Background: an optimization exercise with open tools, aiming at small area. Do not read the settings as production practice. At most, simulation tests tie the RTL to the original design; equivalence was not proved. The series may have gaps, and a smaller design here may also do less where the tests do not look. No functional check of the RTL was part of runs 2 to 4. Power is estimated from default activity; no workload was simulated.

**Run 1: pin placement**

Scale bar: 200 um. Pins as bars across the die edge, other pins in gray.
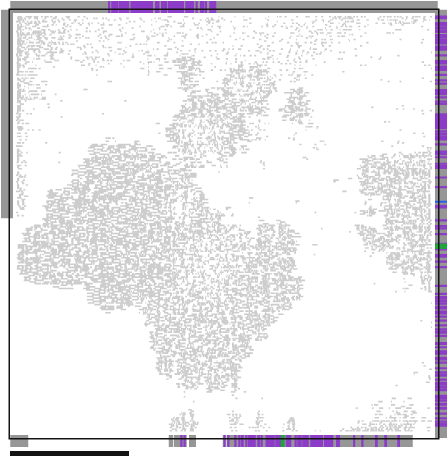
**Run 1: final layout**

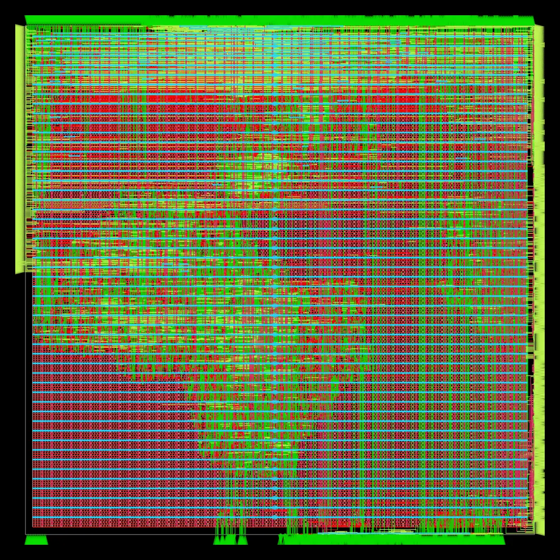
**Run 1: the routed nets**

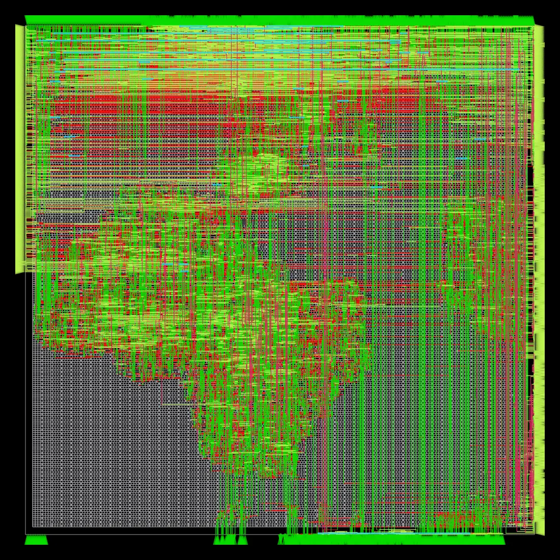
## flow/design.v in outline (module list and top-level ports)
// module bankmachine: 223 lines
// module bankmachine_0: 47 lines
// module bankmachine_1: 47 lines
// module bankmachine_2: 47 lines
// module bankmachine_3: 47 lines
// module bankmachine_4: 47 lines
// module bankmachine_5: 47 lines
// module bankmachine_6: 47 lines
// module bankmachine_7: 47 lines
// module refresher_pos_8: 177 lines
// module multiplexer_b8: 414 lines
// module crossbar_2ports: 3890 lines
// module DFIAdapter: 1896 lines
// module tapped_delay_line32: 16 lines
// module mc_core: 1125 lines
module mc_core(
	input wire clk,
	input wire rst,
    input wire cmd_valid,
	output wire cmd_ready,
	input wire cmd_first,
	input wire cmd_last,
	input wire cmd_payload_mw,
	input wire cmd_payload_we,
	input wire [25:0] cmd_payload_addr,
	input wire wdata_valid,
	output wire wdata_ready,
	input wire wdata_first,
	input wire wdata_last,
	input wire [255:0] wdata_payload_data,
	input wire [31:0] wdata_payload_we,
	output wire rdata_valid,
	input wire rdata_ready,
	input wire rdata_first,
	input wire rdata_last,
	output wire [255:0] rdata_payload_data,
	input wire cmd_valid_1,
	output wire cmd_ready_1,
	input wire cmd_first_1,
	input wire cmd_last_1,
	input wire cmd_payload_mw_1,
	input wire cmd_payload_we_1,
	input wire [25:0] cmd_payload_addr_1,
	input wire wdata_valid_1,
	output wire wdata_ready_1,
	input wire wdata_first_1,
	input wire wdata_last_1,
	input wire [255:0] wdata_payload_data_1,
	input wire [31:0] wdata_payload_we_1,
	output wire rdata_valid_1,
	input wire rdata_ready_1,
	input wire rdata_first_1,
	input wire rdata_last_1,
	output wire [255:0] rdata_payload_data_1,
    output wire dfi_lpddr4_if_dfi_cs_0,
    output wire [5:0] dfi_lpddr4_if_dfi_ca_0,
    output wire dfi_lpddr4_if_dfi_cke_0,
    output wire dfi_lpddr4_if_dfi_odt_0,
    output wire dfi_lpddr4_if_dfi_reset_n_0,
    output wire dfi_lpddr4_if_dfi_act_n_0,
    output wire [63:0] dfi_lpddr4_if_dfi_wrdata_0,
    output wire [7:0] dfi_lpddr4_if_dfi_wrdata_mask_0,
  // ...
==> flow/run.sh <==
#!/bin/bash
# synth_recipe.tcl (not shown) runs the flow's synth.tcl, then flattens the netlist and writes it again
# the make line also repeats each setting of config.mk as NAME=value (left out here)
make -C /OpenROAD-flow-scripts/flow DESIGN_CONFIG=/design/flow/config.mk WORK_HOME=/design/flow/orfs CLKGATE_MAP_FILE= SYNTH_SCRIPT=/design/flow/synth_recipe.tcl finish
==> flow/config.mk <==
export PLATFORM = sky130hd
export DESIGN_NAME = mc_core
export DESIGN_NICKNAME = mc_core
export VERILOG_FILES = /design/flow/design.v
export SDC_FILE = /design/flow/constraint.sdc
export NUM_CORES = 4
export LEC_CHECK = 0
export CAP_MARGIN = 20
export CORE_AREA = 10 10 710 710
export DIE_AREA = 0 0 720 720
export SLEW_MARGIN = 20
==> flow/constraint.sdc <==
create_clock -name core_clock -period 10.0 [get_ports {clk}]
set_input_delay 2.0000 -clock core_clock [delete_from_list [all_inputs] [get_ports {clk}]]
set_output_delay 2.0000 -clock core_clock [all_outputs]
set_load 0.01 [all_outputs]
==> notes.md, run 1 <==
----------------------------------------------------
[STA]
  FMAX ... 104.4 MHz
  Final setup violation count ... 0
  Slew of the pin with the lowest slew margin ... 1.325 ns
  Share of the clock period used by the worst path after layout ... 0.9577
  Unrepaired setup endpoints after global routing ... no
  Post-layout minimum cycle time ... 9.577 ns
  Worst slew margin relative to its limit ... 0.1043
  Sum Neg Setup Slack ... 0 ns
  Hold violation count in the final report ... 0
  Hold WS ... 0.4056 ns
  Worst Skew ... 0.1031 ns
  Final Slew Violations ... 0

[Die]
  Die Area ... 518400 sq um
  Starting Density ... 0.1838
  Core Area ... 489100 sq um
  Io pins ... 1962

[Critical path]
  CP endpoint kind ... output pin
  Buffers and inverters on the worst path ... 5
  CP dominant cell by count ... nor2_1
  Worst r2r path cells ... 17
  Delay of the slowest cell on the worst path ... 0.77 ns
  Critical path's top delay family ... simple AND/OR/NAND/NOR gates
  Worst-path fanout max ... 21
  Total stage count of the critical path ... 18
  Required @ worst endpoint ... 8.00 ns
  Critical-path top delay cell ... nor2_1
  Startpoint kind of the worst setup timing path ... input pin
  Class of the most critical setup path ... input pin to output pin
  Arr. time, crit path ... 7.58 ns
  Chain of cells forming the critical path ... clkdlybuf4s50_1 -> nor3_1 -> nand2_1 -> nor2_1 -> nand2_1 -> o31ai_1 -> a21oi_1 -> o211ai_1 -> o21ai_0 -> a21oi_1 -> nor2_1 -> inv_1 -> ha_4 -> buf_4 -> a22oi_1 -> nor2_1 -> buf_4 -> clkdlybuf4s50_1
  R2R setup slack ... 3.72 ns

[Global routing]
  Global-route wire length before repair ... 755100 um
  Overall overflow remaining after global route ... 0
  Via count of the first global-routing pass ... 71731
  Initial antenna violation count ... 210
  Largest net degree at the start of global routing ... 140

[Route]
  Post-route antenna net violation count ... 0
  WL per Instance ... 36.05 um
  Number of remaining DRC errors ... 0
  Starting DRC count in detailed routing ... 9640
  DR vias/cell ... 4.644
  Total iterations of the first detailed-routing run ... 8

[Layout]
  Area growth from synthesis to layout ... 27.31%
  Final layout net count ... 11457
  Core utilization of the finished layout ... 0.2340
  Fraction of layout cells with a size suffix above 1 ... 0.1281

[Synth]
  Flip-flop and latch count after synthesis ... 1546
  Fraction of synthesis flops using an asynchronous set or reset pin ... 0
  Most frequent cell after synthesis ... dfxtp_1
  Average footprint of a synthesized cell ... 9.863 sq um
  Top cells by area in the synthesized netlist ... edfxtp_1 25%, dfxtp_1 18%, ha_1 8.1%
  Post-synth top area cell ... edfxtp_1
  Combined area of all synthesized cells ... 89890 sq um
  Proportion of netlist area held by the largest area contributor ... 0.2472
  Warnings from Yosys ... 15
  Count of distinct cell types in the synthesized netlist ... 96
  Post-synth EDFFs ... 740
  Share of synthesized area occupied by flip-flops and latches ... 0.4267
  Count of mapped cells out of synthesis ... 9114
  Top flip-flop cell by instance count after synthesis ... dfxtp_1
  Top cell types by occurrence after synthesis ... 806 x dfxtp_1, 802 x nor2_1, 740 x edfxtp_1, 585 x ha_1, 534 x buf_4

[Clock tree]
  Clock root buffer master ... clkbuf_16
  Number of cells upsized or downsized after cts ... 0
  Clk pin slew, worst setup/hold paths ... 0.06 ns
  Clock tree from TritonCTS ... built
  Deepest level of the CTS H-tree ... 4
  Cts-stage hold buffer count ... 0
  Clock tree buffer depth ... 4
  Total clock buffers created by CTS ... 178
  Clock latency reported for the late side of the worst-skew pair ... 0.91 ns
  Post-CTS setup repair buffer count ... 0
  Total clock sinks ... 1546

[Hold path]
  Worst Hold Class ... flop to flop
  Worst hold stages ... 1

[Pwr]
  Largest vdd supply drop ... 0.0001545 V
  Leakage power ... 40.79 nW
  Power density relative to cell area ... 216.5 nW/um^2
  Power consumption ... 24.78 mW

[Place]
  Weighted congestion reported at the end of routability-driven placement ... 1.125
  HPWL reported at the end of detailed placement ... 510000 um
  Port buffer count ... 1147

[Run status]
  Outcome ... timing/DRC/antenna clean

[Flow run]
  Max-cap violation count ... 0

----------------------------------------------------
Back to the opening pictures, 'pin placement':
- `mul_WRITE_TIME_cfg`: green (pins 8; direction input; edge 5 right, 3 bottom)
- `rdata_payload_data_1`: purple (pins 256; direction output; edge 129 right, 65 top, 62 bottom)
- `mul_wr_phase_cfg`: blue (pins 2; direction input; edge right)
- all pins by edge: 779 top, 528 right, 399 bottom, 256 left

Back to the opening pictures, 'final layout':
area of all placed cells without fillers: 114400 sq um
horizontal die dimension: 720 um
Placement Rows: 257
die extent in y: 720 um

Back to the opening pictures, 'the routed nets':
wire length reported by the detailed router: 603800 um
GRT Util Overall: 0.2202
via count of the routed design: 77789

-- run 1: metrics by stage --
step	instance area [sq um]	std cells	setup slack [ns]
6_report	114400	16751	0.4230
3_3_place_gp	107500	16061	0.7795
4_1_cts	113500	16385	0.7819
2_1_floorplan	89950	9129	3.130
3_5_place_dp	107500	16062	0.8166
5_1_grt	114100	16609	0.5390
-- run 1: cells in the final DEF, fill, tap and decap left out, types with 30 or more instances in the layout --
master	count
and3_1	120
or2_2	57
buf_12	133
nand3_1	276
clkbuf_16	179
or4_1	42
a21oi_1	338
buf_4	246
nor4b_1	34
nor2b_1	305
mux2i_1	113
and2_1	53
nor3_1	161
or3_1	41
xor2_1	273
diode_2	366
o22ai_1	42
o21a_1	42
nand4_1	82
o21ai_0	530
dfxtp_1	800
a31oi_1	74
edfxtp_1	740
inv_1	225
ha_1	583
nor2_1	800
nor4_1	79
a211oi_1	60
nand2b_1	128
xnor2_1	243
a21o_1	135
mux2_2	437
a221oi_1	30
clkdlybuf4s50_1	1013
a22oi_1	357
a222oi_1	40
nand2_1	500
-- run 1: power breakdown --
part           switching (mW)  internal (mW)
logic                    5.22           3.72
registers                1.31           7.72
clock network            2.92           3.89
-- run 1: cells by family after synthesis --
kind of cell	share of synthesized area
compound gates	0.1376
xor+xnor	0.05173
fa+ha+maj	0.08222
buf+inv	0.07118
flops	0.4267
mux	0.07325
other cells	0.00004172
simple gates	0.1573
-- run 1: cell type report --
cell class                      count  area [sq um]
Inverter                          230         870.8
Sequential cell                  1546         38360
Fill cell                       52636        374600
Timing Repair Buffer             1395         14670
Tap cell                         6475          8102
Clock inverter                    106          1249
Clock buffer                      217          4772
Antenna cell                      366         915.9
Multi-Input combinational cell   6416         45490
-- run 1: routing by layer --
metal / up-vias / routed length, um / GRT usage
li1: 34488 / - / -
met2: 4412 / 247900 / 0.3210
met3: 958 / 80630 / 0.1144
met4: 86 / 32330 / 0.09453
met1: 37845 / 239500 / 0.2660
met5: - / 3555 / 0.04309
**Run 1: signal metal coverage by tile**

Scale bar: 200 um. The die is cut into 36 by 36 equal tiles; black is low, pale yellow is high, scaled to the fullest tile. Values are wire area over tile area, all layers added.
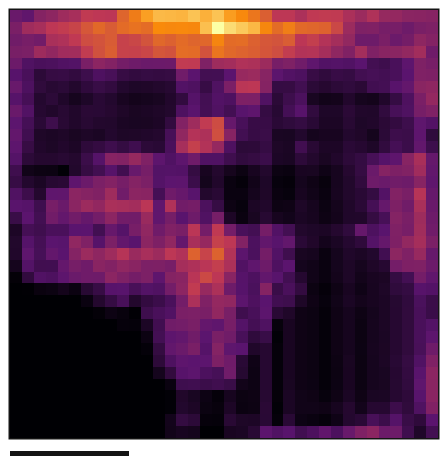

==> run 2: too many edits to list; what changed since run 1 <==
flow/design.v: 8117 -> 14499 lines; modules unchanged: 5
  bankmachine_0: edited, 47 -> 553 lines
  bankmachine_1: edited, 47 -> 553 lines
  bankmachine_2: edited, 47 -> 553 lines
  bankmachine_3: edited, 47 -> 553 lines
  bankmachine_4: edited, 47 -> 553 lines
  bankmachine_5: edited, 47 -> 553 lines
  bankmachine_6: edited, 47 -> 553 lines
  bankmachine_7: edited, 47 -> 553 lines
  multiplexer_b8: edited, 414 -> 2971 lines
  removed: bankmachine
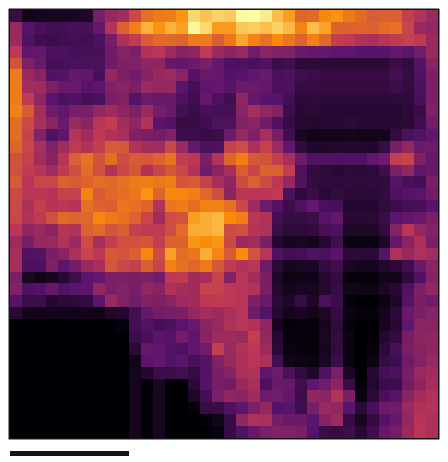
**Above:** run 2 (signal metal coverage by tile).
Scale bar: 200 um. The die is cut into 36 by 36 equal tiles; black is low, pale yellow is high, scaled to the fullest tile. Values are wire area over tile area, all layers added.
- emptiest ninth of the die: lower left
- tiles over half the peak: 20%
- fullest tile: 0.84
- nearly empty tiles: 11%
- mean over tiles: 0.26
wire length reported by the detailed router: 712300 um
GRT Util Overall: 0.2597

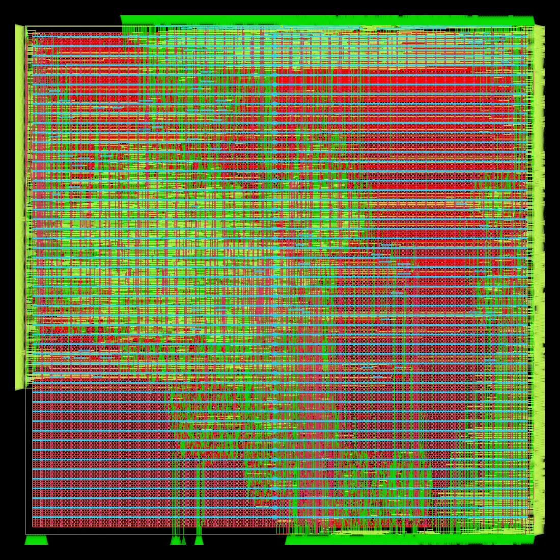
**Above:** run 2 (final layout).
io pins: 1962
filler-free cell count of the finished design: 18860
Die Area: 518400 sq um
area of all placed cells without fillers: 128200 sq um
core utilization of the finished layout: 0.2622

==> run 2 against run 1 <==
Effect of this change: largest power group is now the clock network; fmax up 2.6%; still clean on timing, DRC and antenna; worst hold slack worse by 0.012 ns; global-route usage up 3.9 points; register-to-register slack worse by 0.45 ns; synthesized cell count up 26%.
==> notes.md, run 2 <==
----------------------------------------------------
[Critical path]
  Startpoint kind of the worst setup timing path ... input pin
  Required @ worst endpoint ... 8.00 ns
  Critical-path top delay cell ... clkdlybuf4s50_1
  Chain of cells forming the critical path ... clkdlybuf4s50_1 -> mux4_2 -> inv_1 -> o21ai_0 -> nand2_1 -> o21ai_0 -> a21oi_1 -> a21oi_1 -> o31ai_1 -> nand2_1 -> nor2_1 -> buf_4 -> inv_1 -> ha_4 -> buf_12 -> a22oi_1 -> buf_4 -> or2_2 -> clkdlybuf4s50_1
  Worst-path fanout max ... 91
  Delay of the slowest cell on the worst path ... 0.86 ns
  CP endpoint kind ... output pin
  Worst r2r path cells ... 20
  Class of the most critical setup path ... input pin to output pin
  Arr. time, crit path ... 7.33 ns
  R2R setup slack ... 3.27 ns

[Synth]
  Most frequent cell after synthesis ... nor2_1
  Fraction of synthesis flops using an asynchronous set or reset pin ... 0
  Top flip-flop cell by instance count after synthesis ... dfxtp_1
  Combined area of all synthesized cells ... 103000 sq um
  Top cells by area in the synthesized netlist ... dfxtp_1 30%, edfxtp_1 12%, nor2_1 5.7%
  Top cell types by occurrence after synthesis ... 1570 x nor2_1, 1544 x dfxtp_1, 827 x nand2_1, 581 x clkbuf_1, 540 x buf_4
  Proportion of netlist area held by the largest area contributor ... 0.3002
  Warnings from Yosys ... 15
  Share of synthesized area occupied by flip-flops and latches ... 0.4181
  Average footprint of a synthesized cell ... 8.953 sq um
  Post-synth top area cell ... dfxtp_1
  Flip-flop and latch count after synthesis ... 1948
  Count of distinct cell types in the synthesized netlist ... 111
  Post-synth EDFFs ... 404
  Count of mapped cells out of synthesis ... 11499

[Layout]
  Layout fillers ... 52165
  Sequential cell area ... 43050 sq um
  Max FFs per register ... 64
  Most frequent cells in the layout ... 1558 x nor2_1, 1536 x dfxtp_1, 1014 x clkdlybuf4s50_1
  Final layout net count ... 13325
  Fraction of layout cells with a size suffix above 1 ... 0.1106
  Multi-input gate area in the final layout ... 52310 sq um
  Area growth from synthesis to layout ... 24.57%
  Leading cell type in the layout, fill and taps excluded ... nor2_1

[Global routing]
  Overall overflow remaining after global route ... 0
  Via count of the first global-routing pass ... 84462
  Initial antenna violation count ... 292
  Largest net degree at the start of global routing ... 162
  Global-route wire length before repair ... 887800 um

[Route]
  DR vias/cell ... 4.967
  Post-route antenna net violation count ... 0
  WL per Instance ... 37.77 um
  Number of remaining DRC errors ... 0
  Total iterations of the first detailed-routing run ... 6
  Starting DRC count in detailed routing ... 12046
  Via count of the routed design ... 93685

[STA]
  Hold violation count in the final report ... 0
  Sum Neg Setup Slack ... 0 ns
  Final setup violation count ... 0
  Share of the clock period used by the worst path after layout ... 0.9331
  Worst Skew ... 0.1613 ns
  Final Slew Violations ... 0
  Slew of the pin with the lowest slew margin ... 1.360 ns
  FMAX ... 107.2 MHz
  Post-layout minimum cycle time ... 9.331 ns
  Worst slew margin relative to its limit ... 0.09017
  Final setup slack of the worst path ... 0.6686 ns
  Unrepaired setup endpoints after global routing ... no

[Clock tree]
  Clock tree buffer depth ... 4
  Total clock sinks ... 1948
  Post-CTS setup repair buffer count ... 0
  Cts-stage hold buffer count ... 0
  Clk pin slew, worst setup/hold paths ... 0.06 ns
  Deepest level of the CTS H-tree ... 4
  Clock root buffer master ... clkbuf_16
  Total clock buffers created by CTS ... 225
  Clock latency reported for the late side of the worst-skew pair ... 1.03 ns
  Number of cells upsized or downsized after cts ... 0
  Clock tree from TritonCTS ... built

[Die]
  Placement Rows ... 257
  Starting Density ... 0.2105
  Die extent in y ... 720 um
  Core Area ... 489100 sq um
  Horizontal die dimension ... 720 um

[Flow run]
  Max-cap violation count ... 0

[Hold path]
  Worst hold stages ... 2
  Worst Hold Class ... flop to flop

[Place]
  Weighted congestion reported at the end of routability-driven placement ... 1.046
  Port buffer count ... 1147
  Placed insts ... 18225
  Pre-CTS setup slack ... 0.4039 ns
  HPWL reported at the end of detailed placement ... 596600 um

[Pwr]
  Leakage power ... 44.51 nW
  Power density relative to cell area ... 165.0 nW/um^2
  Largest vdd supply drop ... 0.0001413 V

[Run status]
  Outcome ... timing/DRC/antenna clean

----------------------------------------------------
run 2: cell types whose count changed after synthesis, moves of 205 or more:
cell | before | now
nor2_1 | 802 | 1570
dfxtp_1 | 806 | 1544
a211oi_1 | 60 | 505
ha_1 | 585 | 187
edfxtp_1 | 740 | 404
nand2_1 | 500 | 827
clkbuf_1 | 353 | 581
o21ai_0 | 531 | 309
mux2i_1 | 113 | 318
run 2: report_power, final:
| part | internal (mW) | switching [mW] | leakage, nW | total (mW) |
|---|---|---|---|---|
| registers | 8.25 | 0.285 | 16.2 | 8.53 |
| logic | 1.28 | 2.46 | 24.5 | 3.74 |
| clock network | 5.19 | 3.70 | 3.86 | 8.89 |
| total | 14.7 | 6.45 | 44.5 | 21.2 |
run 2: through the flow:
| stage | hold slack (ns) | total power, mW | utilization | instance area [sq um] |
|---|---|---|---|---|
| 2_1_floorplan | 0.4055 | 10.72 | - | 103000 |
| 3_3_place_gp | 0.4106 | 12.27 | 0.2448 | 119700 |
| 3_5_place_dp | 0.4139 | 12.31 | 0.2449 | 119800 |
| 4_1_cts | 0.4066 | 21.14 | 0.2610 | 127600 |
| 5_1_grt | 0.4294 | 21.72 | 0.2616 | 127900 |
| 6_report | 0.3938 | 21.16 | 0.2622 | 128200 |
run 2: cell families after synthesis:
logic type | count (synthesis) | synth area share
simple gates | 4068 | 0.1889
compound gates | 2274 | 0.1503
flops | 1948 | 0.4181
buf+inv | 1597 | 0.07941
xor+xnor | 774 | 0.06585
mux | 595 | 0.06406
fa+ha+maj | 242 | 0.03342
other cells | 1 | 0.00003643
run 2: critical path, delay by kind of cell:
kind	cells	cell delay, ns
mux	1	0.58
buf+inv	7	2.55
compound gates	6	1.16
simple gates	4	0.58
fa+ha+maj	1	0.33
run 2: per-layer routing:
layer  GRT usage  share of wire
met5     0.02939         0.0044
met4      0.1100          0.055
met3      0.1657           0.17
met2      0.3505           0.38
met1      0.3199           0.40
run 2: final cells by class:
class	instances	area share
Clock buffer	302	0.05029
Tap cell	6475	0.06317
Timing Repair Buffer	1487	0.1175
Antenna cell	219	0.004273
Inverter	348	0.01022
Multi-Input combinational cell	7969	0.4079
Clock inverter	112	0.01102
Sequential cell	1948	0.3357
## Run 3: what changed since run 2
--- a/flow/config.mk
+++ b/flow/config.mk
@@ -7,5 +7,6 @@
 export LEC_CHECK = 0
+export ABC_AREA = 1
 export CAP_MARGIN = 20
-export CORE_AREA = 10 10 710 710
-export DIE_AREA = 0 0 720 720
+export CORE_MARGIN = 2
+export CORE_UTILIZATION = 60
 export SLEW_MARGIN = 20
==> run 3 against run 2 <==
Effect of this change: the run now fails in I/O pin placement (3_2_place_iop); synthesized cell count is 26% higher; synthesized area is 2.1% higher.
==> notes.md, run 3 <==
----------------------------------------------------
[Synth]
  Share of synthesized area occupied by flip-flops and latches ... 0.4093
  Top cells by area in the synthesized netlist ... dfxtp_1 29%, nand2_1 12%, edfxtp_1 12%
  Post-synth EDFFs ... 404
  Top cell types by occurrence after synthesis ... 3346 x nand2_1, 1667 x nor2_1, 1544 x dfxtp_1, 1436 x inv_1, 1062 x a21oi_1
  Fraction of synthesis flops using an asynchronous set or reset pin ... 0
  Most frequent cell after synthesis ... nand2_1
  Post-synth top area cell ... dfxtp_1
  Proportion of netlist area held by the largest area contributor ... 0.2940
  Flip-flop and latch count after synthesis ... 1948
  Count of distinct cell types in the synthesized netlist ... 79
  Top flip-flop cell by instance count after synthesis ... dfxtp_1
  Count of mapped cells out of synthesis ... 14453
  Combined area of all synthesized cells ... 105100 sq um
  Warnings from Yosys ... 15
  Average footprint of a synthesized cell ... 7.275 sq um

[Run status]
  Err ... [ERROR PPL-0024] Number of IO pins (1962) exceeds maximum number of available positions (1530). Increase the die perimeter from 1690.50um to 2668.32um.
  Last stage ... I/O pin placement (3_2_place_iop)
  Outcome ... did not finish

[Die]
  Starting Density ... 0.6043
  Die extent in y ... 422.6 um
  Horizontal die dimension ... 422.6 um
  Placement Rows ... 153

----------------------------------------------------
[run 3: cell types whose count changed after synthesis, moves of 237 or more]
cell,previous run,this run
inv_1,339,1436
o21ai_0,309,969
mux2i_1,318,28
nand2_1,827,3346
a31oi_1,76,313
nor2b_1,311,0
a21oi_1,518,1062
a22oi_1,393,56
a211oi_1,505,92
nand3_1,164,425
mux2_2,240,1
[run 3: cells by family after synthesis]
kind of cell / synth area share
AO/OA/AOI/OAI: 0.1535
XOR/XNOR: 0.04456
adder cells (fa/ha/maj): 0.03272
buffers and inverters: 0.1137
flip-flops: 0.4093
multiplexers: 0.002773
other: 0.00003566
AND/OR/NAND/NOR: 0.2434
==> run 4: too many edits to list; what changed since run 3 <==
flow/design.v: 14499 -> 10674 lines; modules unchanged: 6
  bankmachine: new, 223 lines
  bankmachine_0: edited, 553 -> 47 lines
  bankmachine_1: edited, 553 -> 47 lines
  bankmachine_2: edited, 553 -> 47 lines
  bankmachine_3: edited, 553 -> 47 lines
  bankmachine_4: edited, 553 -> 47 lines
  bankmachine_5: edited, 553 -> 47 lines
  bankmachine_6: edited, 553 -> 47 lines
  bankmachine_7: edited, 553 -> 47 lines
==> module bankmachine as of run 4 <==
module bankmachine #(
	parameter [2:0] BA = 3'd0
) (
	input req_valid,
	output req_ready,
	input req_mw,
	input req_we,
	input [22:0] req_addr,
	output req_lock,
	output reg req_wdata_ready,
	output reg req_rdata_valid,
	input refresh_req,
	output reg refresh_gnt,
	output reg cmd_valid,
	input cmd_ready,
	input cmd_first,
	input cmd_last,
	output [16:0] cmd_payload_a,
	output [2:0] cmd_payload_ba,
	output reg cmd_payload_cas,
	output reg cmd_payload_ras,
	output reg cmd_payload_we,
	output reg cmd_payload_is_cmd,
	output reg cmd_payload_is_read,
	output reg cmd_payload_is_write,
	output reg cmd_payload_is_mw,
	input [7:0] bm_tRTP_cfg,
	input [7:0] bm_tWTP_cfg,
	input [7:0] bm_tRC_cfg,
	input [7:0] bm_tRAS_cfg,
	input [7:0] bm_tRP_cfg,
	input [7:0] bm_tRCD_cfg,
	input [7:0] bm_tCCDMW_cfg,
	input sys_clk,
	input sys_rst
);
reg [1:0] level;
reg produce;
reg consume;
reg [24:0] mem0;
reg [24:0] mem1;
wire lk_valid = (level != 2'd0);
assign req_ready = (level != 2'd2);
wire fifo_wr = req_valid & req_ready;
wire [24:0] head = consume ? mem1 : mem0;
wire [16:0] head_row = head[24:8];
reg src_valid;
reg src_we;
reg src_mw;
reg [22:0] src_addr;
wire src_ready = req_wdata_ready | req_rdata_valid;
wire load_src = (~src_valid) | src_ready;
wire fifo_rd = lk_valid & load_src;
assign req_lock = lk_valid | src_valid;
assign cmd_payload_ba = BA;
reg [16:0] row;
reg row_opened;
wire row_hit = (row == src_addr[22:6]);
reg [7:0] c_act;
reg [7:0] c_wr;
reg [7:0] c_rd;
reg [7:0] c_pre;
wire [7:0] l_rc   = bm_tRC_cfg - 8'd1;
wire [7:0] l_ras  = bm_tRAS_cfg - 8'd1;
wire [7:0] l_rcd  = bm_tRCD_cfg - 8'd1;
wire [7:0] l_wtp  = bm_tWTP_cfg - 8'd1;
wire [7:0] l_ccdmw = bm_tCCDMW_cfg - 8'd1;
wire [7:0] l_rtp  = bm_tRTP_cfg - 8'd1;
wire [7:0] l_rp   = bm_tRP_cfg - 8'd1;
wire trc_ready    = (c_act >= l_rc);
wire tras_ready   = (c_act >= l_ras);
wire trcd_ready   = (c_act >= l_rcd);
wire twtp_ready   = (c_wr >= l_wtp);
wire tccdmw_ready = (c_wr >= l_ccdmw);
wire trtp_ready   = (c_rd >= l_rtp);
wire trp_ready    = (c_pre >= l_rp);
reg [2:0] state;
reg [2:0] next_state;
reg row_open;
reg row_close;
reg row_col_n_addr_sel;
reg trp_start;
reg rdv_next;
reg wdr_next;
wire auto_precharge = lk_valid & src_valid & (head_row != src_addr[22:6]) & ~row_close;
assign cmd_payload_a = row_col_n_addr_sel ? src_addr[22:6] :
	{6'd0, auto_precharge, src_addr[5:0], 4'd0};
wire pre_ok = twtp_ready & trtp_ready & tras_ready;
always @(*) begin
	refresh_gnt = 1'b0;
	cmd_valid = 1'b0;
	cmd_payload_cas = 1'b0;
	cmd_payload_ras = 1'b0;
	cmd_payload_we = 1'b0;
	cmd_payload_is_cmd = 1'b0;
	cmd_payload_is_read = 1'b0;
	cmd_payload_is_write = 1'b0;
	cmd_payload_is_mw = 1'b0;
	row_open = 1'b0;
	row_close = 1'b1;
	row_col_n_addr_sel = 1'b0;
	trp_start = 1'b0;
	rdv_next = 1'b0;
	wdr_next = 1'b0;
	next_state = state;
	case (state)
		3'd1: begin
			if (pre_ok) begin
				cmd_valid = 1'b1;
				if (cmd_ready) begin
					next_state = 3'd5;
					trp_start = 1'b1;
				end
				cmd_payload_ras = 1'b1;
				cmd_payload_we = 1'b1;
				cmd_payload_is_cmd = 1'b1;
			end
		end
		3'd2: begin
			if (pre_ok) begin
				next_state = 3'd5;
				trp_start = 1'b1;
			end
		end
		3'd3: begin
			if (trc_ready) begin
				row_col_n_addr_sel = 1'b1;
				row_close = 1'b0;
				row_open = 1'b1;
				cmd_valid = 1'b1;
				cmd_payload_is_cmd = 1'b1;
				if (cmd_ready)
					next_state = 3'd6;
				cmd_payload_ras = 1'b1;
			end
		end
		3'd4: begin
			if (twtp_ready & tras_ready)
				refresh_gnt = 1'b1;
			cmd_payload_is_cmd = 1'b1;
			if (~refresh_req)
				next_state = 3'd0;
		end
		3'd5: begin
			row_close = 1'b0;
			if (trp_ready)
				next_state = 3'd3;
		end
		3'd6: begin
			row_close = 1'b0;
			if (trcd_ready)
				next_state = 3'd0;
		end
		default: begin
			row_close = 1'b0;
			if (refresh_req) begin
				next_state = 3'd4;
			end else if (src_valid) begin
				if (row_opened & row_hit) begin
					if (src_we) begin
						if (~src_mw | tccdmw_ready) begin
							cmd_valid = 1'b1;
							cmd_payload_is_mw = src_mw;
							wdr_next = cmd_ready;
							cmd_payload_is_write = 1'b1;
							cmd_payload_cas = 1'b1;
							cmd_payload_we = 1'b1;
						end
					end else begin
						cmd_valid = 1'b1;
						rdv_next = cmd_ready;
						cmd_payload_is_read = 1'b1;
						cmd_payload_cas = 1'b1;
					end
					if (cmd_valid & cmd_ready & auto_precharge)
						next_state = 3'd2;
				end else begin
					next_state = 3'd1;
				end
			end
		end
	endcase
end
wire acc = cmd_valid & cmd_ready;
always @(posedge sys_clk) begin
	if (fifo_wr & ~produce) mem0 <= {req_addr, req_mw, req_we};
	if (fifo_wr & produce) mem1 <= {req_addr, req_mw, req_we};
	if (load_src) begin
		{src_addr, src_mw, src_we} <= head;
	end
	if (row_open)
		row <= src_addr[22:6];
	if (sys_rst) begin
		level <= 2'd0;
		produce <= 1'b0;
		consume <= 1'b0;
		src_valid <= 1'b0;
		row_opened <= 1'b0;
		state <= 3'd0;
		req_rdata_valid <= 1'b0;
		req_wdata_ready <= 1'b0;
		c_act <= 8'hff;
		c_wr <= 8'hff;
		c_rd <= 8'hff;
		c_pre <= 8'hff;
	end else begin
		if (fifo_wr) produce <= ~produce;
		if (fifo_rd) consume <= ~consume;
		if (fifo_wr & ~fifo_rd) level <= level + 2'd1;
		else if (~fifo_wr & fifo_rd) level <= level - 2'd1;
		if (load_src) src_valid <= lk_valid;
		if (row_close) row_opened <= 1'b0;
		else if (row_open) row_opened <= 1'b1;
		state <= next_state;
		req_rdata_valid <= rdv_next;
		req_wdata_ready <= wdr_next;
		if (acc & row_open) c_act <= 8'd0; else if (c_act != 8'hff) c_act <= c_act + 8'd1;
		if (acc & cmd_payload_is_write) c_wr <= 8'd0; else if (c_wr != 8'hff) c_wr <= c_wr + 8'd1;
		if (acc & cmd_payload_is_read) c_rd <= 8'd0; else if (c_rd != 8'hff) c_rd <= c_rd + 8'd1;
		if (trp_start) c_pre <= 8'd0; else if (c_pre != 8'hff) c_pre <= c_pre + 8'd1;
	end
end
endmodule
==> module bankmachine_6 as of run 4 <==
module bankmachine_6 (
	input req_valid, output req_ready, input req_mw, input req_we, input [22:0] req_addr,
	output req_lock, output req_wdata_ready, output req_rdata_valid,
	input refresh_req, output refresh_gnt,
	output cmd_valid, input cmd_ready, input cmd_first, input cmd_last,
	output [16:0] cmd_payload_a, output [2:0] cmd_payload_ba,
	output cmd_payload_cas, output cmd_payload_ras, output cmd_payload_we,
	output cmd_payload_is_cmd, output cmd_payload_is_read, output cmd_payload_is_write, output cmd_payload_is_mw,
	input [7:0] bm_tRTP_cfg, input [7:0] bm_tWTP_cfg, input [7:0] bm_tRC_cfg, input [7:0] bm_tRAS_cfg,
	input [7:0] bm_tRP_cfg, input [7:0] bm_tRCD_cfg, input [7:0] bm_tCCDMW_cfg,
	input sys_clk, input sys_rst
);
bankmachine #(.BA(3'd6)) u (
	.req_valid(req_valid),
	.req_ready(req_ready),
	.req_mw(req_mw),
	.req_we(req_we),
	.req_addr(req_addr),
	.req_lock(req_lock),
	.req_wdata_ready(req_wdata_ready),
	.req_rdata_valid(req_rdata_valid),
	.refresh_req(refresh_req),
	.refresh_gnt(refresh_gnt),
	.cmd_valid(cmd_valid),
	.cmd_ready(cmd_ready),
	.cmd_first(cmd_first),
	.cmd_last(cmd_last),
	.cmd_payload_a(cmd_payload_a),
	.cmd_payload_ba(cmd_payload_ba),
	.cmd_payload_cas(cmd_payload_cas),
	.cmd_payload_ras(cmd_payload_ras),
	.cmd_payload_we(cmd_payload_we),
	.cmd_payload_is_cmd(cmd_payload_is_cmd),
	.cmd_payload_is_read(cmd_payload_is_read),
	.cmd_payload_is_write(cmd_payload_is_write),
	.cmd_payload_is_mw(cmd_payload_is_mw),
	.bm_tRTP_cfg(bm_tRTP_cfg),
	.bm_tWTP_cfg(bm_tWTP_cfg),
	.bm_tRC_cfg(bm_tRC_cfg),
	.bm_tRAS_cfg(bm_tRAS_cfg),
	.bm_tRP_cfg(bm_tRP_cfg),
	.bm_tRCD_cfg(bm_tRCD_cfg),
	.bm_tCCDMW_cfg(bm_tCCDMW_cfg),
	.sys_clk(sys_clk),
	.sys_rst(sys_rst)
);
endmodule
==> module bankmachine_5 as of run 4 <==
module bankmachine_5 (
	input req_valid, output req_ready, input req_mw, input req_we, input [22:0] req_addr,
	output req_lock, output req_wdata_ready, output req_rdata_valid,
	input refresh_req, output refresh_gnt,
	output cmd_valid, input cmd_ready, input cmd_first, input cmd_last,
	output [16:0] cmd_payload_a, output [2:0] cmd_payload_ba,
	output cmd_payload_cas, output cmd_payload_ras, output cmd_payload_we,
	output cmd_payload_is_cmd, output cmd_payload_is_read, output cmd_payload_is_write, output cmd_payload_is_mw,
	input [7:0] bm_tRTP_cfg, input [7:0] bm_tWTP_cfg, input [7:0] bm_tRC_cfg, input [7:0] bm_tRAS_cfg,
	input [7:0] bm_tRP_cfg, input [7:0] bm_tRCD_cfg, input [7:0] bm_tCCDMW_cfg,
	input sys_clk, input sys_rst
);
bankmachine #(.BA(3'd5)) u (
	.req_valid(req_valid),
	.req_ready(req_ready),
	.req_mw(req_mw),
	.req_we(req_we),
	.req_addr(req_addr),
	.req_lock(req_lock),
	.req_wdata_ready(req_wdata_ready),
	.req_rdata_valid(req_rdata_valid),
	.refresh_req(refresh_req),
	.refresh_gnt(refresh_gnt),
	.cmd_valid(cmd_valid),
	.cmd_ready(cmd_ready),
	.cmd_first(cmd_first),
	.cmd_last(cmd_last),
	.cmd_payload_a(cmd_payload_a),
	.cmd_payload_ba(cmd_payload_ba),
	.cmd_payload_cas(cmd_payload_cas),
	.cmd_payload_ras(cmd_payload_ras),
	.cmd_payload_we(cmd_payload_we),
	.cmd_payload_is_cmd(cmd_payload_is_cmd),
	.cmd_payload_is_read(cmd_payload_is_read),
	.cmd_payload_is_write(cmd_payload_is_write),
	.cmd_payload_is_mw(cmd_payload_is_mw),
	.bm_tRTP_cfg(bm_tRTP_cfg),
	.bm_tWTP_cfg(bm_tWTP_cfg),
	.bm_tRC_cfg(bm_tRC_cfg),
	.bm_tRAS_cfg(bm_tRAS_cfg),
	.bm_tRP_cfg(bm_tRP_cfg),
	.bm_tRCD_cfg(bm_tRCD_cfg),
	.bm_tCCDMW_cfg(bm_tCCDMW_cfg),
	.sys_clk(sys_clk),
	.sys_rst(sys_rst)
);
endmodule
==> module bankmachine_2 as of run 4 <==
module bankmachine_2 (
	input req_valid, output req_ready, input req_mw, input req_we, input [22:0] req_addr,
	output req_lock, output req_wdata_ready, output req_rdata_valid,
	input refresh_req, output refresh_gnt,
	output cmd_valid, input cmd_ready, input cmd_first, input cmd_last,
	output [16:0] cmd_payload_a, output [2:0] cmd_payload_ba,
	output cmd_payload_cas, output cmd_payload_ras, output cmd_payload_we,
	output cmd_payload_is_cmd, output cmd_payload_is_read, output cmd_payload_is_write, output cmd_payload_is_mw,
	input [7:0] bm_tRTP_cfg, input [7:0] bm_tWTP_cfg, input [7:0] bm_tRC_cfg, input [7:0] bm_tRAS_cfg,
	input [7:0] bm_tRP_cfg, input [7:0] bm_tRCD_cfg, input [7:0] bm_tCCDMW_cfg,
	input sys_clk, input sys_rst
);
bankmachine #(.BA(3'd2)) u (
	.req_valid(req_valid),
	.req_ready(req_ready),
	.req_mw(req_mw),
	.req_we(req_we),
	.req_addr(req_addr),
	.req_lock(req_lock),
	.req_wdata_ready(req_wdata_ready),
	.req_rdata_valid(req_rdata_valid),
	.refresh_req(refresh_req),
	.refresh_gnt(refresh_gnt),
	.cmd_valid(cmd_valid),
	.cmd_ready(cmd_ready),
	.cmd_first(cmd_first),
	.cmd_last(cmd_last),
	.cmd_payload_a(cmd_payload_a),
	.cmd_payload_ba(cmd_payload_ba),
	.cmd_payload_cas(cmd_payload_cas),
	.cmd_payload_ras(cmd_payload_ras),
	.cmd_payload_we(cmd_payload_we),
	.cmd_payload_is_cmd(cmd_payload_is_cmd),
	.cmd_payload_is_read(cmd_payload_is_read),
	.cmd_payload_is_write(cmd_payload_is_write),
	.cmd_payload_is_mw(cmd_payload_is_mw),
	.bm_tRTP_cfg(bm_tRTP_cfg),
	.bm_tWTP_cfg(bm_tWTP_cfg),
	.bm_tRC_cfg(bm_tRC_cfg),
	.bm_tRAS_cfg(bm_tRAS_cfg),
	.bm_tRP_cfg(bm_tRP_cfg),
	.bm_tRCD_cfg(bm_tRCD_cfg),
	.bm_tCCDMW_cfg(bm_tCCDMW_cfg),
	.sys_clk(sys_clk),
	.sys_rst(sys_rst)
);
endmodule
==> module bankmachine_1 as of run 4 <==
module bankmachine_1 (
	input req_valid, output req_ready, input req_mw, input req_we, input [22:0] req_addr,
	output req_lock, output req_wdata_ready, output req_rdata_valid,
	input refresh_req, output refresh_gnt,
	output cmd_valid, input cmd_ready, input cmd_first, input cmd_last,
	output [16:0] cmd_payload_a, output [2:0] cmd_payload_ba,
	output cmd_payload_cas, output cmd_payload_ras, output cmd_payload_we,
	output cmd_payload_is_cmd, output cmd_payload_is_read, output cmd_payload_is_write, output cmd_payload_is_mw,
	input [7:0] bm_tRTP_cfg, input [7:0] bm_tWTP_cfg, input [7:0] bm_tRC_cfg, input [7:0] bm_tRAS_cfg,
	input [7:0] bm_tRP_cfg, input [7:0] bm_tRCD_cfg, input [7:0] bm_tCCDMW_cfg,
	input sys_clk, input sys_rst
);
bankmachine #(.BA(3'd1)) u (
	.req_valid(req_valid),
	.req_ready(req_ready),
	.req_mw(req_mw),
	.req_we(req_we),
	.req_addr(req_addr),
	.req_lock(req_lock),
	.req_wdata_ready(req_wdata_ready),
	.req_rdata_valid(req_rdata_valid),
	.refresh_req(refresh_req),
	.refresh_gnt(refresh_gnt),
	.cmd_valid(cmd_valid),
	.cmd_ready(cmd_ready),
	.cmd_first(cmd_first),
	.cmd_last(cmd_last),
	.cmd_payload_a(cmd_payload_a),
	.cmd_payload_ba(cmd_payload_ba),
	.cmd_payload_cas(cmd_payload_cas),
	.cmd_payload_ras(cmd_payload_ras),
	.cmd_payload_we(cmd_payload_we),
	.cmd_payload_is_cmd(cmd_payload_is_cmd),
	.cmd_payload_is_read(cmd_payload_is_read),
	.cmd_payload_is_write(cmd_payload_is_write),
	.cmd_payload_is_mw(cmd_payload_is_mw),
	.bm_tRTP_cfg(bm_tRTP_cfg),
	.bm_tWTP_cfg(bm_tWTP_cfg),
	.bm_tRC_cfg(bm_tRC_cfg),
	.bm_tRAS_cfg(bm_tRAS_cfg),
	.bm_tRP_cfg(bm_tRP_cfg),
	.bm_tRCD_cfg(bm_tRCD_cfg),
	.bm_tCCDMW_cfg(bm_tCCDMW_cfg),
	.sys_clk(sys_clk),
	.sys_rst(sys_rst)
);
endmodule
==> module bankmachine_4 as of run 4 <==
module bankmachine_4 (
	input req_valid, output req_ready, input req_mw, input req_we, input [22:0] req_addr,
	output req_lock, output req_wdata_ready, output req_rdata_valid,
	input refresh_req, output refresh_gnt,
	output cmd_valid, input cmd_ready, input cmd_first, input cmd_last,
	output [16:0] cmd_payload_a, output [2:0] cmd_payload_ba,
	output cmd_payload_cas, output cmd_payload_ras, output cmd_payload_we,
	output cmd_payload_is_cmd, output cmd_payload_is_read, output cmd_payload_is_write, output cmd_payload_is_mw,
	input [7:0] bm_tRTP_cfg, input [7:0] bm_tWTP_cfg, input [7:0] bm_tRC_cfg, input [7:0] bm_tRAS_cfg,
	input [7:0] bm_tRP_cfg, input [7:0] bm_tRCD_cfg, input [7:0] bm_tCCDMW_cfg,
	input sys_clk, input sys_rst
);
bankmachine #(.BA(3'd4)) u (
	.req_valid(req_valid),
	.req_ready(req_ready),
	.req_mw(req_mw),
	.req_we(req_we),
	.req_addr(req_addr),
	.req_lock(req_lock),
	.req_wdata_ready(req_wdata_ready),
	.req_rdata_valid(req_rdata_valid),
	.refresh_req(refresh_req),
	.refresh_gnt(refresh_gnt),
	.cmd_valid(cmd_valid),
	.cmd_ready(cmd_ready),
	.cmd_first(cmd_first),
	.cmd_last(cmd_last),
	.cmd_payload_a(cmd_payload_a),
	.cmd_payload_ba(cmd_payload_ba),
	.cmd_payload_cas(cmd_payload_cas),
	.cmd_payload_ras(cmd_payload_ras),
	.cmd_payload_we(cmd_payload_we),
	.cmd_payload_is_cmd(cmd_payload_is_cmd),
	.cmd_payload_is_read(cmd_payload_is_read),
	.cmd_payload_is_write(cmd_payload_is_write),
	.cmd_payload_is_mw(cmd_payload_is_mw),
	.bm_tRTP_cfg(bm_tRTP_cfg),
	.bm_tWTP_cfg(bm_tWTP_cfg),
	.bm_tRC_cfg(bm_tRC_cfg),
	.bm_tRAS_cfg(bm_tRAS_cfg),
	.bm_tRP_cfg(bm_tRP_cfg),
	.bm_tRCD_cfg(bm_tRCD_cfg),
	.bm_tCCDMW_cfg(bm_tCCDMW_cfg),
	.sys_clk(sys_clk),
	.sys_rst(sys_rst)
);
endmodule
==> flow/flow/run.sh (new file) <==
#!/bin/bash
# Layout flow: the standard synthesis, then an area-oriented re-mapping of
# the combinational logic only (every register instance is kept as the
# standard synthesis made it), then the standard ORFS flow from floorplan on,
# with small port buffers and a lighter clock tree.
set -euo pipefail
HERE=$(pwd)
R=$HERE/orfs/results/sky130hd/mc_core/base
LIB=$FLOW_HOME/platforms/sky130hd/lib/sky130_fd_sc_hd__tt_025C_1v80.lib

# 1. standard synthesis
bash standard.sh synth > flow_1_synth.log 2>&1

# 2. re-map combinational cells for area
cp $R/1_2_yosys.v $HERE/standard_synth.v
python3 flow/gen_map.py $LIB $HERE/cells_map.v > flow_2_genmap.log 2>&1
DU=$(awk '{printf "-dont_use %s ", $1}' flow/dont_use.txt)
cat > $HERE/remap.ys <<EOT
read_liberty -lib $LIB
read_verilog -sv $HERE/standard_synth.v
hierarchy -top $FLOW_TOP
techmap -map $HERE/cells_map.v
techmap
opt -purge
abc -script $HERE/flow/remap.abc -liberty $LIB $DU
opt_clean -purge
hilomap -singleton -hicell sky130_fd_sc_hd__conb_1 HI -locell sky130_fd_sc_hd__conb_1 LO
splitnets
opt_clean -purge
stat -liberty $LIB
check -assert -mapped
write_verilog -noattr -noexpr -nohex -nodec $HERE/remapped.v
EOT
yosys -l flow_2_remap.log -q -s $HERE/remap.ys > /dev/null 2>&1
cp $HERE/remapped.v $R/1_2_yosys.v
touch $R/1_2_yosys.v

# 3. floorplan to final layout
bash standard.sh \
  'BUFFER_PORTS_ARGS=-buffer_cell sky130_fd_sc_hd__buf_1' \
  'CTS_ARGS=-sink_clustering_enable -repair_clock_nets -dont_use_dummy_load -buf_list sky130_fd_sc_hd__clkbuf_8' \
  finish > flow_3_finish.log 2>&1
==> flow/flow/dont_use.txt (new file) <==
sky130_fd_sc_hd__lpflow_bleeder_1
sky130_fd_sc_hd__lpflow_clkbufkapwr_1
sky130_fd_sc_hd__lpflow_clkbufkapwr_16
sky130_fd_sc_hd__lpflow_clkbufkapwr_2
sky130_fd_sc_hd__lpflow_clkbufkapwr_4
sky130_fd_sc_hd__lpflow_clkbufkapwr_8
sky130_fd_sc_hd__lpflow_clkinvkapwr_1
sky130_fd_sc_hd__lpflow_clkinvkapwr_16
sky130_fd_sc_hd__lpflow_clkinvkapwr_2
sky130_fd_sc_hd__lpflow_clkinvkapwr_4
sky130_fd_sc_hd__lpflow_clkinvkapwr_8
sky130_fd_sc_hd__lpflow_decapkapwr_12
sky130_fd_sc_hd__lpflow_decapkapwr_3
sky130_fd_sc_hd__lpflow_decapkapwr_4
sky130_fd_sc_hd__lpflow_decapkapwr_6
sky130_fd_sc_hd__lpflow_decapkapwr_8
sky130_fd_sc_hd__lpflow_inputiso0n_1
sky130_fd_sc_hd__lpflow_inputiso0p_1
sky130_fd_sc_hd__lpflow_inputiso1n_1
sky130_fd_sc_hd__lpflow_inputiso1p_1
sky130_fd_sc_hd__lpflow_inputisolatch_1
sky130_fd_sc_hd__lpflow_isobufsrc_1
sky130_fd_sc_hd__lpflow_isobufsrc_16
sky130_fd_sc_hd__lpflow_isobufsrc_2
sky130_fd_sc_hd__lpflow_isobufsrc_4
sky130_fd_sc_hd__lpflow_isobufsrc_8
sky130_fd_sc_hd__lpflow_isobufsrckapwr_16
sky130_fd_sc_hd__lpflow_lsbuf_lh_hl_isowell_tap_1
sky130_fd_sc_hd__lpflow_lsbuf_lh_hl_isowell_tap_2
sky130_fd_sc_hd__lpflow_lsbuf_lh_hl_isowell_tap_4
sky130_fd_sc_hd__lpflow_lsbuf_lh_isowell_4
sky130_fd_sc_hd__lpflow_lsbuf_lh_isowell_tap_1
sky130_fd_sc_hd__lpflow_lsbuf_lh_isowell_tap_2
sky130_fd_sc_hd__lpflow_lsbuf_lh_isowell_tap_4
sky130_fd_sc_hd__probe_p_8
sky130_fd_sc_hd__probec_p_8
==> flow/flow/gen_map.py (new file) <==
#!/usr/bin/env python3
# Generate a Yosys techmap file that replaces every combinational sky130 cell
# by its logic function (taken from the liberty file), so that ABC can re-map it.
import re, sys
lib = open(sys.argv[1]).read()
out = open(sys.argv[2], 'w')
skip_re = re.compile(sys.argv[3]) if len(sys.argv) > 3 else None
pos = 0
cells = []
for m in re.finditer(r'\n\s*cell\s*\(\s*"?([A-Za-z0-9_]+)"?\s*\)\s*\{', lib):
    cells.append((m.start(), m.group(1)))
cells.append((len(lib), None))
n = 0
for (s, name), (e, _) in zip(cells, cells[1:]):
    body = lib[s:e]
    if re.search(r'\b(ff|latch|statetable)\s*\(', body):
        continue
    if skip_re and skip_re.search(name):
        continue
    pins = []
    for pm in re.finditer(r'\n\s*pin\s*\(\s*"?([A-Za-z0-9_]+)"?\s*\)\s*\{', body):
        pname = pm.group(1)
        # pin body until next pin( or end
        nxt = re.search(r'\n\s*pin\s*\(', body[pm.end():])
        pb = body[pm.end(): pm.end() + (nxt.start() if nxt else len(body))]
        d = re.search(r'direction\s*:\s*"?(\w+)"?', pb)
        f = re.search(r'\bfunction\s*:\s*"([^"]*)"', pb)
        pins.append((pname, d.group(1) if d else None, f.group(1) if f else None))
    ins = [p for p, d, f in pins if d == 'input']
    outs = [(p, f) for p, d, f in pins if d == 'output']
    if not outs or any(f is None for p, f in outs) or not ins and not outs:
        continue
    def conv(f):
        f = f.replace('!', '~').replace('+', '|').replace('*', '&')
        # implicit AND by whitespace between operands e.g. "A B"
        f = re.sub(r'([A-Za-z0-9_\)])\s+([A-Za-z0-9_~\(])', r'\1 & \2', f)
        return f
    ports = ins + [p for p, f in outs]
    out.write('(* techmap_celltype = "%s" *)\nmodule _map_%s (%s);\n' % (name, name, ', '.join(ports)))
    for p in ins:
        out.write('  input %s;\n' % p)
    for p, f in outs:
        out.write('  output %s;\n  assign %s = %s;\n' % (p, p, conv(f)))
    out.write('endmodule\n')
    n += 1
print("mapped", n, "cells", file=sys.stderr)
==> flow/flow/remap.abc (new file) <==
strash
&get -n
&fraig -x
&put
scorr
dc2
strash
&get -n
&dch -f
&nf -R 1000
&put
==> flow/standard.sh (new file) <==
#!/bin/bash
# synth_recipe.tcl (not shown) runs the flow's synth.tcl, then flattens the netlist and writes it again
# the make line also repeats each setting of config.mk as NAME=value (left out here)
make -C /OpenROAD-flow-scripts/flow DESIGN_CONFIG=/design/flow/config.mk WORK_HOME=/design/flow/orfs CLKGATE_MAP_FILE= SYNTH_SCRIPT=/design/flow/synth_recipe.tcl "${@:-finish}"
--- a/flow/config.mk
+++ b/flow/config.mk
@@ -6,7 +6,6 @@
 export NUM_CORES = 4
 export LEC_CHECK = 0
-export ABC_AREA = 1
 export CAP_MARGIN = 20
-export CORE_MARGIN = 2
-export CORE_UTILIZATION = 60
+export CORE_AREA = 10 10 710 710
+export DIE_AREA = 0 0 720 720
 export SLEW_MARGIN = 20
removed: flow/run.sh
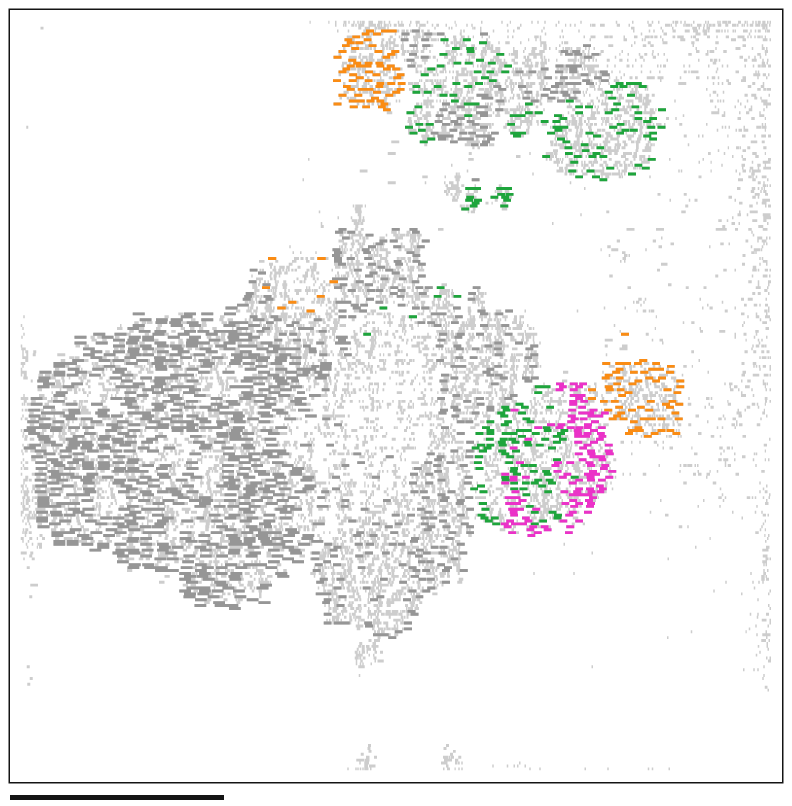
**Above:** run 4 (sequential cells colored by instance or generate block).
Scale bar: 200 um.
- `u_crossbar_2ports`: orange (sequential cells 140)
- `u_multiplexer_b8`: green (sequential cells 236)
- `u_DFIAdapter`: magenta (sequential cells 138; where middle right)

==> run 4 against run 3 <==
Effect of this change: now clean on timing, DRC and antenna; synthesized area down 23%; synthesized cell count down 44%.
==> notes.md, run 4 <==
----------------------------------------------------
[STA]
  Post-layout minimum cycle time ... 8.911 ns
  Hold violation count in the final report ... 0
  Worst Skew ... 0.1086 ns
  Unrepaired setup endpoints after global routing ... no
  FMAX ... 112.2 MHz
  Final setup violation count ... 0
  Final Slew Violations ... 0
  Share of the clock period used by the worst path after layout ... 0.8911
  Sum Neg Setup Slack ... 0 ns
  Slew of the pin with the lowest slew margin ... 1.373 ns
  Hold WS ... 0.4071 ns
  Final setup slack of the worst path ... 1.089 ns
  Worst slew margin relative to its limit ... 0.07518

[Die]
  Io pins ... 1962
  Die Area ... 518400 sq um
  Core Area ... 489100 sq um
  Placement Rows ... 257
  Starting Density ... 0.1653
  Die extent in y ... 720 um
  Horizontal die dimension ... 720 um

[Route]
  Number of remaining DRC errors ... 0
  Total iterations of the first detailed-routing run ... 12
  DR vias/cell ... 4.665
  Post-route antenna net violation count ... 0
  Via count of the routed design ... 78990
  WL per Instance ... 33.57 um
  Starting DRC count in detailed routing ... 10992

[Global routing]
  Global-route wire length before repair ... 711100 um
  GRT Util Overall ... 0.2058
  Initial antenna violation count ... 313
  Via count of the first global-routing pass ... 71427
  Largest net degree at the start of global routing ... 130
  Overall overflow remaining after global route ... 0

[Layout]
  Area growth from synthesis to layout ... 26.11%
  Leading cell type in the layout, fill and taps excluded ... buf_1
  Max FFs per register ... 64
  Final layout net count ... 10882
  Layout fillers ... 54040
  Most frequent cells in the layout ... 1058 x buf_1, 946 x dfxtp_1, 835 x nor2_1
  Filler-free cell count of the finished design ... 16933
  Fraction of layout cells with a size suffix above 1 ... 0.07273

[Hold path]
  Worst hold stages ... 1
  Worst Hold Class ... flop to flop

[Critical path]
  Critical-path top delay cell ... a22o_1
  Delay of the slowest cell on the worst path ... 0.86 ns
  Startpoint kind of the worst setup timing path ... input pin
  Required @ worst endpoint ... 8.00 ns
  Class of the most critical setup path ... input pin to output pin
  Worst-path fanout max ... 35
  CP endpoint kind ... output pin
  Chain of cells forming the critical path ... buf_1 -> and2_0 -> a22oi_1 -> a221oi_1 -> nor2_1 -> o21ai_0 -> a22o_1 -> or2_0 -> buf_4 -> nor2b_4 -> buf_12 -> buf_4 -> a22o_1 -> buf_1
  Arr. time, crit path ... 6.91 ns
  Worst r2r path cells ... 25
  R2R setup slack ... 2.83 ns

[Clock tree]
  Number of cells upsized or downsized after cts ... 0
  Total clock buffers created by CTS ... 304
  Deepest level of the CTS H-tree ... 5
  Total clock sinks ... 1692
  Clock tree from TritonCTS ... built
  Post-CTS setup repair buffer count ... 0
  Clk pin slew, worst setup/hold paths ... 0.05 ns
  Clock tree buffer depth ... 4
  Clock root buffer master ... clkbuf_8
  Cts-stage hold buffer count ... 0
  Clock latency reported for the late side of the worst-skew pair ... 1.10 ns

[Pwr]
  Leakage power ... 33.24 nW
  Largest vdd supply drop ... 0.0001333 V
  Power density relative to cell area ... 213.8 nW/um^2

[Place]
  Port buffer count ... 1147
  Weighted congestion reported at the end of routability-driven placement ... 1.032
  Placed insts ... 15945
  HPWL reported at the end of detailed placement ... 474900 um
  Pre-CTS setup slack ... 1.352 ns

[Flow run]
  Max-cap violation count ... 0

[Synth]
  Count of mapped cells out of synthesis ... 8060
  Average footprint of a synthesized cell ... 10.03 sq um
  Warnings from Yosys ... 15
  Combined area of all synthesized cells ... 80840 sq um

[Run status]
  Outcome ... timing/DRC/antenna clean

----------------------------------------------------
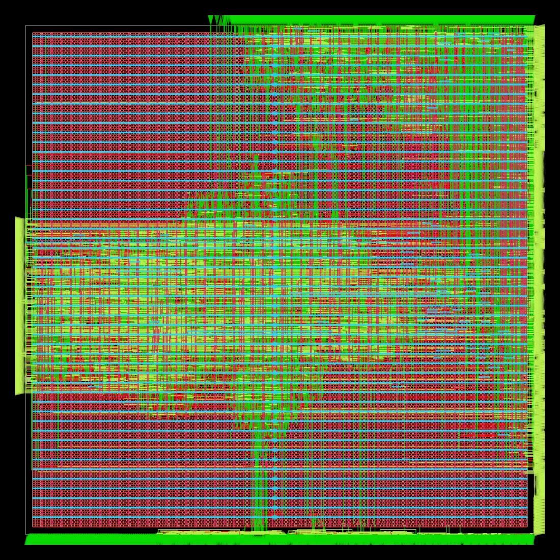
**Above:** run 4 (final layout).
wire length reported by the detailed router: 568400 um
area of all placed cells without fillers: 102000 sq um
core utilization of the finished layout: 0.2084

## run 4: routing by layer
| layer | global-route usage | share of wire | vias to the layer above |
|---|---|---|---|
| met5 | 0.0002722 | 0.0031 | - |
| li1 | - | - | 34586 |
| met4 | 0.09910 | 0.057 | 120 |
| met1 | 0.2307 | 0.35 | 38318 |
| met3 | 0.1330 | 0.17 | 1009 |
| met2 | 0.3014 | 0.41 | 4957 |
## run 4: per-stage QoR
stage	util	total power [mW]	instance area [sq um]
floorplan	-	13.25	80920
global placement	0.1963	16.21	96010
detailed placement	0.1963	16.25	96020
CTS	0.2049	21.67	100200
global route	0.2055	22.74	100500
finish	0.2084	21.79	102000
## run 4: area by class of cell
class	count	area, sq um	area share
well taps	6475	8102	0.07947
clock buffers	304	4184	0.04104
flip-flops and latches	1692	41290	0.4050
inverters	223	844.6	0.008284
repair buffers	1397	6827	0.06696
diodes	682	1707	0.01674
multi-input cells	6160	39000	0.3825
## run 4: worst max-delay path, delay by kind of cell
family / cells / cell delay, ns
buf+inv: 5 / 1.82
compound gates: 5 / 1.77
simple gates: 4 / 1.12
## run 4: power breakdown
group / switching [mW] / internal [mW]
registers: 1.27 / 8.20
clock network: 2.78 / 2.67
logic: 4.46 / 2.41
total: 8.51 / 13.3
**Run 4: signal metal coverage by tile**

Scale bar: 200 um. The die is cut into 36 by 36 equal tiles; black is low, pale yellow is high, scaled to the fullest tile. Values are wire area over tile area, all layers added.
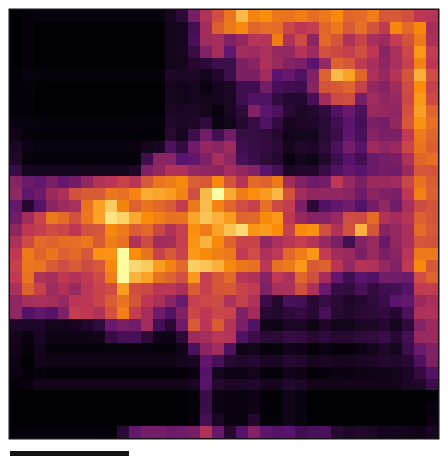

## Run 5: large edit since run 4, in outline
flow/design.v: 10674 -> 6627 lines; modules unchanged: 11
  multiplexer_b8: edited, 2971 -> 423 lines
  crossbar_2ports: edited, 3890 -> 3894 lines
  DFIAdapter: edited, 1896 -> 397 lines
  mc_core: edited, 1125 -> 1121 lines
==> module DFIAdapter as of run 5 <==
module DFIAdapter(
	input [16:0] a,
	input [2:0] ba,
	input cas,
	input ras,
	input we,
	input mw,
	input [1:0] phase,
	output [3:0] cs,
	output [3:0] ca,
	output [3:0] ca_1,
	output [3:0] ca_2,
	output [3:0] ca_3,
	output [3:0] ca_4,
	output [3:0] ca_5,
	input sys_clk,
	input sys_rst
);
wire [5:0] bank6 = {3'd0, ba};
wire [2:0] d_dfi_cmd = {cas, ras, we};
reg d_valid;
reg [1:0] d_command0_cs0;
reg [5:0] d_command00;
reg [5:0] d_command01;
reg [1:0] d_command0_cs1;
reg [5:0] d_command02;
reg [5:0] d_command03;
always @(*) begin
	d_valid = 1'd0;
	d_command0_cs0 = 2'd0;
	d_command00 = 6'd0;
	d_command01 = 6'd0;
	d_command0_cs1 = 2'd0;
	d_command02 = 6'd0;
	d_command03 = 6'd0;
	if ((1'b1)) begin
		case (d_dfi_cmd)
			1'd1: begin
				case (bank6)
					1'd0: begin
						d_command00[0] = 1'd0;
						d_command00[1] = 1'd0;
						d_command00[2] = 1'd0;
						d_command00[3] = 1'd0;
						d_command00[4] = 1'd0;
						d_command00[5] = 1'd0;
						d_command01[0] = 1'd0;
						d_command01[1] = 1'd0;
						d_command01[2] = 1'd0;
						d_command01[3] = 1'd0;
						d_command01[4] = 1'd0;
						d_command01[5] = 1'd0;
						d_command02[0] = 1'd0;
						d_command02[1] = 1'd0;
						d_command02[2] = 1'd0;
						d_command02[3] = 1'd0;
						d_command02[4] = 1'd0;
						d_command02[5] = a[6];
						d_command03[0] = a[0];
						d_command03[1] = a[1];
						d_command03[2] = a[2];
						d_command03[3] = a[3];
						d_command03[4] = a[4];
						d_command03[5] = a[5];
						d_command0_cs1[0] = 1'd1;
						d_valid = 1'd1;
					end
					1'd1: begin
						d_command00[0] = 1'd0;
						d_command00[1] = 1'd1;
						d_command00[2] = 1'd1;
						d_command00[3] = 1'd1;
						d_command00[4] = 1'd0;
						d_command00[5] = 1'd0;
						d_command01[0] = a[0];
						d_command01[1] = a[1];
						d_command01[2] = a[2];
						d_command01[3] = a[3];
						d_command01[4] = a[4];
						d_command01[5] = a[5];
						d_command0_cs0[0] = 1'd1;
						d_command02[0] = 1'd0;
						d_command02[1] = 1'd1;
						d_command02[2] = 1'd0;
						d_command02[3] = 1'd0;
						d_command02[4] = 1'd1;
						d_command02[5] = a[8];
						d_command03[0] = a[2];
						d_command03[1] = a[3];
						d_command03[2] = a[4];
						d_command03[3] = a[5];
						d_command03[4] = a[6];
						d_command03[5] = a[7];
						d_command0_cs1[0] = 1'd1;
						d_valid = 1'd1;
					end
					default: begin
						d_command00[0] = 1'd0;
						d_command00[1] = 1'd0;
						d_command00[2] = 1'd0;
						d_command00[3] = 1'd0;
						d_command00[4] = 1'd0;
						d_command00[5] = 1'd0;
						d_command01[0] = 1'd0;
						d_command01[1] = 1'd0;
						d_command01[2] = 1'd0;
						d_command01[3] = 1'd0;
						d_command01[4] = 1'd0;
						d_command01[5] = 1'd0;
						d_command02[0] = 1'd0;
						d_command02[1] = 1'd0;
						d_command02[2] = 1'd0;
						d_command02[3] = 1'd0;
						d_command02[4] = 1'd0;
						d_command02[5] = 1'd0;
						d_command03[0] = 1'd0;
						d_command03[1] = 1'd0;
						d_command03[2] = 1'd0;
						d_command03[3] = 1'd0;
						d_command03[4] = 1'd0;
						d_command03[5] = 1'd0;
						d_valid = 1'd0;
					end
				endcase
			end
			2'd2: begin
				d_command00[0] = 1'd1;
				d_command00[1] = 1'd0;
				d_command00[2] = a[12];
				d_command00[3] = a[13];
				d_command00[4] = a[14];
				d_command00[5] = a[15];
				d_command01[0] = bank6[0];
				d_command01[1] = bank6[1];
				d_command01[2] = bank6[2];
				d_command01[3] = a[16];
				d_command01[4] = a[10];
				d_command01[5] = a[11];
				d_command0_cs0[0] = 1'd1;
				d_command02[0] = 1'd1;
				d_command02[1] = 1'd1;
				d_command02[2] = a[6];
				d_command02[3] = a[7];
				d_command02[4] = a[8];
				d_command02[5] = a[9];
				d_command03[0] = a[0];
				d_command03[1] = a[1];
				d_command03[2] = a[2];
				d_command03[3] = a[3];
				d_command03[4] = a[4];
				d_command03[5] = a[5];
				d_command0_cs1[0] = 1'd1;
				d_valid = 1'd1;
			end
			2'd3: begin
				d_command00[0] = 1'd0;
				d_command00[1] = 1'd0;
				d_command00[2] = 1'd0;
				d_command00[3] = 1'd0;
				d_command00[4] = 1'd0;
				d_command00[5] = 1'd0;
				d_command01[0] = 1'd0;
				d_command01[1] = 1'd0;
				d_command01[2] = 1'd0;
				d_command01[3] = 1'd0;
				d_command01[4] = 1'd0;
				d_command01[5] = 1'd0;
				d_command02[0] = 1'd0;
				d_command02[1] = 1'd0;
				d_command02[2] = 1'd0;
				d_command02[3] = 1'd0;
				d_command02[4] = 1'd1;
				d_command02[5] = a[10];
				d_command03[0] = bank6[0];
				d_command03[1] = bank6[1];
				d_command03[2] = bank6[2];
				d_command03[3] = 1'd0;
				d_command03[4] = 1'd0;
				d_command03[5] = 1'd0;
				d_command0_cs1[0] = 1'd1;
				d_valid = 1'd1;
			end
			3'd4: begin
				d_command00[0] = 1'd0;
				d_command00[1] = 1'd1;
				d_command00[2] = 1'd0;
				d_command00[3] = 1'd0;
				d_command00[4] = 1'd0;
				d_command00[5] = 1'd0;
				d_command01[0] = bank6[0];
				d_command01[1] = bank6[1];
				d_command01[2] = bank6[2];
				d_command01[3] = 1'd0;
				d_command01[4] = a[9];
				d_command01[5] = a[10];
				d_command0_cs0[0] = 1'd1;
				d_command02[0] = 1'd0;
				d_command02[1] = 1'd1;
				d_command02[2] = 1'd0;
				d_command02[3] = 1'd0;
				d_command02[4] = 1'd1;
				d_command02[5] = a[8];
				d_command03[0] = a[2];
				d_command03[1] = a[3];
				d_command03[2] = a[4];
				d_command03[3] = a[5];
				d_command03[4] = a[6];
				d_command03[5] = a[7];
				d_command0_cs1[0] = 1'd1;
				d_valid = 1'd1;
			end
			3'd5: begin
				case (mw)
					1'd0: begin
						d_command00[0] = 1'd0;
						d_command00[1] = 1'd0;
						d_command00[2] = 1'd1;
						d_command00[3] = 1'd0;
						d_command00[4] = 1'd0;
						d_command00[5] = 1'd0;
						d_command01[0] = bank6[0];
						d_command01[1] = bank6[1];
						d_command01[2] = bank6[2];
						d_command01[3] = 1'd0;
						d_command01[4] = a[9];
						d_command01[5] = a[10];
						d_command0_cs0[0] = 1'd1;
						d_command02[0] = 1'd0;
						d_command02[1] = 1'd1;
						d_command02[2] = 1'd0;
						d_command02[3] = 1'd0;
						d_command02[4] = 1'd1;
						d_command02[5] = a[8];
						d_command03[0] = a[2];
						d_command03[1] = a[3];
						d_command03[2] = a[4];
						d_command03[3] = a[5];
						d_command03[4] = a[6];
						d_command03[5] = a[7];
						d_command0_cs1[0] = 1'd1;
						d_valid = 1'd1;
					end
					1'd1: begin
						d_command00[0] = 1'd0;
						d_command00[1] = 1'd0;
						d_command00[2] = 1'd1;
						d_command00[3] = 1'd1;
						d_command00[4] = 1'd0;
						d_command00[5] = 1'd0;
						d_command01[0] = bank6[0];
						d_command01[1] = bank6[1];
						d_command01[2] = bank6[2];
						d_command01[3] = 1'd0;
						d_command01[4] = a[9];
						d_command01[5] = a[10];
						d_command0_cs0[0] = 1'd1;
						d_command02[0] = 1'd0;
						d_command02[1] = 1'd1;
						d_command02[2] = 1'd0;
						d_command02[3] = 1'd0;
						d_command02[4] = 1'd1;
						d_command02[5] = a[8];
						d_command03[0] = a[2];
						d_command03[1] = a[3];
						d_command03[2] = a[4];
						d_command03[3] = a[5];
						d_command03[4] = a[6];
						d_command03[5] = a[7];
						d_command0_cs1[0] = 1'd1;
						d_valid = 1'd1;
					end
				endcase
			end
			3'd6: begin
				d_command00[0] = 1'd0;
				d_command00[1] = 1'd0;
				d_command00[2] = 1'd0;
				d_command00[3] = 1'd0;
				d_command00[4] = 1'd0;
				d_command00[5] = 1'd0;
				d_command01[0] = 1'd0;
				d_command01[1] = 1'd0;
				d_command01[2] = 1'd0;
				d_command01[3] = 1'd0;
				d_command01[4] = 1'd0;
				d_command01[5] = 1'd0;
				d_command02[0] = 1'd0;
				d_command02[1] = 1'd0;
				d_command02[2] = 1'd0;
				d_command02[3] = 1'd1;
				d_command02[4] = 1'd0;
				d_command02[5] = a[10];
				d_command03[0] = bank6[0];
				d_command03[1] = bank6[1];
				d_command03[2] = bank6[2];
				d_command03[3] = 1'd0;
				d_command03[4] = 1'd0;
				d_command03[5] = 1'd0;
				d_command0_cs1[0] = 1'd1;
				d_valid = 1'd1;
			end
			3'd7: begin
				d_command00[0] = 1'd0;
				d_command00[1] = 1'd1;
				d_command00[2] = 1'd1;
				d_command00[3] = 1'd0;
				d_command00[4] = 1'd0;
				d_command00[5] = a[7];
				d_command01[0] = bank6[0];
				d_command01[1] = bank6[1];
				d_command01[2] = bank6[2];
				d_command01[3] = bank6[3];
				d_command01[4] = bank6[4];
				d_command01[5] = bank6[5];
				d_command0_cs0[0] = 1'd1;
				d_command02[0] = 1'd0;
				d_command02[1] = 1'd1;
				d_command02[2] = 1'd1;
				d_command02[3] = 1'd0;
				d_command02[4] = 1'd1;
				d_command02[5] = a[6];
				d_command03[0] = a[0];
				d_command03[1] = a[1];
				d_command03[2] = a[2];
				d_command03[3] = a[3];
				d_command03[4] = a[4];
				d_command03[5] = a[5];
				d_command0_cs1[0] = 1'd1;
				d_valid = 1'd1;
			end
			default: begin
				d_command00[0] = 1'd0;
				d_command00[1] = 1'd0;
				d_command00[2] = 1'd0;
				d_command00[3] = 1'd0;
				d_command00[4] = 1'd0;
				d_command00[5] = 1'd0;
				d_command01[0] = 1'd0;
				d_command01[1] = 1'd0;
				d_command01[2] = 1'd0;
				d_command01[3] = 1'd0;
				d_command01[4] = 1'd0;
				d_command01[5] = 1'd0;
				d_command02[0] = 1'd0;
				d_command02[1] = 1'd0;
				d_command02[2] = 1'd0;
				d_command02[3] = 1'd0;
				d_command02[4] = 1'd0;
				d_command02[5] = 1'd0;
				d_command03[0] = 1'd0;
				d_command03[1] = 1'd0;
				d_command03[2] = 1'd0;
				d_command03[3] = 1'd0;
				d_command03[4] = 1'd0;
				d_command03[5] = 1'd0;
				d_valid = 1'd0;
			end
		endcase
	end
end
wire [6:0] beat0 = {d_command00, d_command0_cs0[0]};
wire [6:0] beat1 = {d_command01, d_command0_cs0[1]};
wire [6:0] beat2 = {d_command02, d_command0_cs1[0]};
wire [6:0] beat3 = {d_command03, d_command0_cs1[1]};
reg prev_valid;
reg [1:0] prev_phase;
wire blocked = prev_valid & (prev_phase > phase);
wire [27:0] beats = blocked ? 28'd0 : {beat3, beat2, beat1, beat0};
wire [48:0] slots = {21'd0, beats} << (7 * phase);
reg [27:0] out_q;
reg [20:0] spill_q;
always @(posedge sys_clk) begin
	if (sys_rst) begin
		out_q <= 28'd0;
		spill_q <= 21'd0;
		prev_valid <= 1'b0;
		prev_phase <= 2'd0;
	end else begin
		out_q <= slots[27:0] | {7'd0, spill_q};
		spill_q <= slots[48:28];
		prev_valid <= d_valid;
		prev_phase <= phase;
	end
end
genvar q;
generate
	for (q = 0; q < 4; q = q + 1) begin : g_out
		assign cs[q]   = out_q[7*q + 0];
		assign ca[q]   = out_q[7*q + 1];
		assign ca_1[q] = out_q[7*q + 2];
		assign ca_2[q] = out_q[7*q + 3];
		assign ca_3[q] = out_q[7*q + 4];
		assign ca_4[q] = out_q[7*q + 5];
		assign ca_5[q] = out_q[7*q + 6];
	end
endgenerate
endmodule
--- a/flow/flow/run.sh
+++ b/flow/flow/run.sh
@@ -26,4 +26,5 @@
 opt_clean -purge
 hilomap -singleton -hicell sky130_fd_sc_hd__conb_1 HI -locell sky130_fd_sc_hd__conb_1 LO
+insbuf -buf sky130_fd_sc_hd__buf_4 A X
 splitnets
 opt_clean -purge
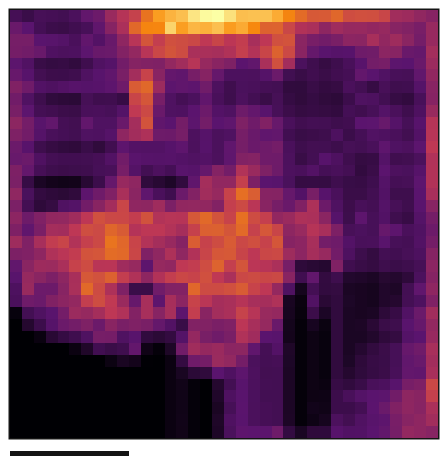
**Above:** run 5 (signal metal coverage by tile).
Scale bar: 200 um. The die is cut into 36 by 36 equal tiles; black is low, pale yellow is high, scaled to the fullest tile. Values are wire area over tile area, all layers added.
- fullest tile: 0.92
- mean over tiles: 0.25
- emptiest ninth of the die: lower left
- tiles over half the peak: 12%
- nearly empty tiles: 9.0%

==> run 5 against run 4 <==
Effect of this change: critical path type unchanged; highest routed layer unchanged; register-to-register slack gained 0.12 ns; combinational power is 21% higher; fmax about the same; synthesized area decreased by 5.9%; setup slack got worse by 0.0079 ns; worst hold slack gained 0.0032 ns; still clean on timing, DRC and antenna; flip-flop and latch count shrank 298; critical path depth is 1 lower.
==> notes.md, run 5 <==
----------------------------------------------------
[STA]
  Slew of the pin with the lowest slew margin ... 1.326 ns
  Final setup violation count ... 0
  Share of the clock period used by the worst path after layout ... 0.8919
  Unrepaired setup endpoints after global routing ... no
  Sum Neg Setup Slack ... 0 ns
  Worst slew margin relative to its limit ... 0.1081
  Post-layout minimum cycle time ... 8.919 ns
  Hold violation count in the final report ... 0
  Worst Skew ... 0.1558 ns
  FMAX ... 112.1 MHz
  Final Slew Violations ... 0

[Critical path]
  Chain of cells forming the critical path ... buf_1 -> nor2b_1 -> a222oi_1 -> clkinv_1 -> o21ai_0 -> o211ai_1 -> o22a_1 -> nor2_1 -> clkinv_1 -> nor2_4 -> buf_12 -> a22o_1 -> buf_1
  Critical path's top delay family ... buffers and inverters
  Worst-path fanout max ... 68
  Total stage count of the critical path ... 13
  Buffers and inverters on the worst path ... 5
  R2R setup slack ... 2.95 ns
  Delay of the slowest cell on the worst path ... 0.68 ns
  Startpoint kind of the worst setup timing path ... input pin
  Critical-path top delay cell ... a22o_1
  Required @ worst endpoint ... 8.00 ns
  Worst r2r path cells ... 22
  Class of the most critical setup path ... input pin to output pin
  Arr. time, crit path ... 6.92 ns
  CP endpoint kind ... output pin

[Clock tree]
  Total clock sinks ... 1394
  Post-CTS setup repair buffer count ... 0
  Number of cells upsized or downsized after cts ... 0
  Clock root buffer master ... clkbuf_8
  Total clock buffers created by CTS ... 262
  Clock latency reported for the late side of the worst-skew pair ... 1.04 ns
  Cts-stage hold buffer count ... 0
  Deepest level of the CTS H-tree ... 5
  Clock tree buffer depth ... 4
  Clk pin slew, worst setup/hold paths ... 0.06 ns
  Clock tree from TritonCTS ... built

[Global routing]
  Via count of the first global-routing pass ... 67407
  Overall overflow remaining after global route ... 0
  Global-route wire length before repair ... 842100 um
  Largest net degree at the start of global routing ... 169
  GRT Util Overall ... 0.2568
  Initial antenna violation count ... 406

[Place]
  Weighted congestion reported at the end of routability-driven placement ... 1.055
  Area of placed instances ... 87040 sq um
  HPWL reported at the end of detailed placement ... 612400 um
  Port buffer count ... 1147

[Route]
  Starting DRC count in detailed routing ... 10069
  Via count of the routed design ... 74618
  Number of remaining DRC errors ... 0
  DR vias/cell ... 4.624
  Total iterations of the first detailed-routing run ... 6
  WL per Instance ... 43.56 um
  Wire length reported by the detailed router ... 703000 um
  Post-route antenna net violation count ... 0

[Pwr]
  Power density relative to cell area ... 231.5 nW/um^2
  Switching Power ... 9.192 mW
  Clock network power share ... 0.218
  Switching portion of total power ... 0.4299
  Leakage power ... 29.40 nW
  Int Pwr ... 12.19 mW
  Largest vdd supply drop ... 0.0001594 V
  Combinational share of power ... 0.390
  Seq pwr share ... 0.392

[Die]
  Placement Rows ... 257
  Die extent in y ... 720 um
  Horizontal die dimension ... 720 um
  Io pins ... 1962
  Die Area ... 518400 sq um
  Core Area ... 489100 sq um
  Starting Density ... 0.1555

[Hold path]
  Worst hold stages ... 2
  Worst Hold Class ... flop to flop

[Synth]
  Warnings from Yosys ... 13
  Count of mapped cells out of synthesis ... 7847
  Combined area of all synthesized cells ... 76040 sq um
  Average footprint of a synthesized cell ... 9.690 sq um

[Layout]
  Fraction of layout cells with a size suffix above 1 ... 0.07095
  Area growth from synthesis to layout ... 21.48%
  Layout fillers ... 54661
  Area of all placed cells without fillers ... 92370 sq um
  Most frequent cells in the layout ... 1065 x buf_1, 740 x edfxtp_1, 699 x nand2_1
  Max FFs per register ... 28
  Final layout net count ... 10084
  Leading cell type in the layout, fill and taps excluded ... buf_1

[Flow run]
  Max-cap violation count ... 0

[Run status]
  Outcome ... timing/DRC/antenna clean

----------------------------------------------------
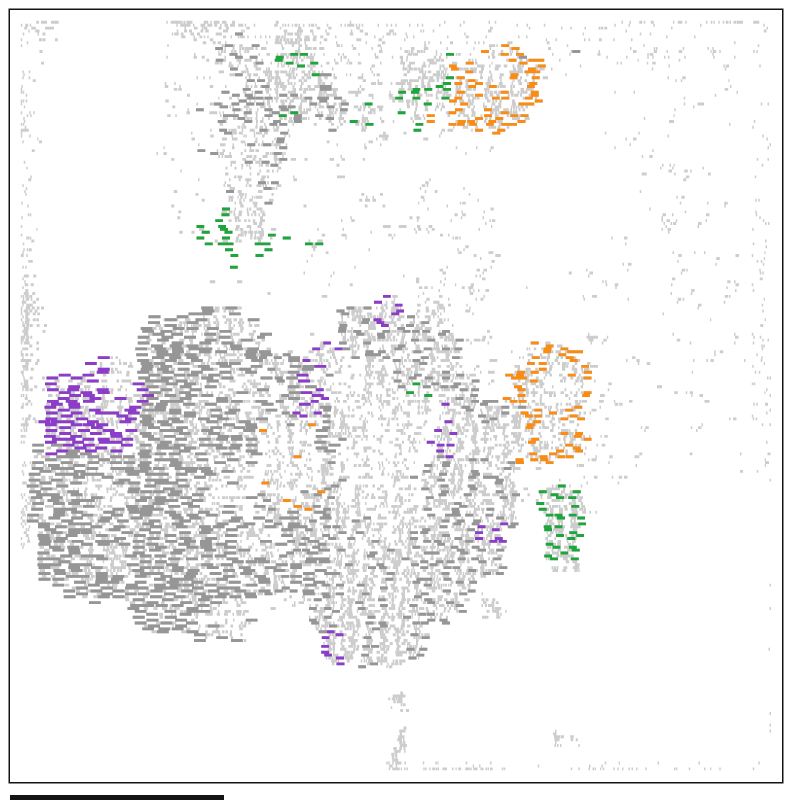
**Above:** run 5 (sequential cells colored by instance or generate block).
Scale bar: 200 um.
- `u_multiplexer_b8`: green (sequential cells 86)
- `u_bankmachine_1`: purple (sequential cells 135)
- `u_crossbar_2ports`: orange (sequential cells 140)

==> run 5: metrics by stage <==
| step | utilization | hold slack [ns] | power (mW) | setup WS [ns] | std cells |
|---|---|---|---|---|---|
| final | 0.1889 | 0.4103 | 21.38 | 1.081 | 16137 |
| after global routing | 0.1872 | 0.4288 | 22.43 | 0.8766 | 15816 |
| after CTS | 0.1853 | 0.4113 | 21.29 | 1.143 | 15453 |
| after detailed placement | 0.1780 | 0.4178 | 16.61 | 1.116 | 15191 |
| after global placement | 0.1779 | 0.4153 | 16.56 | 1.089 | 15188 |
| after floorplan | - | 0.4078 | 13.11 | 0.3586 | 7862 |
==> run 5: power by group through the flow <==
stage	registers [mW]	logic [mW]	clock network, mW
global route	8.50	8.98	4.96
global placement	8.40	8.16	0
floorplan	8.10	5.00	0
detailed placement	8.43	8.18	0
CTS	8.32	8.22	4.75
finish	8.38	8.34	4.66
==> run 5: per-layer routing <==
metal / track usage / vias up / share of wire
met2: 0.3656 / 5297 / 0.40
li1: - / 32030 / -
met3: 0.1914 / 1150 / 0.19
met4: 0.1217 / 188 / 0.057
met5: 0.01923 / - / 0.0037
met1: 0.2800 / 35953 / 0.35
==> run 5: worst register-to-register path: cells and delay by family, from the launching register on <==
family	cells	cell delay, ns
flops	1	0.33
simple gates	10	3.91
buf+inv	3	1.04
compound gates	9	1.60
==> run 5: cell type report <==
cell class	instances	area (sq um)	area share
Antenna cell	684	1712	0.01853
Clock buffer	262	3606	0.03904
Inverter	216	818.3	0.008859
Multi-Input combinational cell	5721	36270	0.3926
Sequential cell	1394	35320	0.3824
Tap cell	6475	8102	0.08771
Timing Repair Buffer	1385	6546	0.07087
**Run 5: final layout**

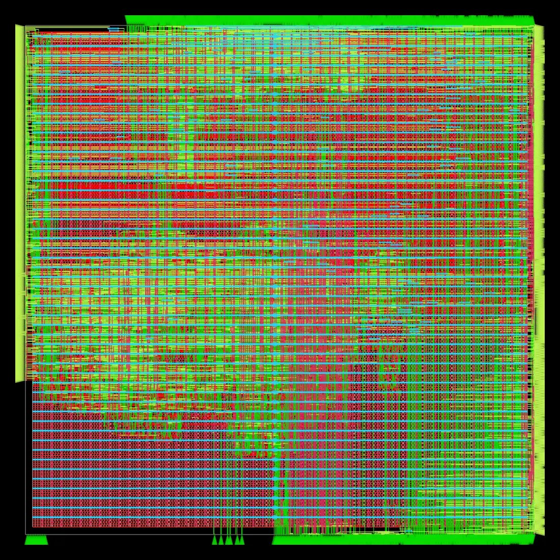

## Run 6: large edit since run 5, in outline
flow/design.v: 6627 -> 6275 lines; modules unchanged: 4
  bm_port_queue: new, 46 lines
  bm_engine: new, 176 lines
  bankmachine_0: edited, 47 -> 113 lines
  crossbar_2ports: edited, 3894 -> 3900 lines
  mc_core: edited, 1121 -> 1027 lines
  removed: bankmachine, bankmachine_1, bankmachine_2, bankmachine_3, bankmachine_4, bankmachine_5, bankmachine_6, bankmachine_7
==> module bm_engine as of run 6 <==
module bm_engine #(
	parameter [2:0] BA = 3'd0
) (
	input clk,
	input rst,
	input src_valid,
	input src_we,
	input src_mw,
	input [22:0] src_addr,
	input lk_valid,
	input row_neq,
	input refresh_req,
	output reg refresh_gnt,
	output reg cmd_valid,
	input cmd_ready,
	output [16:0] cmd_payload_a,
	output [2:0] cmd_payload_ba,
	output reg cmd_payload_cas,
	output reg cmd_payload_ras,
	output reg cmd_payload_we,
	output reg cmd_payload_is_cmd,
	output reg cmd_payload_is_read,
	output reg cmd_payload_is_write,
	output reg cmd_payload_is_mw,
	output reg rdv_next,
	output reg wdr_next,
	input [7:0] l_rtp,
	input [7:0] l_wtp,
	input [7:0] l_rc,
	input [7:0] l_ras,
	input [7:0] l_rp,
	input [7:0] l_rcd,
	input [7:0] l_ccdmw
);
assign cmd_payload_ba = BA;
reg [16:0] row;
reg row_opened;
wire row_hit = (row == src_addr[22:6]);
reg [7:0] c_act;
reg [7:0] c_wr;
reg [7:0] c_rd;
reg [7:0] c_pre;
wire trc_ready    = (c_act >= l_rc);
wire tras_ready   = (c_act >= l_ras);
wire trcd_ready   = (c_act >= l_rcd);
wire twtp_ready   = (c_wr >= l_wtp);
wire tccdmw_ready = (c_wr >= l_ccdmw);
wire trtp_ready   = (c_rd >= l_rtp);
wire trp_ready    = (c_pre >= l_rp);
reg [2:0] state;
reg [2:0] next_state;
reg row_open;
reg row_close;
reg row_col_n_addr_sel;
reg trp_start;
wire auto_precharge = lk_valid & src_valid & row_neq & ~row_close;
wire [16:0] act_row = src_valid ? src_addr[22:6] : row;
assign cmd_payload_a = row_col_n_addr_sel ? act_row :
	{6'd0, auto_precharge, src_addr[5:0], 4'd0};
wire pre_ok = twtp_ready & trtp_ready & tras_ready;
always @(*) begin
	refresh_gnt = 1'b0;
	cmd_valid = 1'b0;
	cmd_payload_cas = 1'b0;
	cmd_payload_ras = 1'b0;
	cmd_payload_we = 1'b0;
	cmd_payload_is_cmd = 1'b0;
	cmd_payload_is_read = 1'b0;
	cmd_payload_is_write = 1'b0;
	cmd_payload_is_mw = 1'b0;
	row_open = 1'b0;
	row_close = 1'b1;
	row_col_n_addr_sel = 1'b0;
	trp_start = 1'b0;
	rdv_next = 1'b0;
	wdr_next = 1'b0;
	next_state = state;
	case (state)
		3'd1: begin
			if (pre_ok) begin
				cmd_valid = 1'b1;
				if (cmd_ready) begin
					next_state = 3'd5;
					trp_start = 1'b1;
				end
				cmd_payload_ras = 1'b1;
				cmd_payload_we = 1'b1;
				cmd_payload_is_cmd = 1'b1;
			end
		end
		3'd2: begin
			if (pre_ok) begin
				next_state = 3'd5;
				trp_start = 1'b1;
			end
		end
		3'd3: begin
			if (trc_ready) begin
				row_col_n_addr_sel = 1'b1;
				row_close = 1'b0;
				row_open = 1'b1;
				cmd_valid = 1'b1;
				cmd_payload_is_cmd = 1'b1;
				if (cmd_ready)
					next_state = 3'd6;
				cmd_payload_ras = 1'b1;
			end
		end
		3'd4: begin
			if (twtp_ready & tras_ready)
				refresh_gnt = 1'b1;
			cmd_payload_is_cmd = 1'b1;
			if (~refresh_req)
				next_state = 3'd0;
		end
		3'd5: begin
			row_close = 1'b0;
			if (trp_ready)
				next_state = 3'd3;
		end
		3'd6: begin
			row_close = 1'b0;
			if (trcd_ready)
				next_state = 3'd0;
		end
		default: begin
			row_close = 1'b0;
			if (refresh_req) begin
				next_state = 3'd4;
			end else if (src_valid) begin
				if (row_opened & row_hit) begin
					if (src_we) begin
						if (~src_mw | tccdmw_ready) begin
							cmd_valid = 1'b1;
							cmd_payload_is_mw = src_mw;
							wdr_next = cmd_ready;
							cmd_payload_is_write = 1'b1;
							cmd_payload_cas = 1'b1;
							cmd_payload_we = 1'b1;
						end
					end else begin
						cmd_valid = 1'b1;
						rdv_next = cmd_ready;
						cmd_payload_is_read = 1'b1;
						cmd_payload_cas = 1'b1;
					end
					if (cmd_valid & cmd_ready & auto_precharge)
						next_state = 3'd2;
				end else begin
					next_state = 3'd1;
				end
			end
		end
	endcase
end
wire acc = cmd_valid & cmd_ready;
always @(posedge clk) begin
	if (row_open)
		row <= act_row;
	if (trp_start) c_pre <= 8'd0; else if (c_pre != 8'hff) c_pre <= c_pre + 8'd1;
	if (rst) begin
		row_opened <= 1'b0;
		state <= 3'd0;
		c_act <= 8'hff;
		c_wr <= 8'hff;
		c_rd <= 8'hff;
	end else begin
		if (row_close) row_opened <= 1'b0;
		else if (row_open) row_opened <= 1'b1;
		state <= next_state;
		if (acc & row_open) c_act <= 8'd0; else if (c_act != 8'hff) c_act <= c_act + 8'd1;
		if (acc & cmd_payload_is_write) c_wr <= 8'd0; else if (c_wr != 8'hff) c_wr <= c_wr + 8'd1;
		if (acc & cmd_payload_is_read) c_rd <= 8'd0; else if (c_rd != 8'hff) c_rd <= c_rd + 8'd1;
	end
end
endmodule
==> module bm_port_queue as of run 6 <==
module bm_port_queue (
	input clk,
	input rst,
	input wr,
	input [24:0] din,        
	input [2:0] din_bank,
	input src_ready,         
	output [1:0] level,
	output lk_valid,
	output reg src_valid,
	output reg [22:0] src_addr,
	output reg src_mw,
	output reg src_we,
	output row_neq,          
	output reg [2:0] bank
);
reg [1:0] lvl;
reg produce;
reg consume;
reg [24:0] mem0;
reg [24:0] mem1;
assign level = lvl;
assign lk_valid = (lvl != 2'd0);
wire [24:0] head = consume ? mem1 : mem0;
assign row_neq = (head[24:8] != src_addr[22:6]);
wire load_src = (~src_valid) | src_ready;
wire rd = lk_valid & load_src;
always @(posedge clk) begin
	if (wr & ~produce) mem0 <= din;
	if (wr & produce) mem1 <= din;
	if (wr) bank <= din_bank;
	if (load_src) {src_addr, src_mw, src_we} <= head;
	if (rst) begin
		lvl <= 2'd0;
		produce <= 1'b0;
		consume <= 1'b0;
		src_valid <= 1'b0;
	end else begin
		if (wr) produce <= ~produce;
		if (rd) consume <= ~consume;
		if (wr & ~rd) lvl <= lvl + 2'd1;
		else if (~wr & rd) lvl <= lvl - 2'd1;
		if (load_src) src_valid <= lk_valid;
	end
end
endmodule
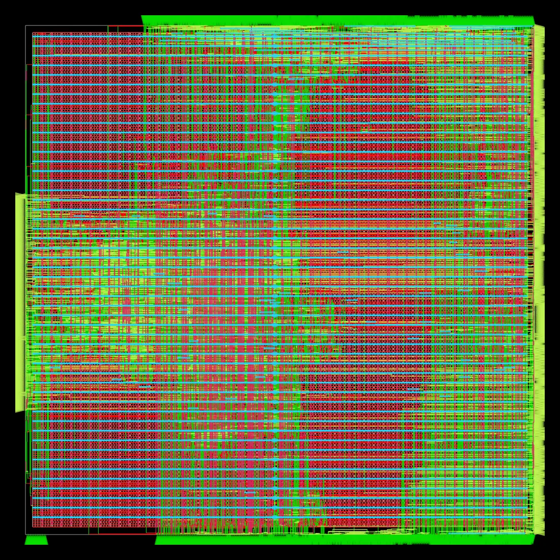
**Above:** run 6 (final layout).
filler-free cell count of the finished design: 15907
wire length reported by the detailed router: 667600 um
core utilization of the finished layout: 0.1558
area of all placed cells without fillers: 76180 sq um

==> run 6 against run 5 <==
Effect of this change: still clean; synthesized area shrank 23%; setup slack gained 0.063 ns; power shrank 27%; fmax grew 0.71%; critical path depth is the same; clock skew grew 0.067 ns; critical endpoint is now dfi_lpddr4_if_dfi_wrdata_1[7]; largest cell class unchanged.
==> notes.md, run 6 <==
----------------------------------------------------
[Run status]
  Outcome ... timing/DRC/antenna clean

[Synth]
  Average footprint of a synthesized cell ... 8.235 sq um
  Warnings from Yosys ... 15
  Combined area of all synthesized cells ... 58890 sq um
  Count of mapped cells out of synthesis ... 7151

[Hold path]
  Worst hold stages ... 1
  Worst Hold Class ... flop to flop

[Route]
  Number of remaining DRC errors ... 0
  DR vias/cell ... 4.348
  Starting DRC count in detailed routing ... 9575
  Post-route antenna net violation count ... 0
  Total iterations of the first detailed-routing run ... 8

[Place]
  Area of placed instances ... 70580 sq um
  Weighted congestion reported at the end of routability-driven placement ... 1.100
  HPWL reported at the end of detailed placement ... 587100 um
  Port buffer count ... 1147

[Global routing]
  Via count of the first global-routing pass ... 60706
  Initial antenna violation count ... 403
  Global-route wire length before repair ... 791200 um
  Largest net degree at the start of global routing ... 143
  Overall overflow remaining after global route ... 0

[Die]
  Horizontal die dimension ... 720 um
  Io pins ... 1962
  Die Area ... 518400 sq um
  Die extent in y ... 720 um
  Starting Density ... 0.1204
  Placement Rows ... 257
  Core Area ... 489100 sq um

[Critical path]
  CP endpoint kind ... output pin
  Required @ worst endpoint ... 8.00 ns
  Worst r2r path cells ... 26
  Startpoint kind of the worst setup timing path ... input pin
  Arr. time, crit path ... 6.86 ns
  R2R setup slack ... 2.30 ns
  Worst-path fanout max ... 82
  Class of the most critical setup path ... input pin to output pin

[Layout]
  Most frequent cells in the layout ... 978 x buf_1, 813 x nand2_1, 678 x nor2_1
  Final layout net count ... 9325
  Area growth from synthesis to layout ... 29.37%
  Fraction of layout cells with a size suffix above 1 ... 0.07933
  Leading cell type in the layout, fill and taps excluded ... buf_1
  Layout fillers ... 56366

[Pwr]
  Power density relative to cell area ... 205.6 nW/um^2
  Largest vdd supply drop ... 0.0001181 V
  Leakage power ... 24.07 nW
  Power consumption ... 15.66 mW

[STA]
  Share of the clock period used by the worst path after layout ... 0.8856
  Worst slew margin relative to its limit ... 0.2093
  Hold violation count in the final report ... 0
  FMAX ... 112.9 MHz
  Slew of the pin with the lowest slew margin ... 1.184 ns
  Final setup violation count ... 0
  Post-layout minimum cycle time ... 8.856 ns
  Sum Neg Setup Slack ... 0 ns
  Unrepaired setup endpoints after global routing ... no
  Final Slew Violations ... 0
  Worst Skew ... 0.2231 ns

[Clock tree]
  Clk pin slew, worst setup/hold paths ... 0.06 ns
  Total clock buffers created by CTS ... 186
  Clock tree from TritonCTS ... built
  Clock root buffer master ... clkbuf_8
  Number of cells upsized or downsized after cts ... 0
  Deepest level of the CTS H-tree ... 4
  Cts-stage hold buffer count ... 0
  Total clock sinks ... 908
  Clock latency reported for the late side of the worst-skew pair ... 1.16 ns
  Clock tree buffer depth ... 4
  Post-CTS setup repair buffer count ... 0

[Flow run]
  Max-cap violation count ... 0

----------------------------------------------------
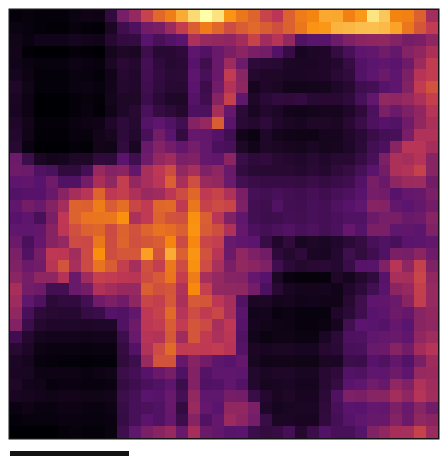
**Above:** run 6 (signal metal coverage by tile).
Scale bar: 200 um. The die is cut into 36 by 36 equal tiles; black is low, pale yellow is high, scaled to the fullest tile. Values are wire area over tile area, all layers added.
- nearly empty tiles: 4.7%
- mean over tiles: 0.24
- fullest tile: 0.93
- emptiest ninth of the die: upper left
- tiles over half the peak: 14%
WL per Instance: 41.97 um
GRT Util Overall: 0.2428
via count of the routed design: 69169

[run 6: final cells by class]
type,count,area [sq um],area share
multi-input cells,5597,33510,0.4399
flip-flops and latches,908,21150,0.2776
well taps,6475,8102,0.1063
repair buffers,1398,7325,0.09615
diodes,1213,3035,0.03985
clock buffers,186,2560,0.03360
inverters,130,495.5,0.006504
[run 6: critical path, cell delays in order]
cell      delay (ns)
buf_1           0.59
clkinv_1        0.25
and3_1          0.29
a222oi_1        0.36
nand3_1         0.15
nand3_1         0.10
o21ai_0         0.12
a311oi_1        0.60
nor2b_1         0.43
and2_4          0.35
buf_12          0.33
a22o_1          0.59
buf_1           0.40
[run 6: power by group]
group / total, mW / switching [mW] / internal (mW)
sequential: 5.37 / 0.943 / 4.43
combinational: 6.92 / 4.68 / 2.24
clock: 3.37 / 1.75 / 1.62
total: 15.7 / 7.37 / 8.29
[run 6: per-stage QoR]
stage                     instances  worst slack (ns)  hold WS [ns]
after floorplan                7166            0.5388        0.4004
after global placement        14507             1.135        0.4301
after detailed placement      14508             1.093        0.4240
after CTS                     14694             1.183        0.4333
after global routing          15555             1.038        0.4399
final                         15907             1.144        0.4376
[run 6: metal layers]
metal | GRT usage | wire, um | vias to the layer above
met5 | 0.02758 | 2655 | -
met4 | 0.1784 | 56100 | 111
met3 | 0.1606 | 107300 | 1130
met2 | 0.3423 | 269400 | 4952
met1 | 0.2550 | 232100 | 33155
li1 | - | - | 29821
**Run 6: sequential cells colored by instance or generate block**

Scale bar: 200 um.
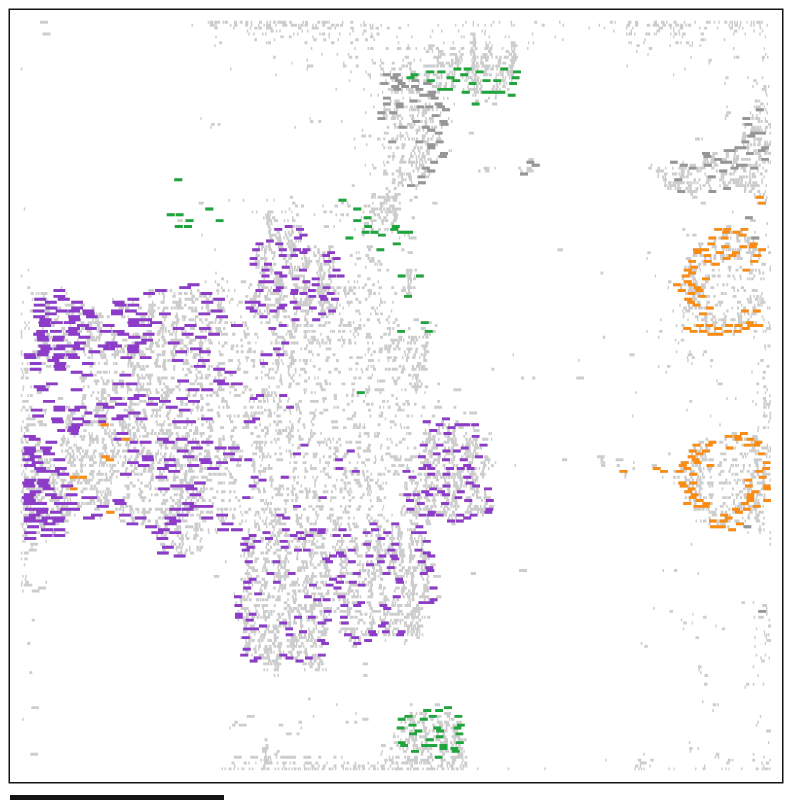

--- run 7: outline of the changes from run 6 ---
flow/design.v: 6275 -> 2617 lines; modules unchanged: 4
  bm_engine: edited, 176 -> 183 lines
  bankmachine_0: edited, 113 -> 125 lines
  multiplexer_b8: edited, 423 -> 426 lines
  crossbar_2ports: edited, 3900 -> 214 lines
  mc_core: edited, 1027 -> 1033 lines
==> module bm_engine as of run 7 <==
module bm_engine #(
	parameter [2:0] BA = 3'd0
) (
	input clk,
	input rst,
	input src_valid,
	input src_we,
	input src_mw,
	input [22:0] src_addr,
	input lk_valid,
	input row_neq,
	input refresh_req,
	output reg refresh_gnt,
	output reg cmd_valid,
	input cmd_ready,
	output [16:0] cmd_payload_a,
	output [2:0] cmd_payload_ba,
	output reg cmd_payload_cas,
	output reg cmd_payload_ras,
	output reg cmd_payload_we,
	output reg cmd_payload_is_cmd,
	output reg cmd_payload_is_read,
	output reg cmd_payload_is_write,
	output reg cmd_payload_is_mw,
	output reg rdv_next,
	output reg wdr_next,
	output [16:0] row_o,
	output addr_sel_o,
	output auto_precharge_o,
	input [7:0] l_rtp,
	input [7:0] l_wtp,
	input [7:0] l_rc,
	input [7:0] l_ras,
	input [7:0] l_rp,
	input [7:0] l_rcd,
	input [7:0] l_ccdmw
);
assign cmd_payload_ba = BA;
reg [16:0] row;
reg row_opened;
wire row_hit = (row == src_addr[22:6]);
reg [7:0] c_act;
reg [7:0] c_wr;
reg [7:0] c_rd;
reg rd_since_pre;
wire trc_ready    = (c_act >= l_rc);
wire tras_ready   = (c_act >= l_ras);
wire trcd_ready   = (c_act >= l_rcd);
wire twtp_ready   = (c_wr >= l_wtp);
wire tccdmw_ready = (c_wr >= l_ccdmw);
wire trtp_ready   = ~rd_since_pre | (c_rd >= l_rtp);
wire trp_ready    = (c_rd >= l_rp);
reg [2:0] state;
reg [2:0] next_state;
reg row_open;
reg row_close;
reg row_col_n_addr_sel;
reg trp_start;
wire auto_precharge = lk_valid & src_valid & row_neq & ~row_close;
wire [16:0] act_row = src_valid ? src_addr[22:6] : row;
assign cmd_payload_a = row_col_n_addr_sel ? act_row :
	{6'd0, auto_precharge, src_addr[5:0], 4'd0};
assign row_o = row;
assign addr_sel_o = row_col_n_addr_sel;
assign auto_precharge_o = auto_precharge;
wire pre_ok = twtp_ready & trtp_ready & tras_ready;
always @(*) begin
	refresh_gnt = 1'b0;
	cmd_valid = 1'b0;
	cmd_payload_cas = 1'b0;
	cmd_payload_ras = 1'b0;
	cmd_payload_we = 1'b0;
	cmd_payload_is_cmd = 1'b0;
	cmd_payload_is_read = 1'b0;
	cmd_payload_is_write = 1'b0;
	cmd_payload_is_mw = 1'b0;
	row_open = 1'b0;
	row_close = 1'b1;
	row_col_n_addr_sel = 1'b0;
	trp_start = 1'b0;
	rdv_next = 1'b0;
	wdr_next = 1'b0;
	next_state = state;
	case (state)
		3'd1: begin
			if (pre_ok) begin
				cmd_valid = 1'b1;
				if (cmd_ready) begin
					next_state = 3'd5;
					trp_start = 1'b1;
				end
				cmd_payload_ras = 1'b1;
				cmd_payload_we = 1'b1;
				cmd_payload_is_cmd = 1'b1;
			end
		end
		3'd2: begin
			if (pre_ok) begin
				next_state = 3'd5;
				trp_start = 1'b1;
			end
		end
		3'd3: begin
			if (trc_ready) begin
				row_col_n_addr_sel = 1'b1;
				row_close = 1'b0;
				row_open = 1'b1;
				cmd_valid = 1'b1;
				cmd_payload_is_cmd = 1'b1;
				if (cmd_ready)
					next_state = 3'd6;
				cmd_payload_ras = 1'b1;
			end
		end
		3'd4: begin
			if (twtp_ready & tras_ready)
				refresh_gnt = 1'b1;
			cmd_payload_is_cmd = 1'b1;
			if (~refresh_req)
				next_state = 3'd0;
		end
		3'd5: begin
			row_close = 1'b0;
			if (trp_ready)
				next_state = 3'd3;
		end
		3'd6: begin
			row_close = 1'b0;
			if (trcd_ready)
				next_state = 3'd0;
		end
		default: begin
			row_close = 1'b0;
			if (refresh_req) begin
				next_state = 3'd4;
			end else if (src_valid) begin
				if (row_opened & row_hit) begin
					if (src_we) begin
						if (~src_mw | tccdmw_ready) begin
							cmd_valid = 1'b1;
							cmd_payload_is_mw = src_mw;
							wdr_next = cmd_ready;
							cmd_payload_is_write = 1'b1;
							cmd_payload_cas = 1'b1;
							cmd_payload_we = 1'b1;
						end
					end else begin
						cmd_valid = 1'b1;
						rdv_next = cmd_ready;
						cmd_payload_is_read = 1'b1;
						cmd_payload_cas = 1'b1;
					end
					if (cmd_valid & cmd_ready & auto_precharge)
						next_state = 3'd2;
				end else begin
					next_state = 3'd1;
				end
			end
		end
	endcase
end
wire acc = cmd_valid & cmd_ready;
always @(posedge clk) begin
	if (row_open)
		row <= act_row;
	if (rst) begin
		row_opened <= 1'b0;
		state <= 3'd0;
		c_act <= 8'hff;
		c_wr <= 8'hff;
		c_rd <= 8'hff;
		rd_since_pre <= 1'b0;
	end else begin
		if (row_close) row_opened <= 1'b0;
		else if (row_open) row_opened <= 1'b1;
		state <= next_state;
		if (acc & row_open) c_act <= 8'd0; else if (c_act != 8'hff) c_act <= c_act + 8'd1;
		if (acc & cmd_payload_is_write) c_wr <= 8'd0; else if (c_wr != 8'hff) c_wr <= c_wr + 8'd1;
		if ((acc & cmd_payload_is_read) | trp_start) c_rd <= 8'd0; else if (c_rd != 8'hff) c_rd <= c_rd + 8'd1;
		if (acc & cmd_payload_is_read) rd_since_pre <= 1'b1; else if (trp_start) rd_since_pre <= 1'b0;
	end
end
endmodule
--- a/flow/flow/run.sh
+++ b/flow/flow/run.sh
@@ -3,5 +3,7 @@
 # the combinational logic only (every register instance is kept as the
 # standard synthesis made it), then the standard ORFS flow from floorplan on,
-# with small port buffers and a lighter clock tree.
+# with small port buffers, a lighter clock tree and placement that is not
+# timing-driven (timing is repaired after clock-tree synthesis and global
+# routing, with a setup margin).
 set -euo pipefail
 HERE=$(pwd)
@@ -26,5 +28,4 @@
 opt_clean -purge
 hilomap -singleton -hicell sky130_fd_sc_hd__conb_1 HI -locell sky130_fd_sc_hd__conb_1 LO
-insbuf -buf sky130_fd_sc_hd__buf_4 A X
 splitnets
 opt_clean -purge
@@ -41,3 +42,6 @@
   'BUFFER_PORTS_ARGS=-buffer_cell sky130_fd_sc_hd__buf_1' \
   'CTS_ARGS=-sink_clustering_enable -repair_clock_nets -dont_use_dummy_load -buf_list sky130_fd_sc_hd__clkbuf_8' \
+  'PLACE_DENSITY=0.70' \
+  'GPL_TIMING_DRIVEN=0' \
+  'SETUP_SLACK_MARGIN=0.3' \
   finish > flow_3_finish.log 2>&1
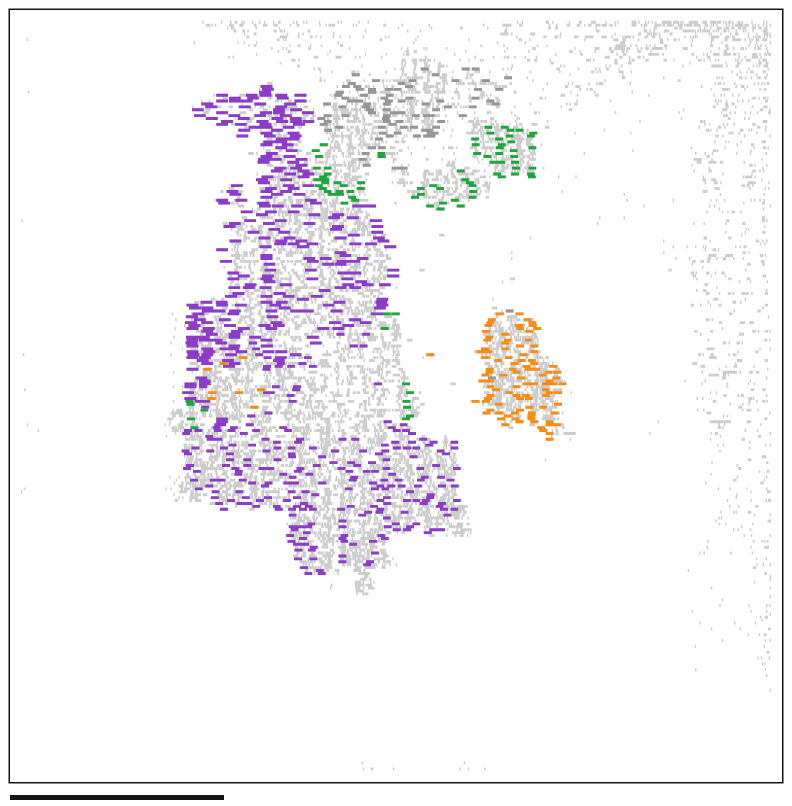
**Above:** run 7 (sequential cells colored by instance or generate block).
Scale bar: 200 um.
- `u_banks`: purple (sequential cells 538)
- `u_multiplexer_b8`: green (sequential cells 86; where top center)
- `u_crossbar_2ports`: orange (sequential cells 108)
core utilization of the finished layout: 0.1395
filler-free cell count of the finished design: 14196

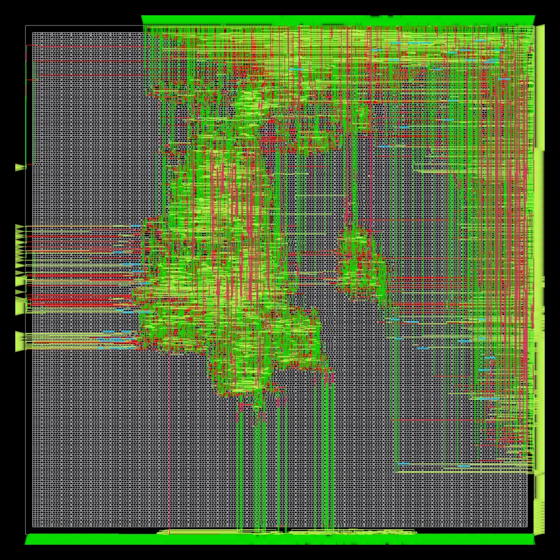
**Above:** run 7 (the routed nets).
WL per Instance: 30.52 um
met2 layer wire length in the routed design: 201200 um
wire length reported by the detailed router: 433200 um

==> run 7 against run 6 <==
Effect of this change: wire length down 35%; die area unchanged; synthesized area down 13%; count of clock-buffer cells in the layout down 38; combinational power about the same.
==> notes.md, run 7 <==
----------------------------------------------------
[Run status]
  Outcome ... timing/DRC/antenna clean

[Global routing]
  Global-route wire length before repair ... 542100 um
  Via count of the first global-routing pass ... 53516
  Overall overflow remaining after global route ... 0
  GRT Util Overall ... 0.1564
  Largest net degree at the start of global routing ... 111
  Initial antenna violation count ... 313

[Layout]
  Final layout net count ... 8589
  Most frequent cells in the layout ... 1143 x buf_1, 693 x nand2_1, 596 x nor2_1
  Area growth from synthesis to layout ... 33.92%
  Sequential cell area ... 19390 sq um
  Fraction of layout cells with a size suffix above 1 ... 0.04878
  Multi-input gate area in the final layout ... 31220 sq um
  Layout fillers ... 56180
  Max FFs per register ... 136
  Leading cell type in the layout, fill and taps excluded ... buf_1

[Die]
  Placement Rows ... 257
  Die extent in y ... 720 um
  Core Area ... 489100 sq um
  Die Area ... 518400 sq um
  Horizontal die dimension ... 720 um
  Starting Density ... 0.1042
  Io pins ... 1962

[Critical path]
  Class of the most critical setup path ... input pin to flop
  Total stage count of the critical path ... 26
  Worst-path fanout max ... 14
  Critical path's top delay family ... simple AND/OR/NAND/NOR gates
  Delay of the slowest cell on the worst path ... 0.70 ns
  CP endpoint kind ... flop
  R2R setup slack ... 1.38 ns
  Startpoint kind of the worst setup timing path ... input pin
  Critical-path top delay cell ... xor2_2
  Buffers and inverters on the worst path ... 2
  Worst r2r path cells ... 21
  Arr. time, crit path ... 10.40 ns
  Required @ worst endpoint ... 10.75 ns

[Route]
  Total iterations of the first detailed-routing run ... 10
  DR vias/cell ... 4.285
  Starting DRC count in detailed routing ... 8696
  Number of remaining DRC errors ... 0
  Post-route antenna net violation count ... 0
  Via count of the routed design ... 60830

[Hold path]
  Worst Hold Class ... flop to flop
  Worst hold stages ... 0

[Synth]
  Average footprint of a synthesized cell ... 8.381 sq um
  Combined area of all synthesized cells ... 50940 sq um
  Warnings from Yosys ... 15
  Count of mapped cells out of synthesis ... 6078

[STA]
  Sum Neg Setup Slack ... 0 ns
  Slew of the pin with the lowest slew margin ... 1.322 ns
  Hold violation count in the final report ... 0
  Worst Skew ... 0.09200 ns
  Final Slew Violations ... 0
  Worst slew margin relative to its limit ... 0.1103
  Unrepaired setup endpoints after global routing ... yes
  Hold WS ... 0.3521 ns
  Final setup violation count ... 0
  FMAX ... 103.6 MHz
  Post-layout minimum cycle time ... 9.650 ns
  Share of the clock period used by the worst path after layout ... 0.9650

[Clock tree]
  Total clock sinks ... 820
  Post-CTS setup repair buffer count ... 0
  Total clock buffers created by CTS ... 148
  Clk pin slew, worst setup/hold paths ... 0.06 ns
  Clock root buffer master ... clkbuf_8
  Clock tree buffer depth ... 3
  Deepest level of the CTS H-tree ... 4
  Clock latency reported for the late side of the worst-skew pair ... 0.91 ns
  Clock tree from TritonCTS ... built

[Pwr]
  Leakage power ... 20.92 nW
  Largest vdd supply drop ... 0.0001256 V
  Power consumption ... 14.90 mW
  Power density relative to cell area ... 218.4 nW/um^2

[Place]
  Weighted congestion reported at the end of routability-driven placement ... 1.138
  Port buffer count ... 1147
  HPWL reported at the end of detailed placement ... 369900 um

[Flow run]
  Max-cap violation count ... 0

----------------------------------------------------
==> run 7: cell types whose count changed in the layout (fill, tap and decap cells not counted), moves of 38 or more <==
cell      before   now
o21ai_0      632   527
clkbuf_8     186   148
nor3_1       151   108
buf_4        379    13
nor2b_1      174   113
xor2_1       147    84
buf_1        978  1143
dfxtp_1      605   511
nand2_1      813   693
nand3_1      218   145
nor2_1       678   596
clkinv_1     129   249
diode_2     1213   238
==> run 7: what timing repair did <==
action / 4_1_cts / 5_1_grt
hold buffers: 0 / 0
endpoints found under the setup margin: 10 / 10
resized for setup: 4 / 7
==> run 7: routing by layer <==
| metal | vias to the layer above | share of wire | global-route usage |
|---|---|---|---|
| met3 | 1018 | 0.12 | 0.06537 |
| met2 | 4300 | 0.46 | 0.2585 |
| met1 | 29085 | 0.34 | 0.1651 |
| met4 | 102 | 0.073 | 0.09744 |
| li1 | 26325 | - | - |
| met5 | - | 0.0015 | 0 |
==> run 7: area by class of cell <==
type                            count  share of cell area
Inverter                          250             0.01383
Tap cell                         6475              0.1187
Clock buffer                      148             0.02986
Antenna cell                      238            0.008730
Timing Repair Buffer             1242             0.08693
Multi-Input combinational cell   5023              0.4576
Sequential cell                   820              0.2843
==> run 7: power by group <==
group	internal [mW]	switching, mW
sequential	4.17	1.14
combinational	2.42	4.52
clock	1.30	1.36
==> run 7: per-stage QoR <==
stage	instances	area [sq um]	utilization	worst slack (ns)
6_report	14196	68220	0.1395	0.3497
2_1_floorplan	6093	51020	-	0.3841
3_5_place_dp	13810	65530	0.1340	-1.088
4_1_cts	13958	67580	0.1382	0.3287
3_3_place_gp	13715	63430	0.1297	-12.98
5_1_grt	14108	68000	0.1390	0.2992
**Run 7: wiring by layer**

Scale bar: 200 um.
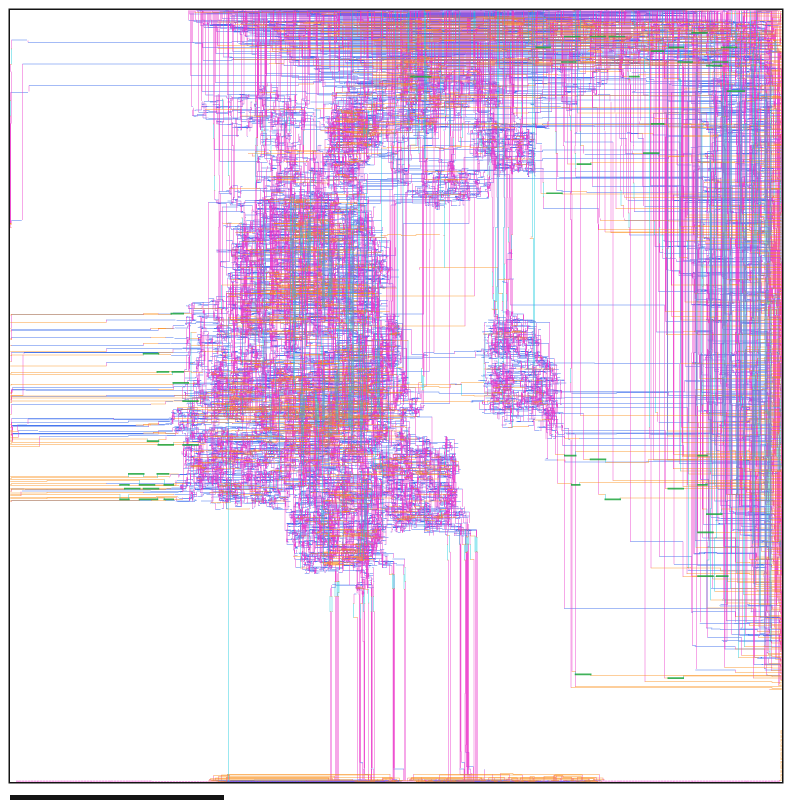

## Run 8: what changed since run 7
--- a/flow/flow/run.sh
+++ b/flow/flow/run.sh
@@ -42,3 +42,3 @@
   'BUFFER_PORTS_ARGS=-buffer_cell sky130_fd_sc_hd__buf_1' \
-  'CTS_ARGS=-sink_clustering_enable -repair_clock_nets -dont_use_dummy_load -buf_list sky130_fd_sc_hd__clkbuf_8' \
+  'CTS_ARGS=-sink_clustering_enable -repair_clock_nets -dont_use_dummy_load -buf_list sky130_fd_sc_hd__clkbuf_8 -sink_clustering_size 12' \
   'PLACE_DENSITY=0.70' \
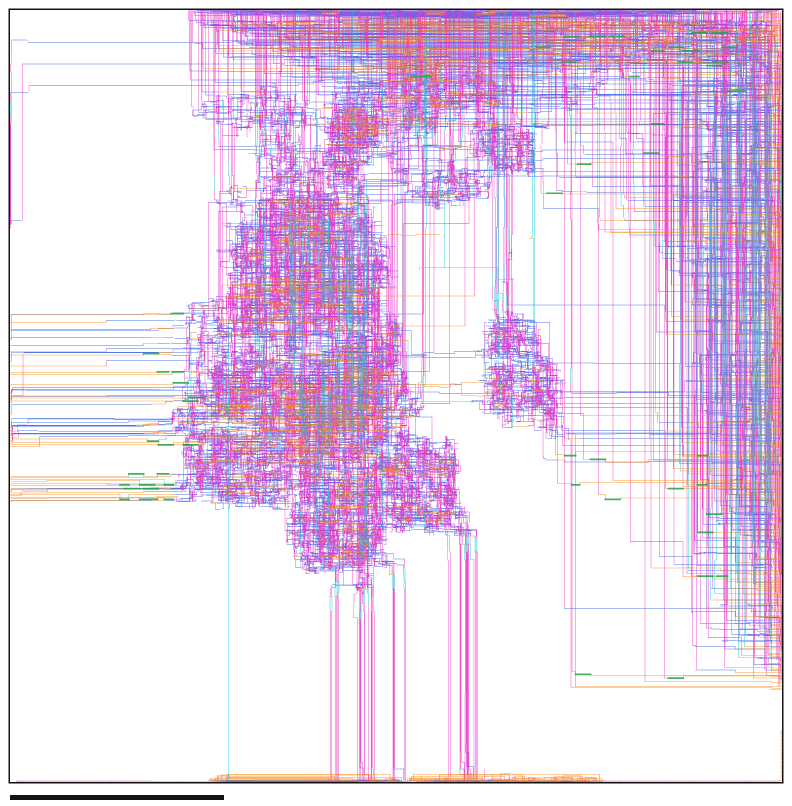
**Above:** run 8 (wiring by layer).
Scale bar: 200 um.
- M2: magenta (wire length 201 mm)
- M1: blue (wire length 148 mm)
- M4: cyan (wire length 31.8 mm)
- M5: green (wire length 674 um)
- M3: orange (wire length 52.1 mm)
GRT Util Overall: 0.1564
WL per Instance: 30.53 um
wire length reported by the detailed router: 433200 um
via count of the routed design: 60867

==> run 8 against run 7 <==
Effect of this change: combinational power barely moved; utilization barely moved; fmax increased by 0.84%; cell area about the same; die area did not move; sequential share of layout area hardly changed; clock power barely moved; register-to-register slack worse by 0.03 ns; synthesized cell count unchanged; wire length about the same; count of clock-buffer cells in the layout unchanged; non-clock buffer count unchanged; largest power group unchanged.
==> notes.md, run 8 <==
----------------------------------------------------
[Layout]
  Most frequent cells in the layout ... 1143 x buf_1, 693 x nand2_1, 596 x nor2_1
  Layout fillers ... 56189
  Core utilization of the finished layout ... 0.1394
  Area of all placed cells without fillers ... 68200 sq um
  Fraction of layout cells with a size suffix above 1 ... 0.04878
  Filler-free cell count of the finished design ... 14186
  Leading cell type in the layout, fill and taps excluded ... buf_1
  Area growth from synthesis to layout ... 33.87%
  Final layout net count ... 8589
  Max FFs per register ... 136

[Die]
  Die extent in y ... 720 um
  Die Area ... 518400 sq um
  Starting Density ... 0.1042
  Core Area ... 489100 sq um
  Placement Rows ... 257
  Io pins ... 1962
  Horizontal die dimension ... 720 um

[Synth]
  Combined area of all synthesized cells ... 50940 sq um
  Warnings from Yosys ... 15
  Average footprint of a synthesized cell ... 8.381 sq um
  Count of mapped cells out of synthesis ... 6078

[Clock tree]
  Clock tree from TritonCTS ... built
  Cts-stage hold buffer count ... 0
  Clk pin slew, worst setup/hold paths ... 0.06 ns
  Total clock buffers created by CTS ... 148
  Clock tree buffer depth ... 3
  Deepest level of the CTS H-tree ... 4
  Clock latency reported for the late side of the worst-skew pair ... 0.92 ns
  Total clock sinks ... 820
  Clock root buffer master ... clkbuf_8

[STA]
  Share of the clock period used by the worst path after layout ... 0.9570
  Unrepaired setup endpoints after global routing ... yes
  Post-layout minimum cycle time ... 9.570 ns
  Hold violation count in the final report ... 0
  Worst slew margin relative to its limit ... 0.08980
  FMAX ... 104.5 MHz
  Final setup violation count ... 0
  Worst Skew ... 0.09275 ns
  Slew of the pin with the lowest slew margin ... 1.371 ns
  Final Slew Violations ... 0

[Place]
  Area of placed instances ... 65530 sq um
  Weighted congestion reported at the end of routability-driven placement ... 1.138
  HPWL reported at the end of detailed placement ... 369900 um
  Placed insts ... 13810
  Port buffer count ... 1147

[Flow run]
  Max-cap violation count ... 0

[Hold path]
  Worst hold stages ... 0
  Worst Hold Class ... flop to flop

[Pwr]
  Leakage power ... 20.92 nW
  Power density relative to cell area ... 218.4 nW/um^2
  Power consumption ... 14.90 mW
  Largest vdd supply drop ... 0.0001263 V

[Critical path]
  Required @ worst endpoint ... 8.00 ns
  CP endpoint kind ... output pin
  R2R setup slack ... 1.35 ns
  Class of the most critical setup path ... input pin to output pin
  Arr. time, crit path ... 7.57 ns
  Worst-path fanout max ... 32
  Worst r2r path cells ... 21
  Startpoint kind of the worst setup timing path ... input pin

[Route]
  Starting DRC count in detailed routing ... 8824
  Post-route antenna net violation count ... 0
  Number of remaining DRC errors ... 0
  DR vias/cell ... 4.291
  Total iterations of the first detailed-routing run ... 9

[Global routing]
  Initial antenna violation count ... 313
  Via count of the first global-routing pass ... 53509
  Overall overflow remaining after global route ... 0
  Global-route wire length before repair ... 542100 um
  Largest net degree at the start of global routing ... 111

[Run status]
  Outcome ... timing/DRC/antenna clean

----------------------------------------------------
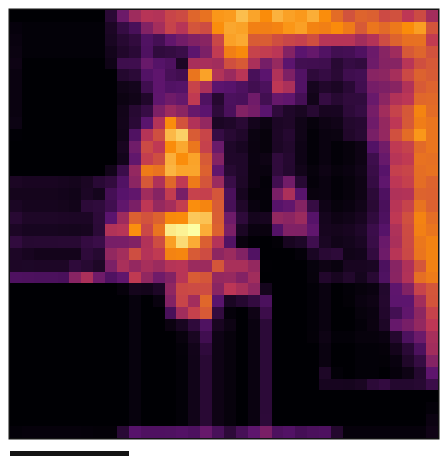
**Above:** run 8 (signal metal coverage by tile).
Scale bar: 200 um. The die is cut into 36 by 36 equal tiles; black is low, pale yellow is high, scaled to the fullest tile. Values are wire area over tile area, all layers added.
- mean over tiles: 0.15
- nearly empty tiles: 35%
- tiles over half the peak: 16%
- emptiest ninth of the die: lower left
- fullest tile: 0.75

run 8: cell types whose count changed in the layout (fill, tap and decap cells not counted), sizes merged:
| cell | delta |
|---|---|
| diode | -10 |
run 8: area by class of cell:
| class | instances | area (sq um) | share of cell area |
|---|---|---|---|
| repair buffers | 1242 | 5931 | 0.08696 |
| clock buffers | 148 | 2037 | 0.02987 |
| inverters | 250 | 943.4 | 0.01383 |
| diodes | 228 | 570.5 | 0.008366 |
| multi-input cells | 5023 | 31220 | 0.4578 |
| well taps | 6475 | 8102 | 0.1188 |
| flip-flops and latches | 820 | 19390 | 0.2844 |
run 8: where the power goes:
part / internal (mW) / leakage, nW / total (mW) / switching, mW
clock: 1.30 / 1.07 / 2.65 / 1.35
sequential: 4.17 / 7.02 / 5.31 / 1.14
combinational: 2.42 / 12.8 / 6.93 / 4.51
total: 7.89 / 20.9 / 14.9 / 7.01
run 8: worst max-delay path: stages:
cell	delay, ns
buf_1	0.07
or3_1	0.63
nor2_2	0.44
mux4_2	0.58
a21oi_1	0.18
mux2i_1	0.12
a21oi_1	0.38
nand2b_1	0.18
nand2b_1	0.12
nor2b_4	0.24
buf_12	0.22
buf_12	0.18
buf_12	0.18
buf_12	0.18
buf_12	0.18
buf_12	0.18
a22oi_1	0.94
buf_1	0.38
run 8: what timing repair did:
action	4_1_cts	5_1_grt
buffers inserted	0	0
resized for setup	4	7
setup endpoints to repair	10	10
run 8: stage by stage:
stage | hold slack [ns] | setup TNS [ns] | worst slack (ns)
after floorplan | 0.3380 | 0 | 0.3841
after global placement | 0.3442 | -4444.46 | -12.98
after detailed placement | 0.3545 | -26.80 | -1.088
after CTS | 0.3471 | 0 | 0.3287
after global routing | 0.3575 | 0 | 0.2969
final | 0.3476 | 0 | 0.4302
run 8: layer usage:
layer	wire length, um	GRT usage	vias up	share of wire
li1	-	-	26295	-
met1	147800	0.1651	29118	0.34
met2	200800	0.2585	4345	0.46
met3	52080	0.06536	1001	0.12
met4	31800	0.09744	108	0.073
met5	674	0	-	0.0016

## Gallery

Wiring by layer.
Scale bar: 200 um.
(a)
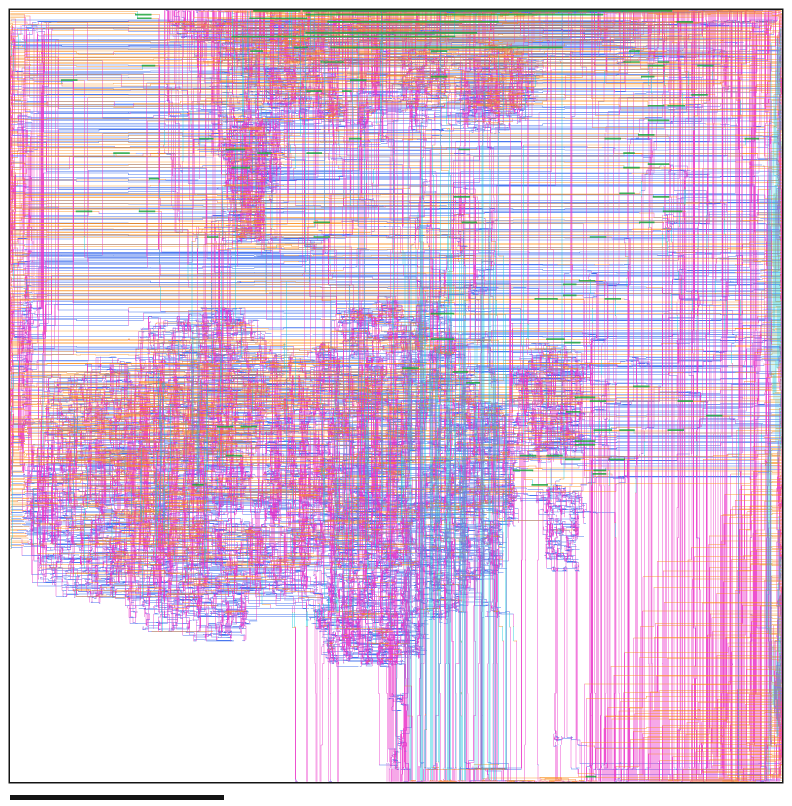
(b)
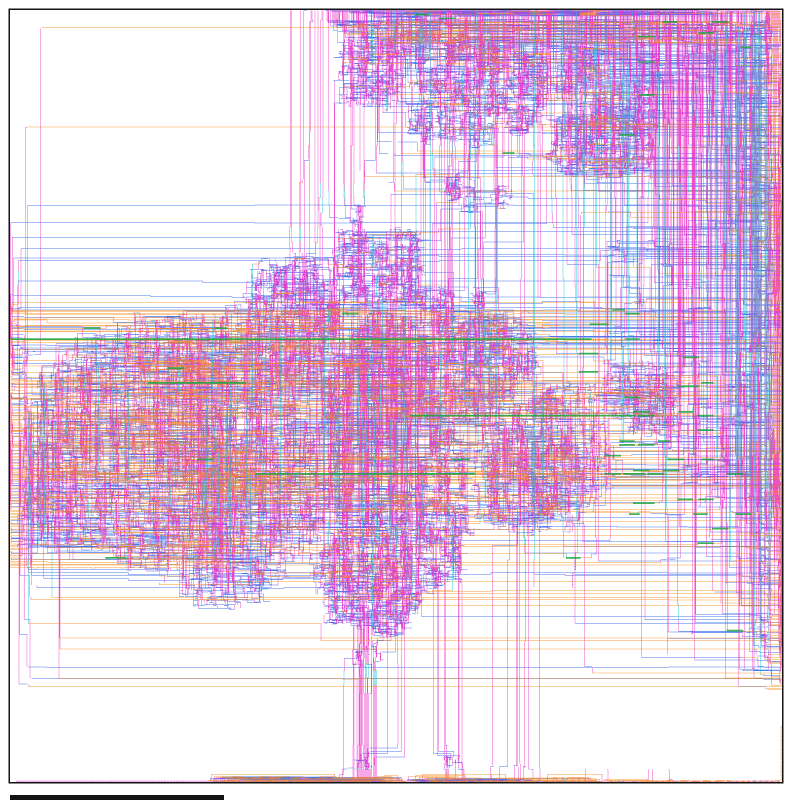
(c)
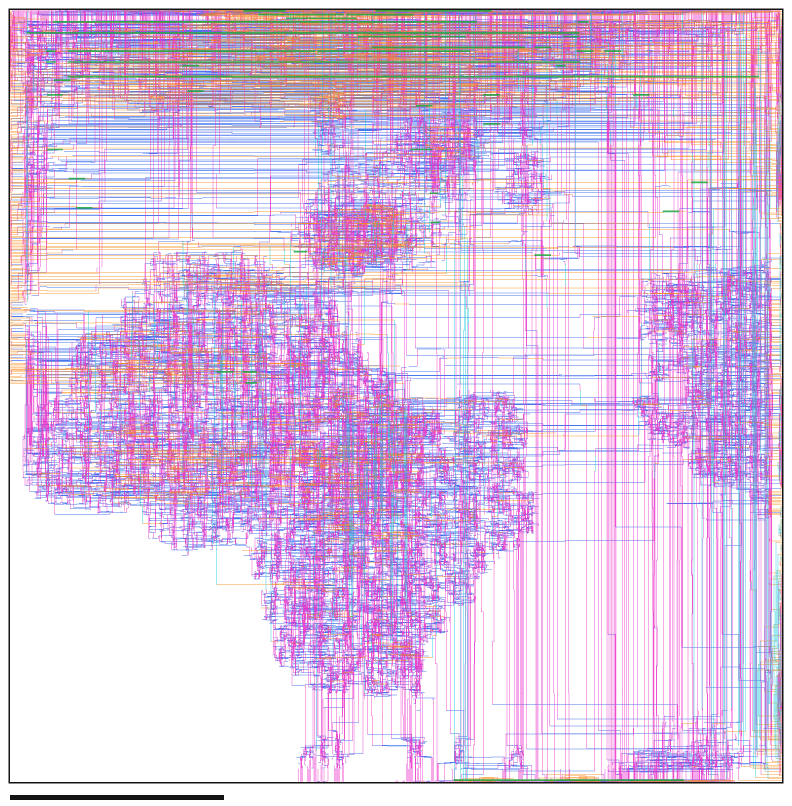
(d)
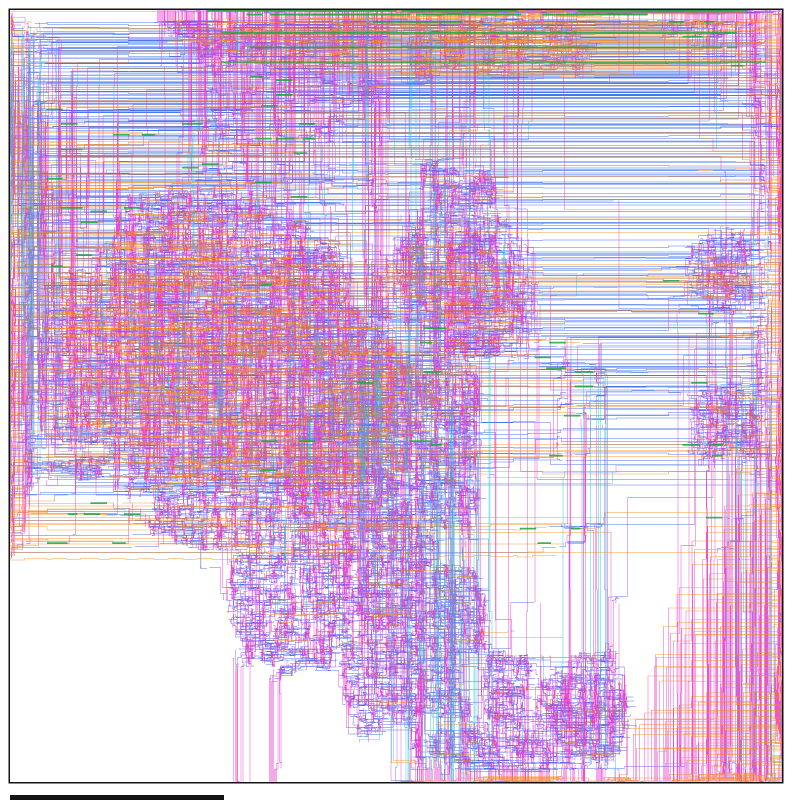
(e)
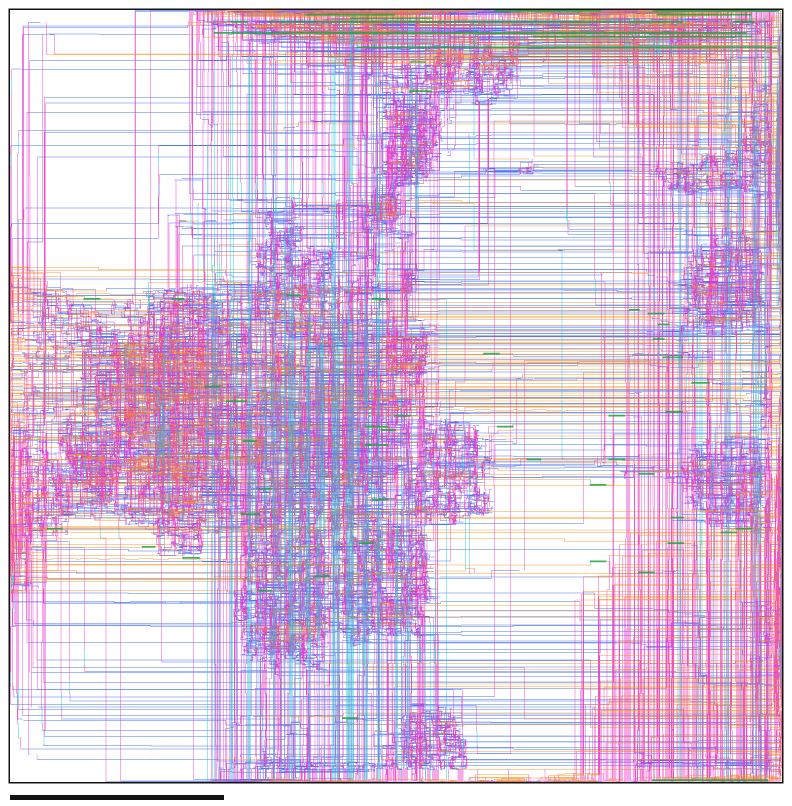
- run 1 = (c)
- run 4 = (b)
- run 2 = (d)
- run 5 = (a)
- run 6 = (e)

afterwards: timing with drivers on the ports:
No port has a modelled driver above. Below, the same layouts with a new extraction and two added sets of constraints.
Step 1 (the two cells are an assumption about what drives the block):
set clk [get_ports {clk}]
set_driving_cell -lib_cell sky130_fd_sc_hd__clkbuf_16 $clk
set_driving_cell -lib_cell sky130_fd_sc_hd__buf_2 [delete_from_list [all_inputs] $clk]
Step 2, shift: input delay + t, output delay - t, t = (earliest + latest rising clock arrival at the registers) / 2. This alone moves slack from input paths to output paths.
Slacks: no drivers / after step 1 / after step 2; pairs: no drivers / after step 1.
run | t, ns | slack for setup (ns) | hold WS [ns] | worst data-port slew with drivers (ns)
run 1 | 0.950 | 0.423 / 0.269 / 0.269 | 0.406 / 0.406 / 0.406 | 0.78
run 2 | 1.052 | 0.669 / 0.609 / 0.329 | 0.394 / 0.394 / 0.394 | 0.76
run 4 | 1.152 | 1.089 / 0.978 / 0.754 | 0.407 / 0.407 / 0.407 | 0.79
run 5 | 1.042 | 1.081 / 0.912 / 0.745 | 0.410 / 0.410 / 0.410 | 0.84
run 6 | 1.145 | 1.144 / 1.107 / 0.940 | 0.438 / 0.438 / 0.438 | 0.84
run 7 | 0.980 | 0.350 / 0.333 / -0.646 | 0.352 / 0.352 / 0.352 | 0.60
run 8 | 0.980 | 0.430 / 0.400 / -0.549 | 0.348 / 0.348 / 0.348 | 0.60
Met with ideal ports but missed after step 2: setup timing in run 7 and run 8. For run 7, which loses most, drivers alone change the setup slack by -0.017 ns; drivers and shift together by -0.996 ns.
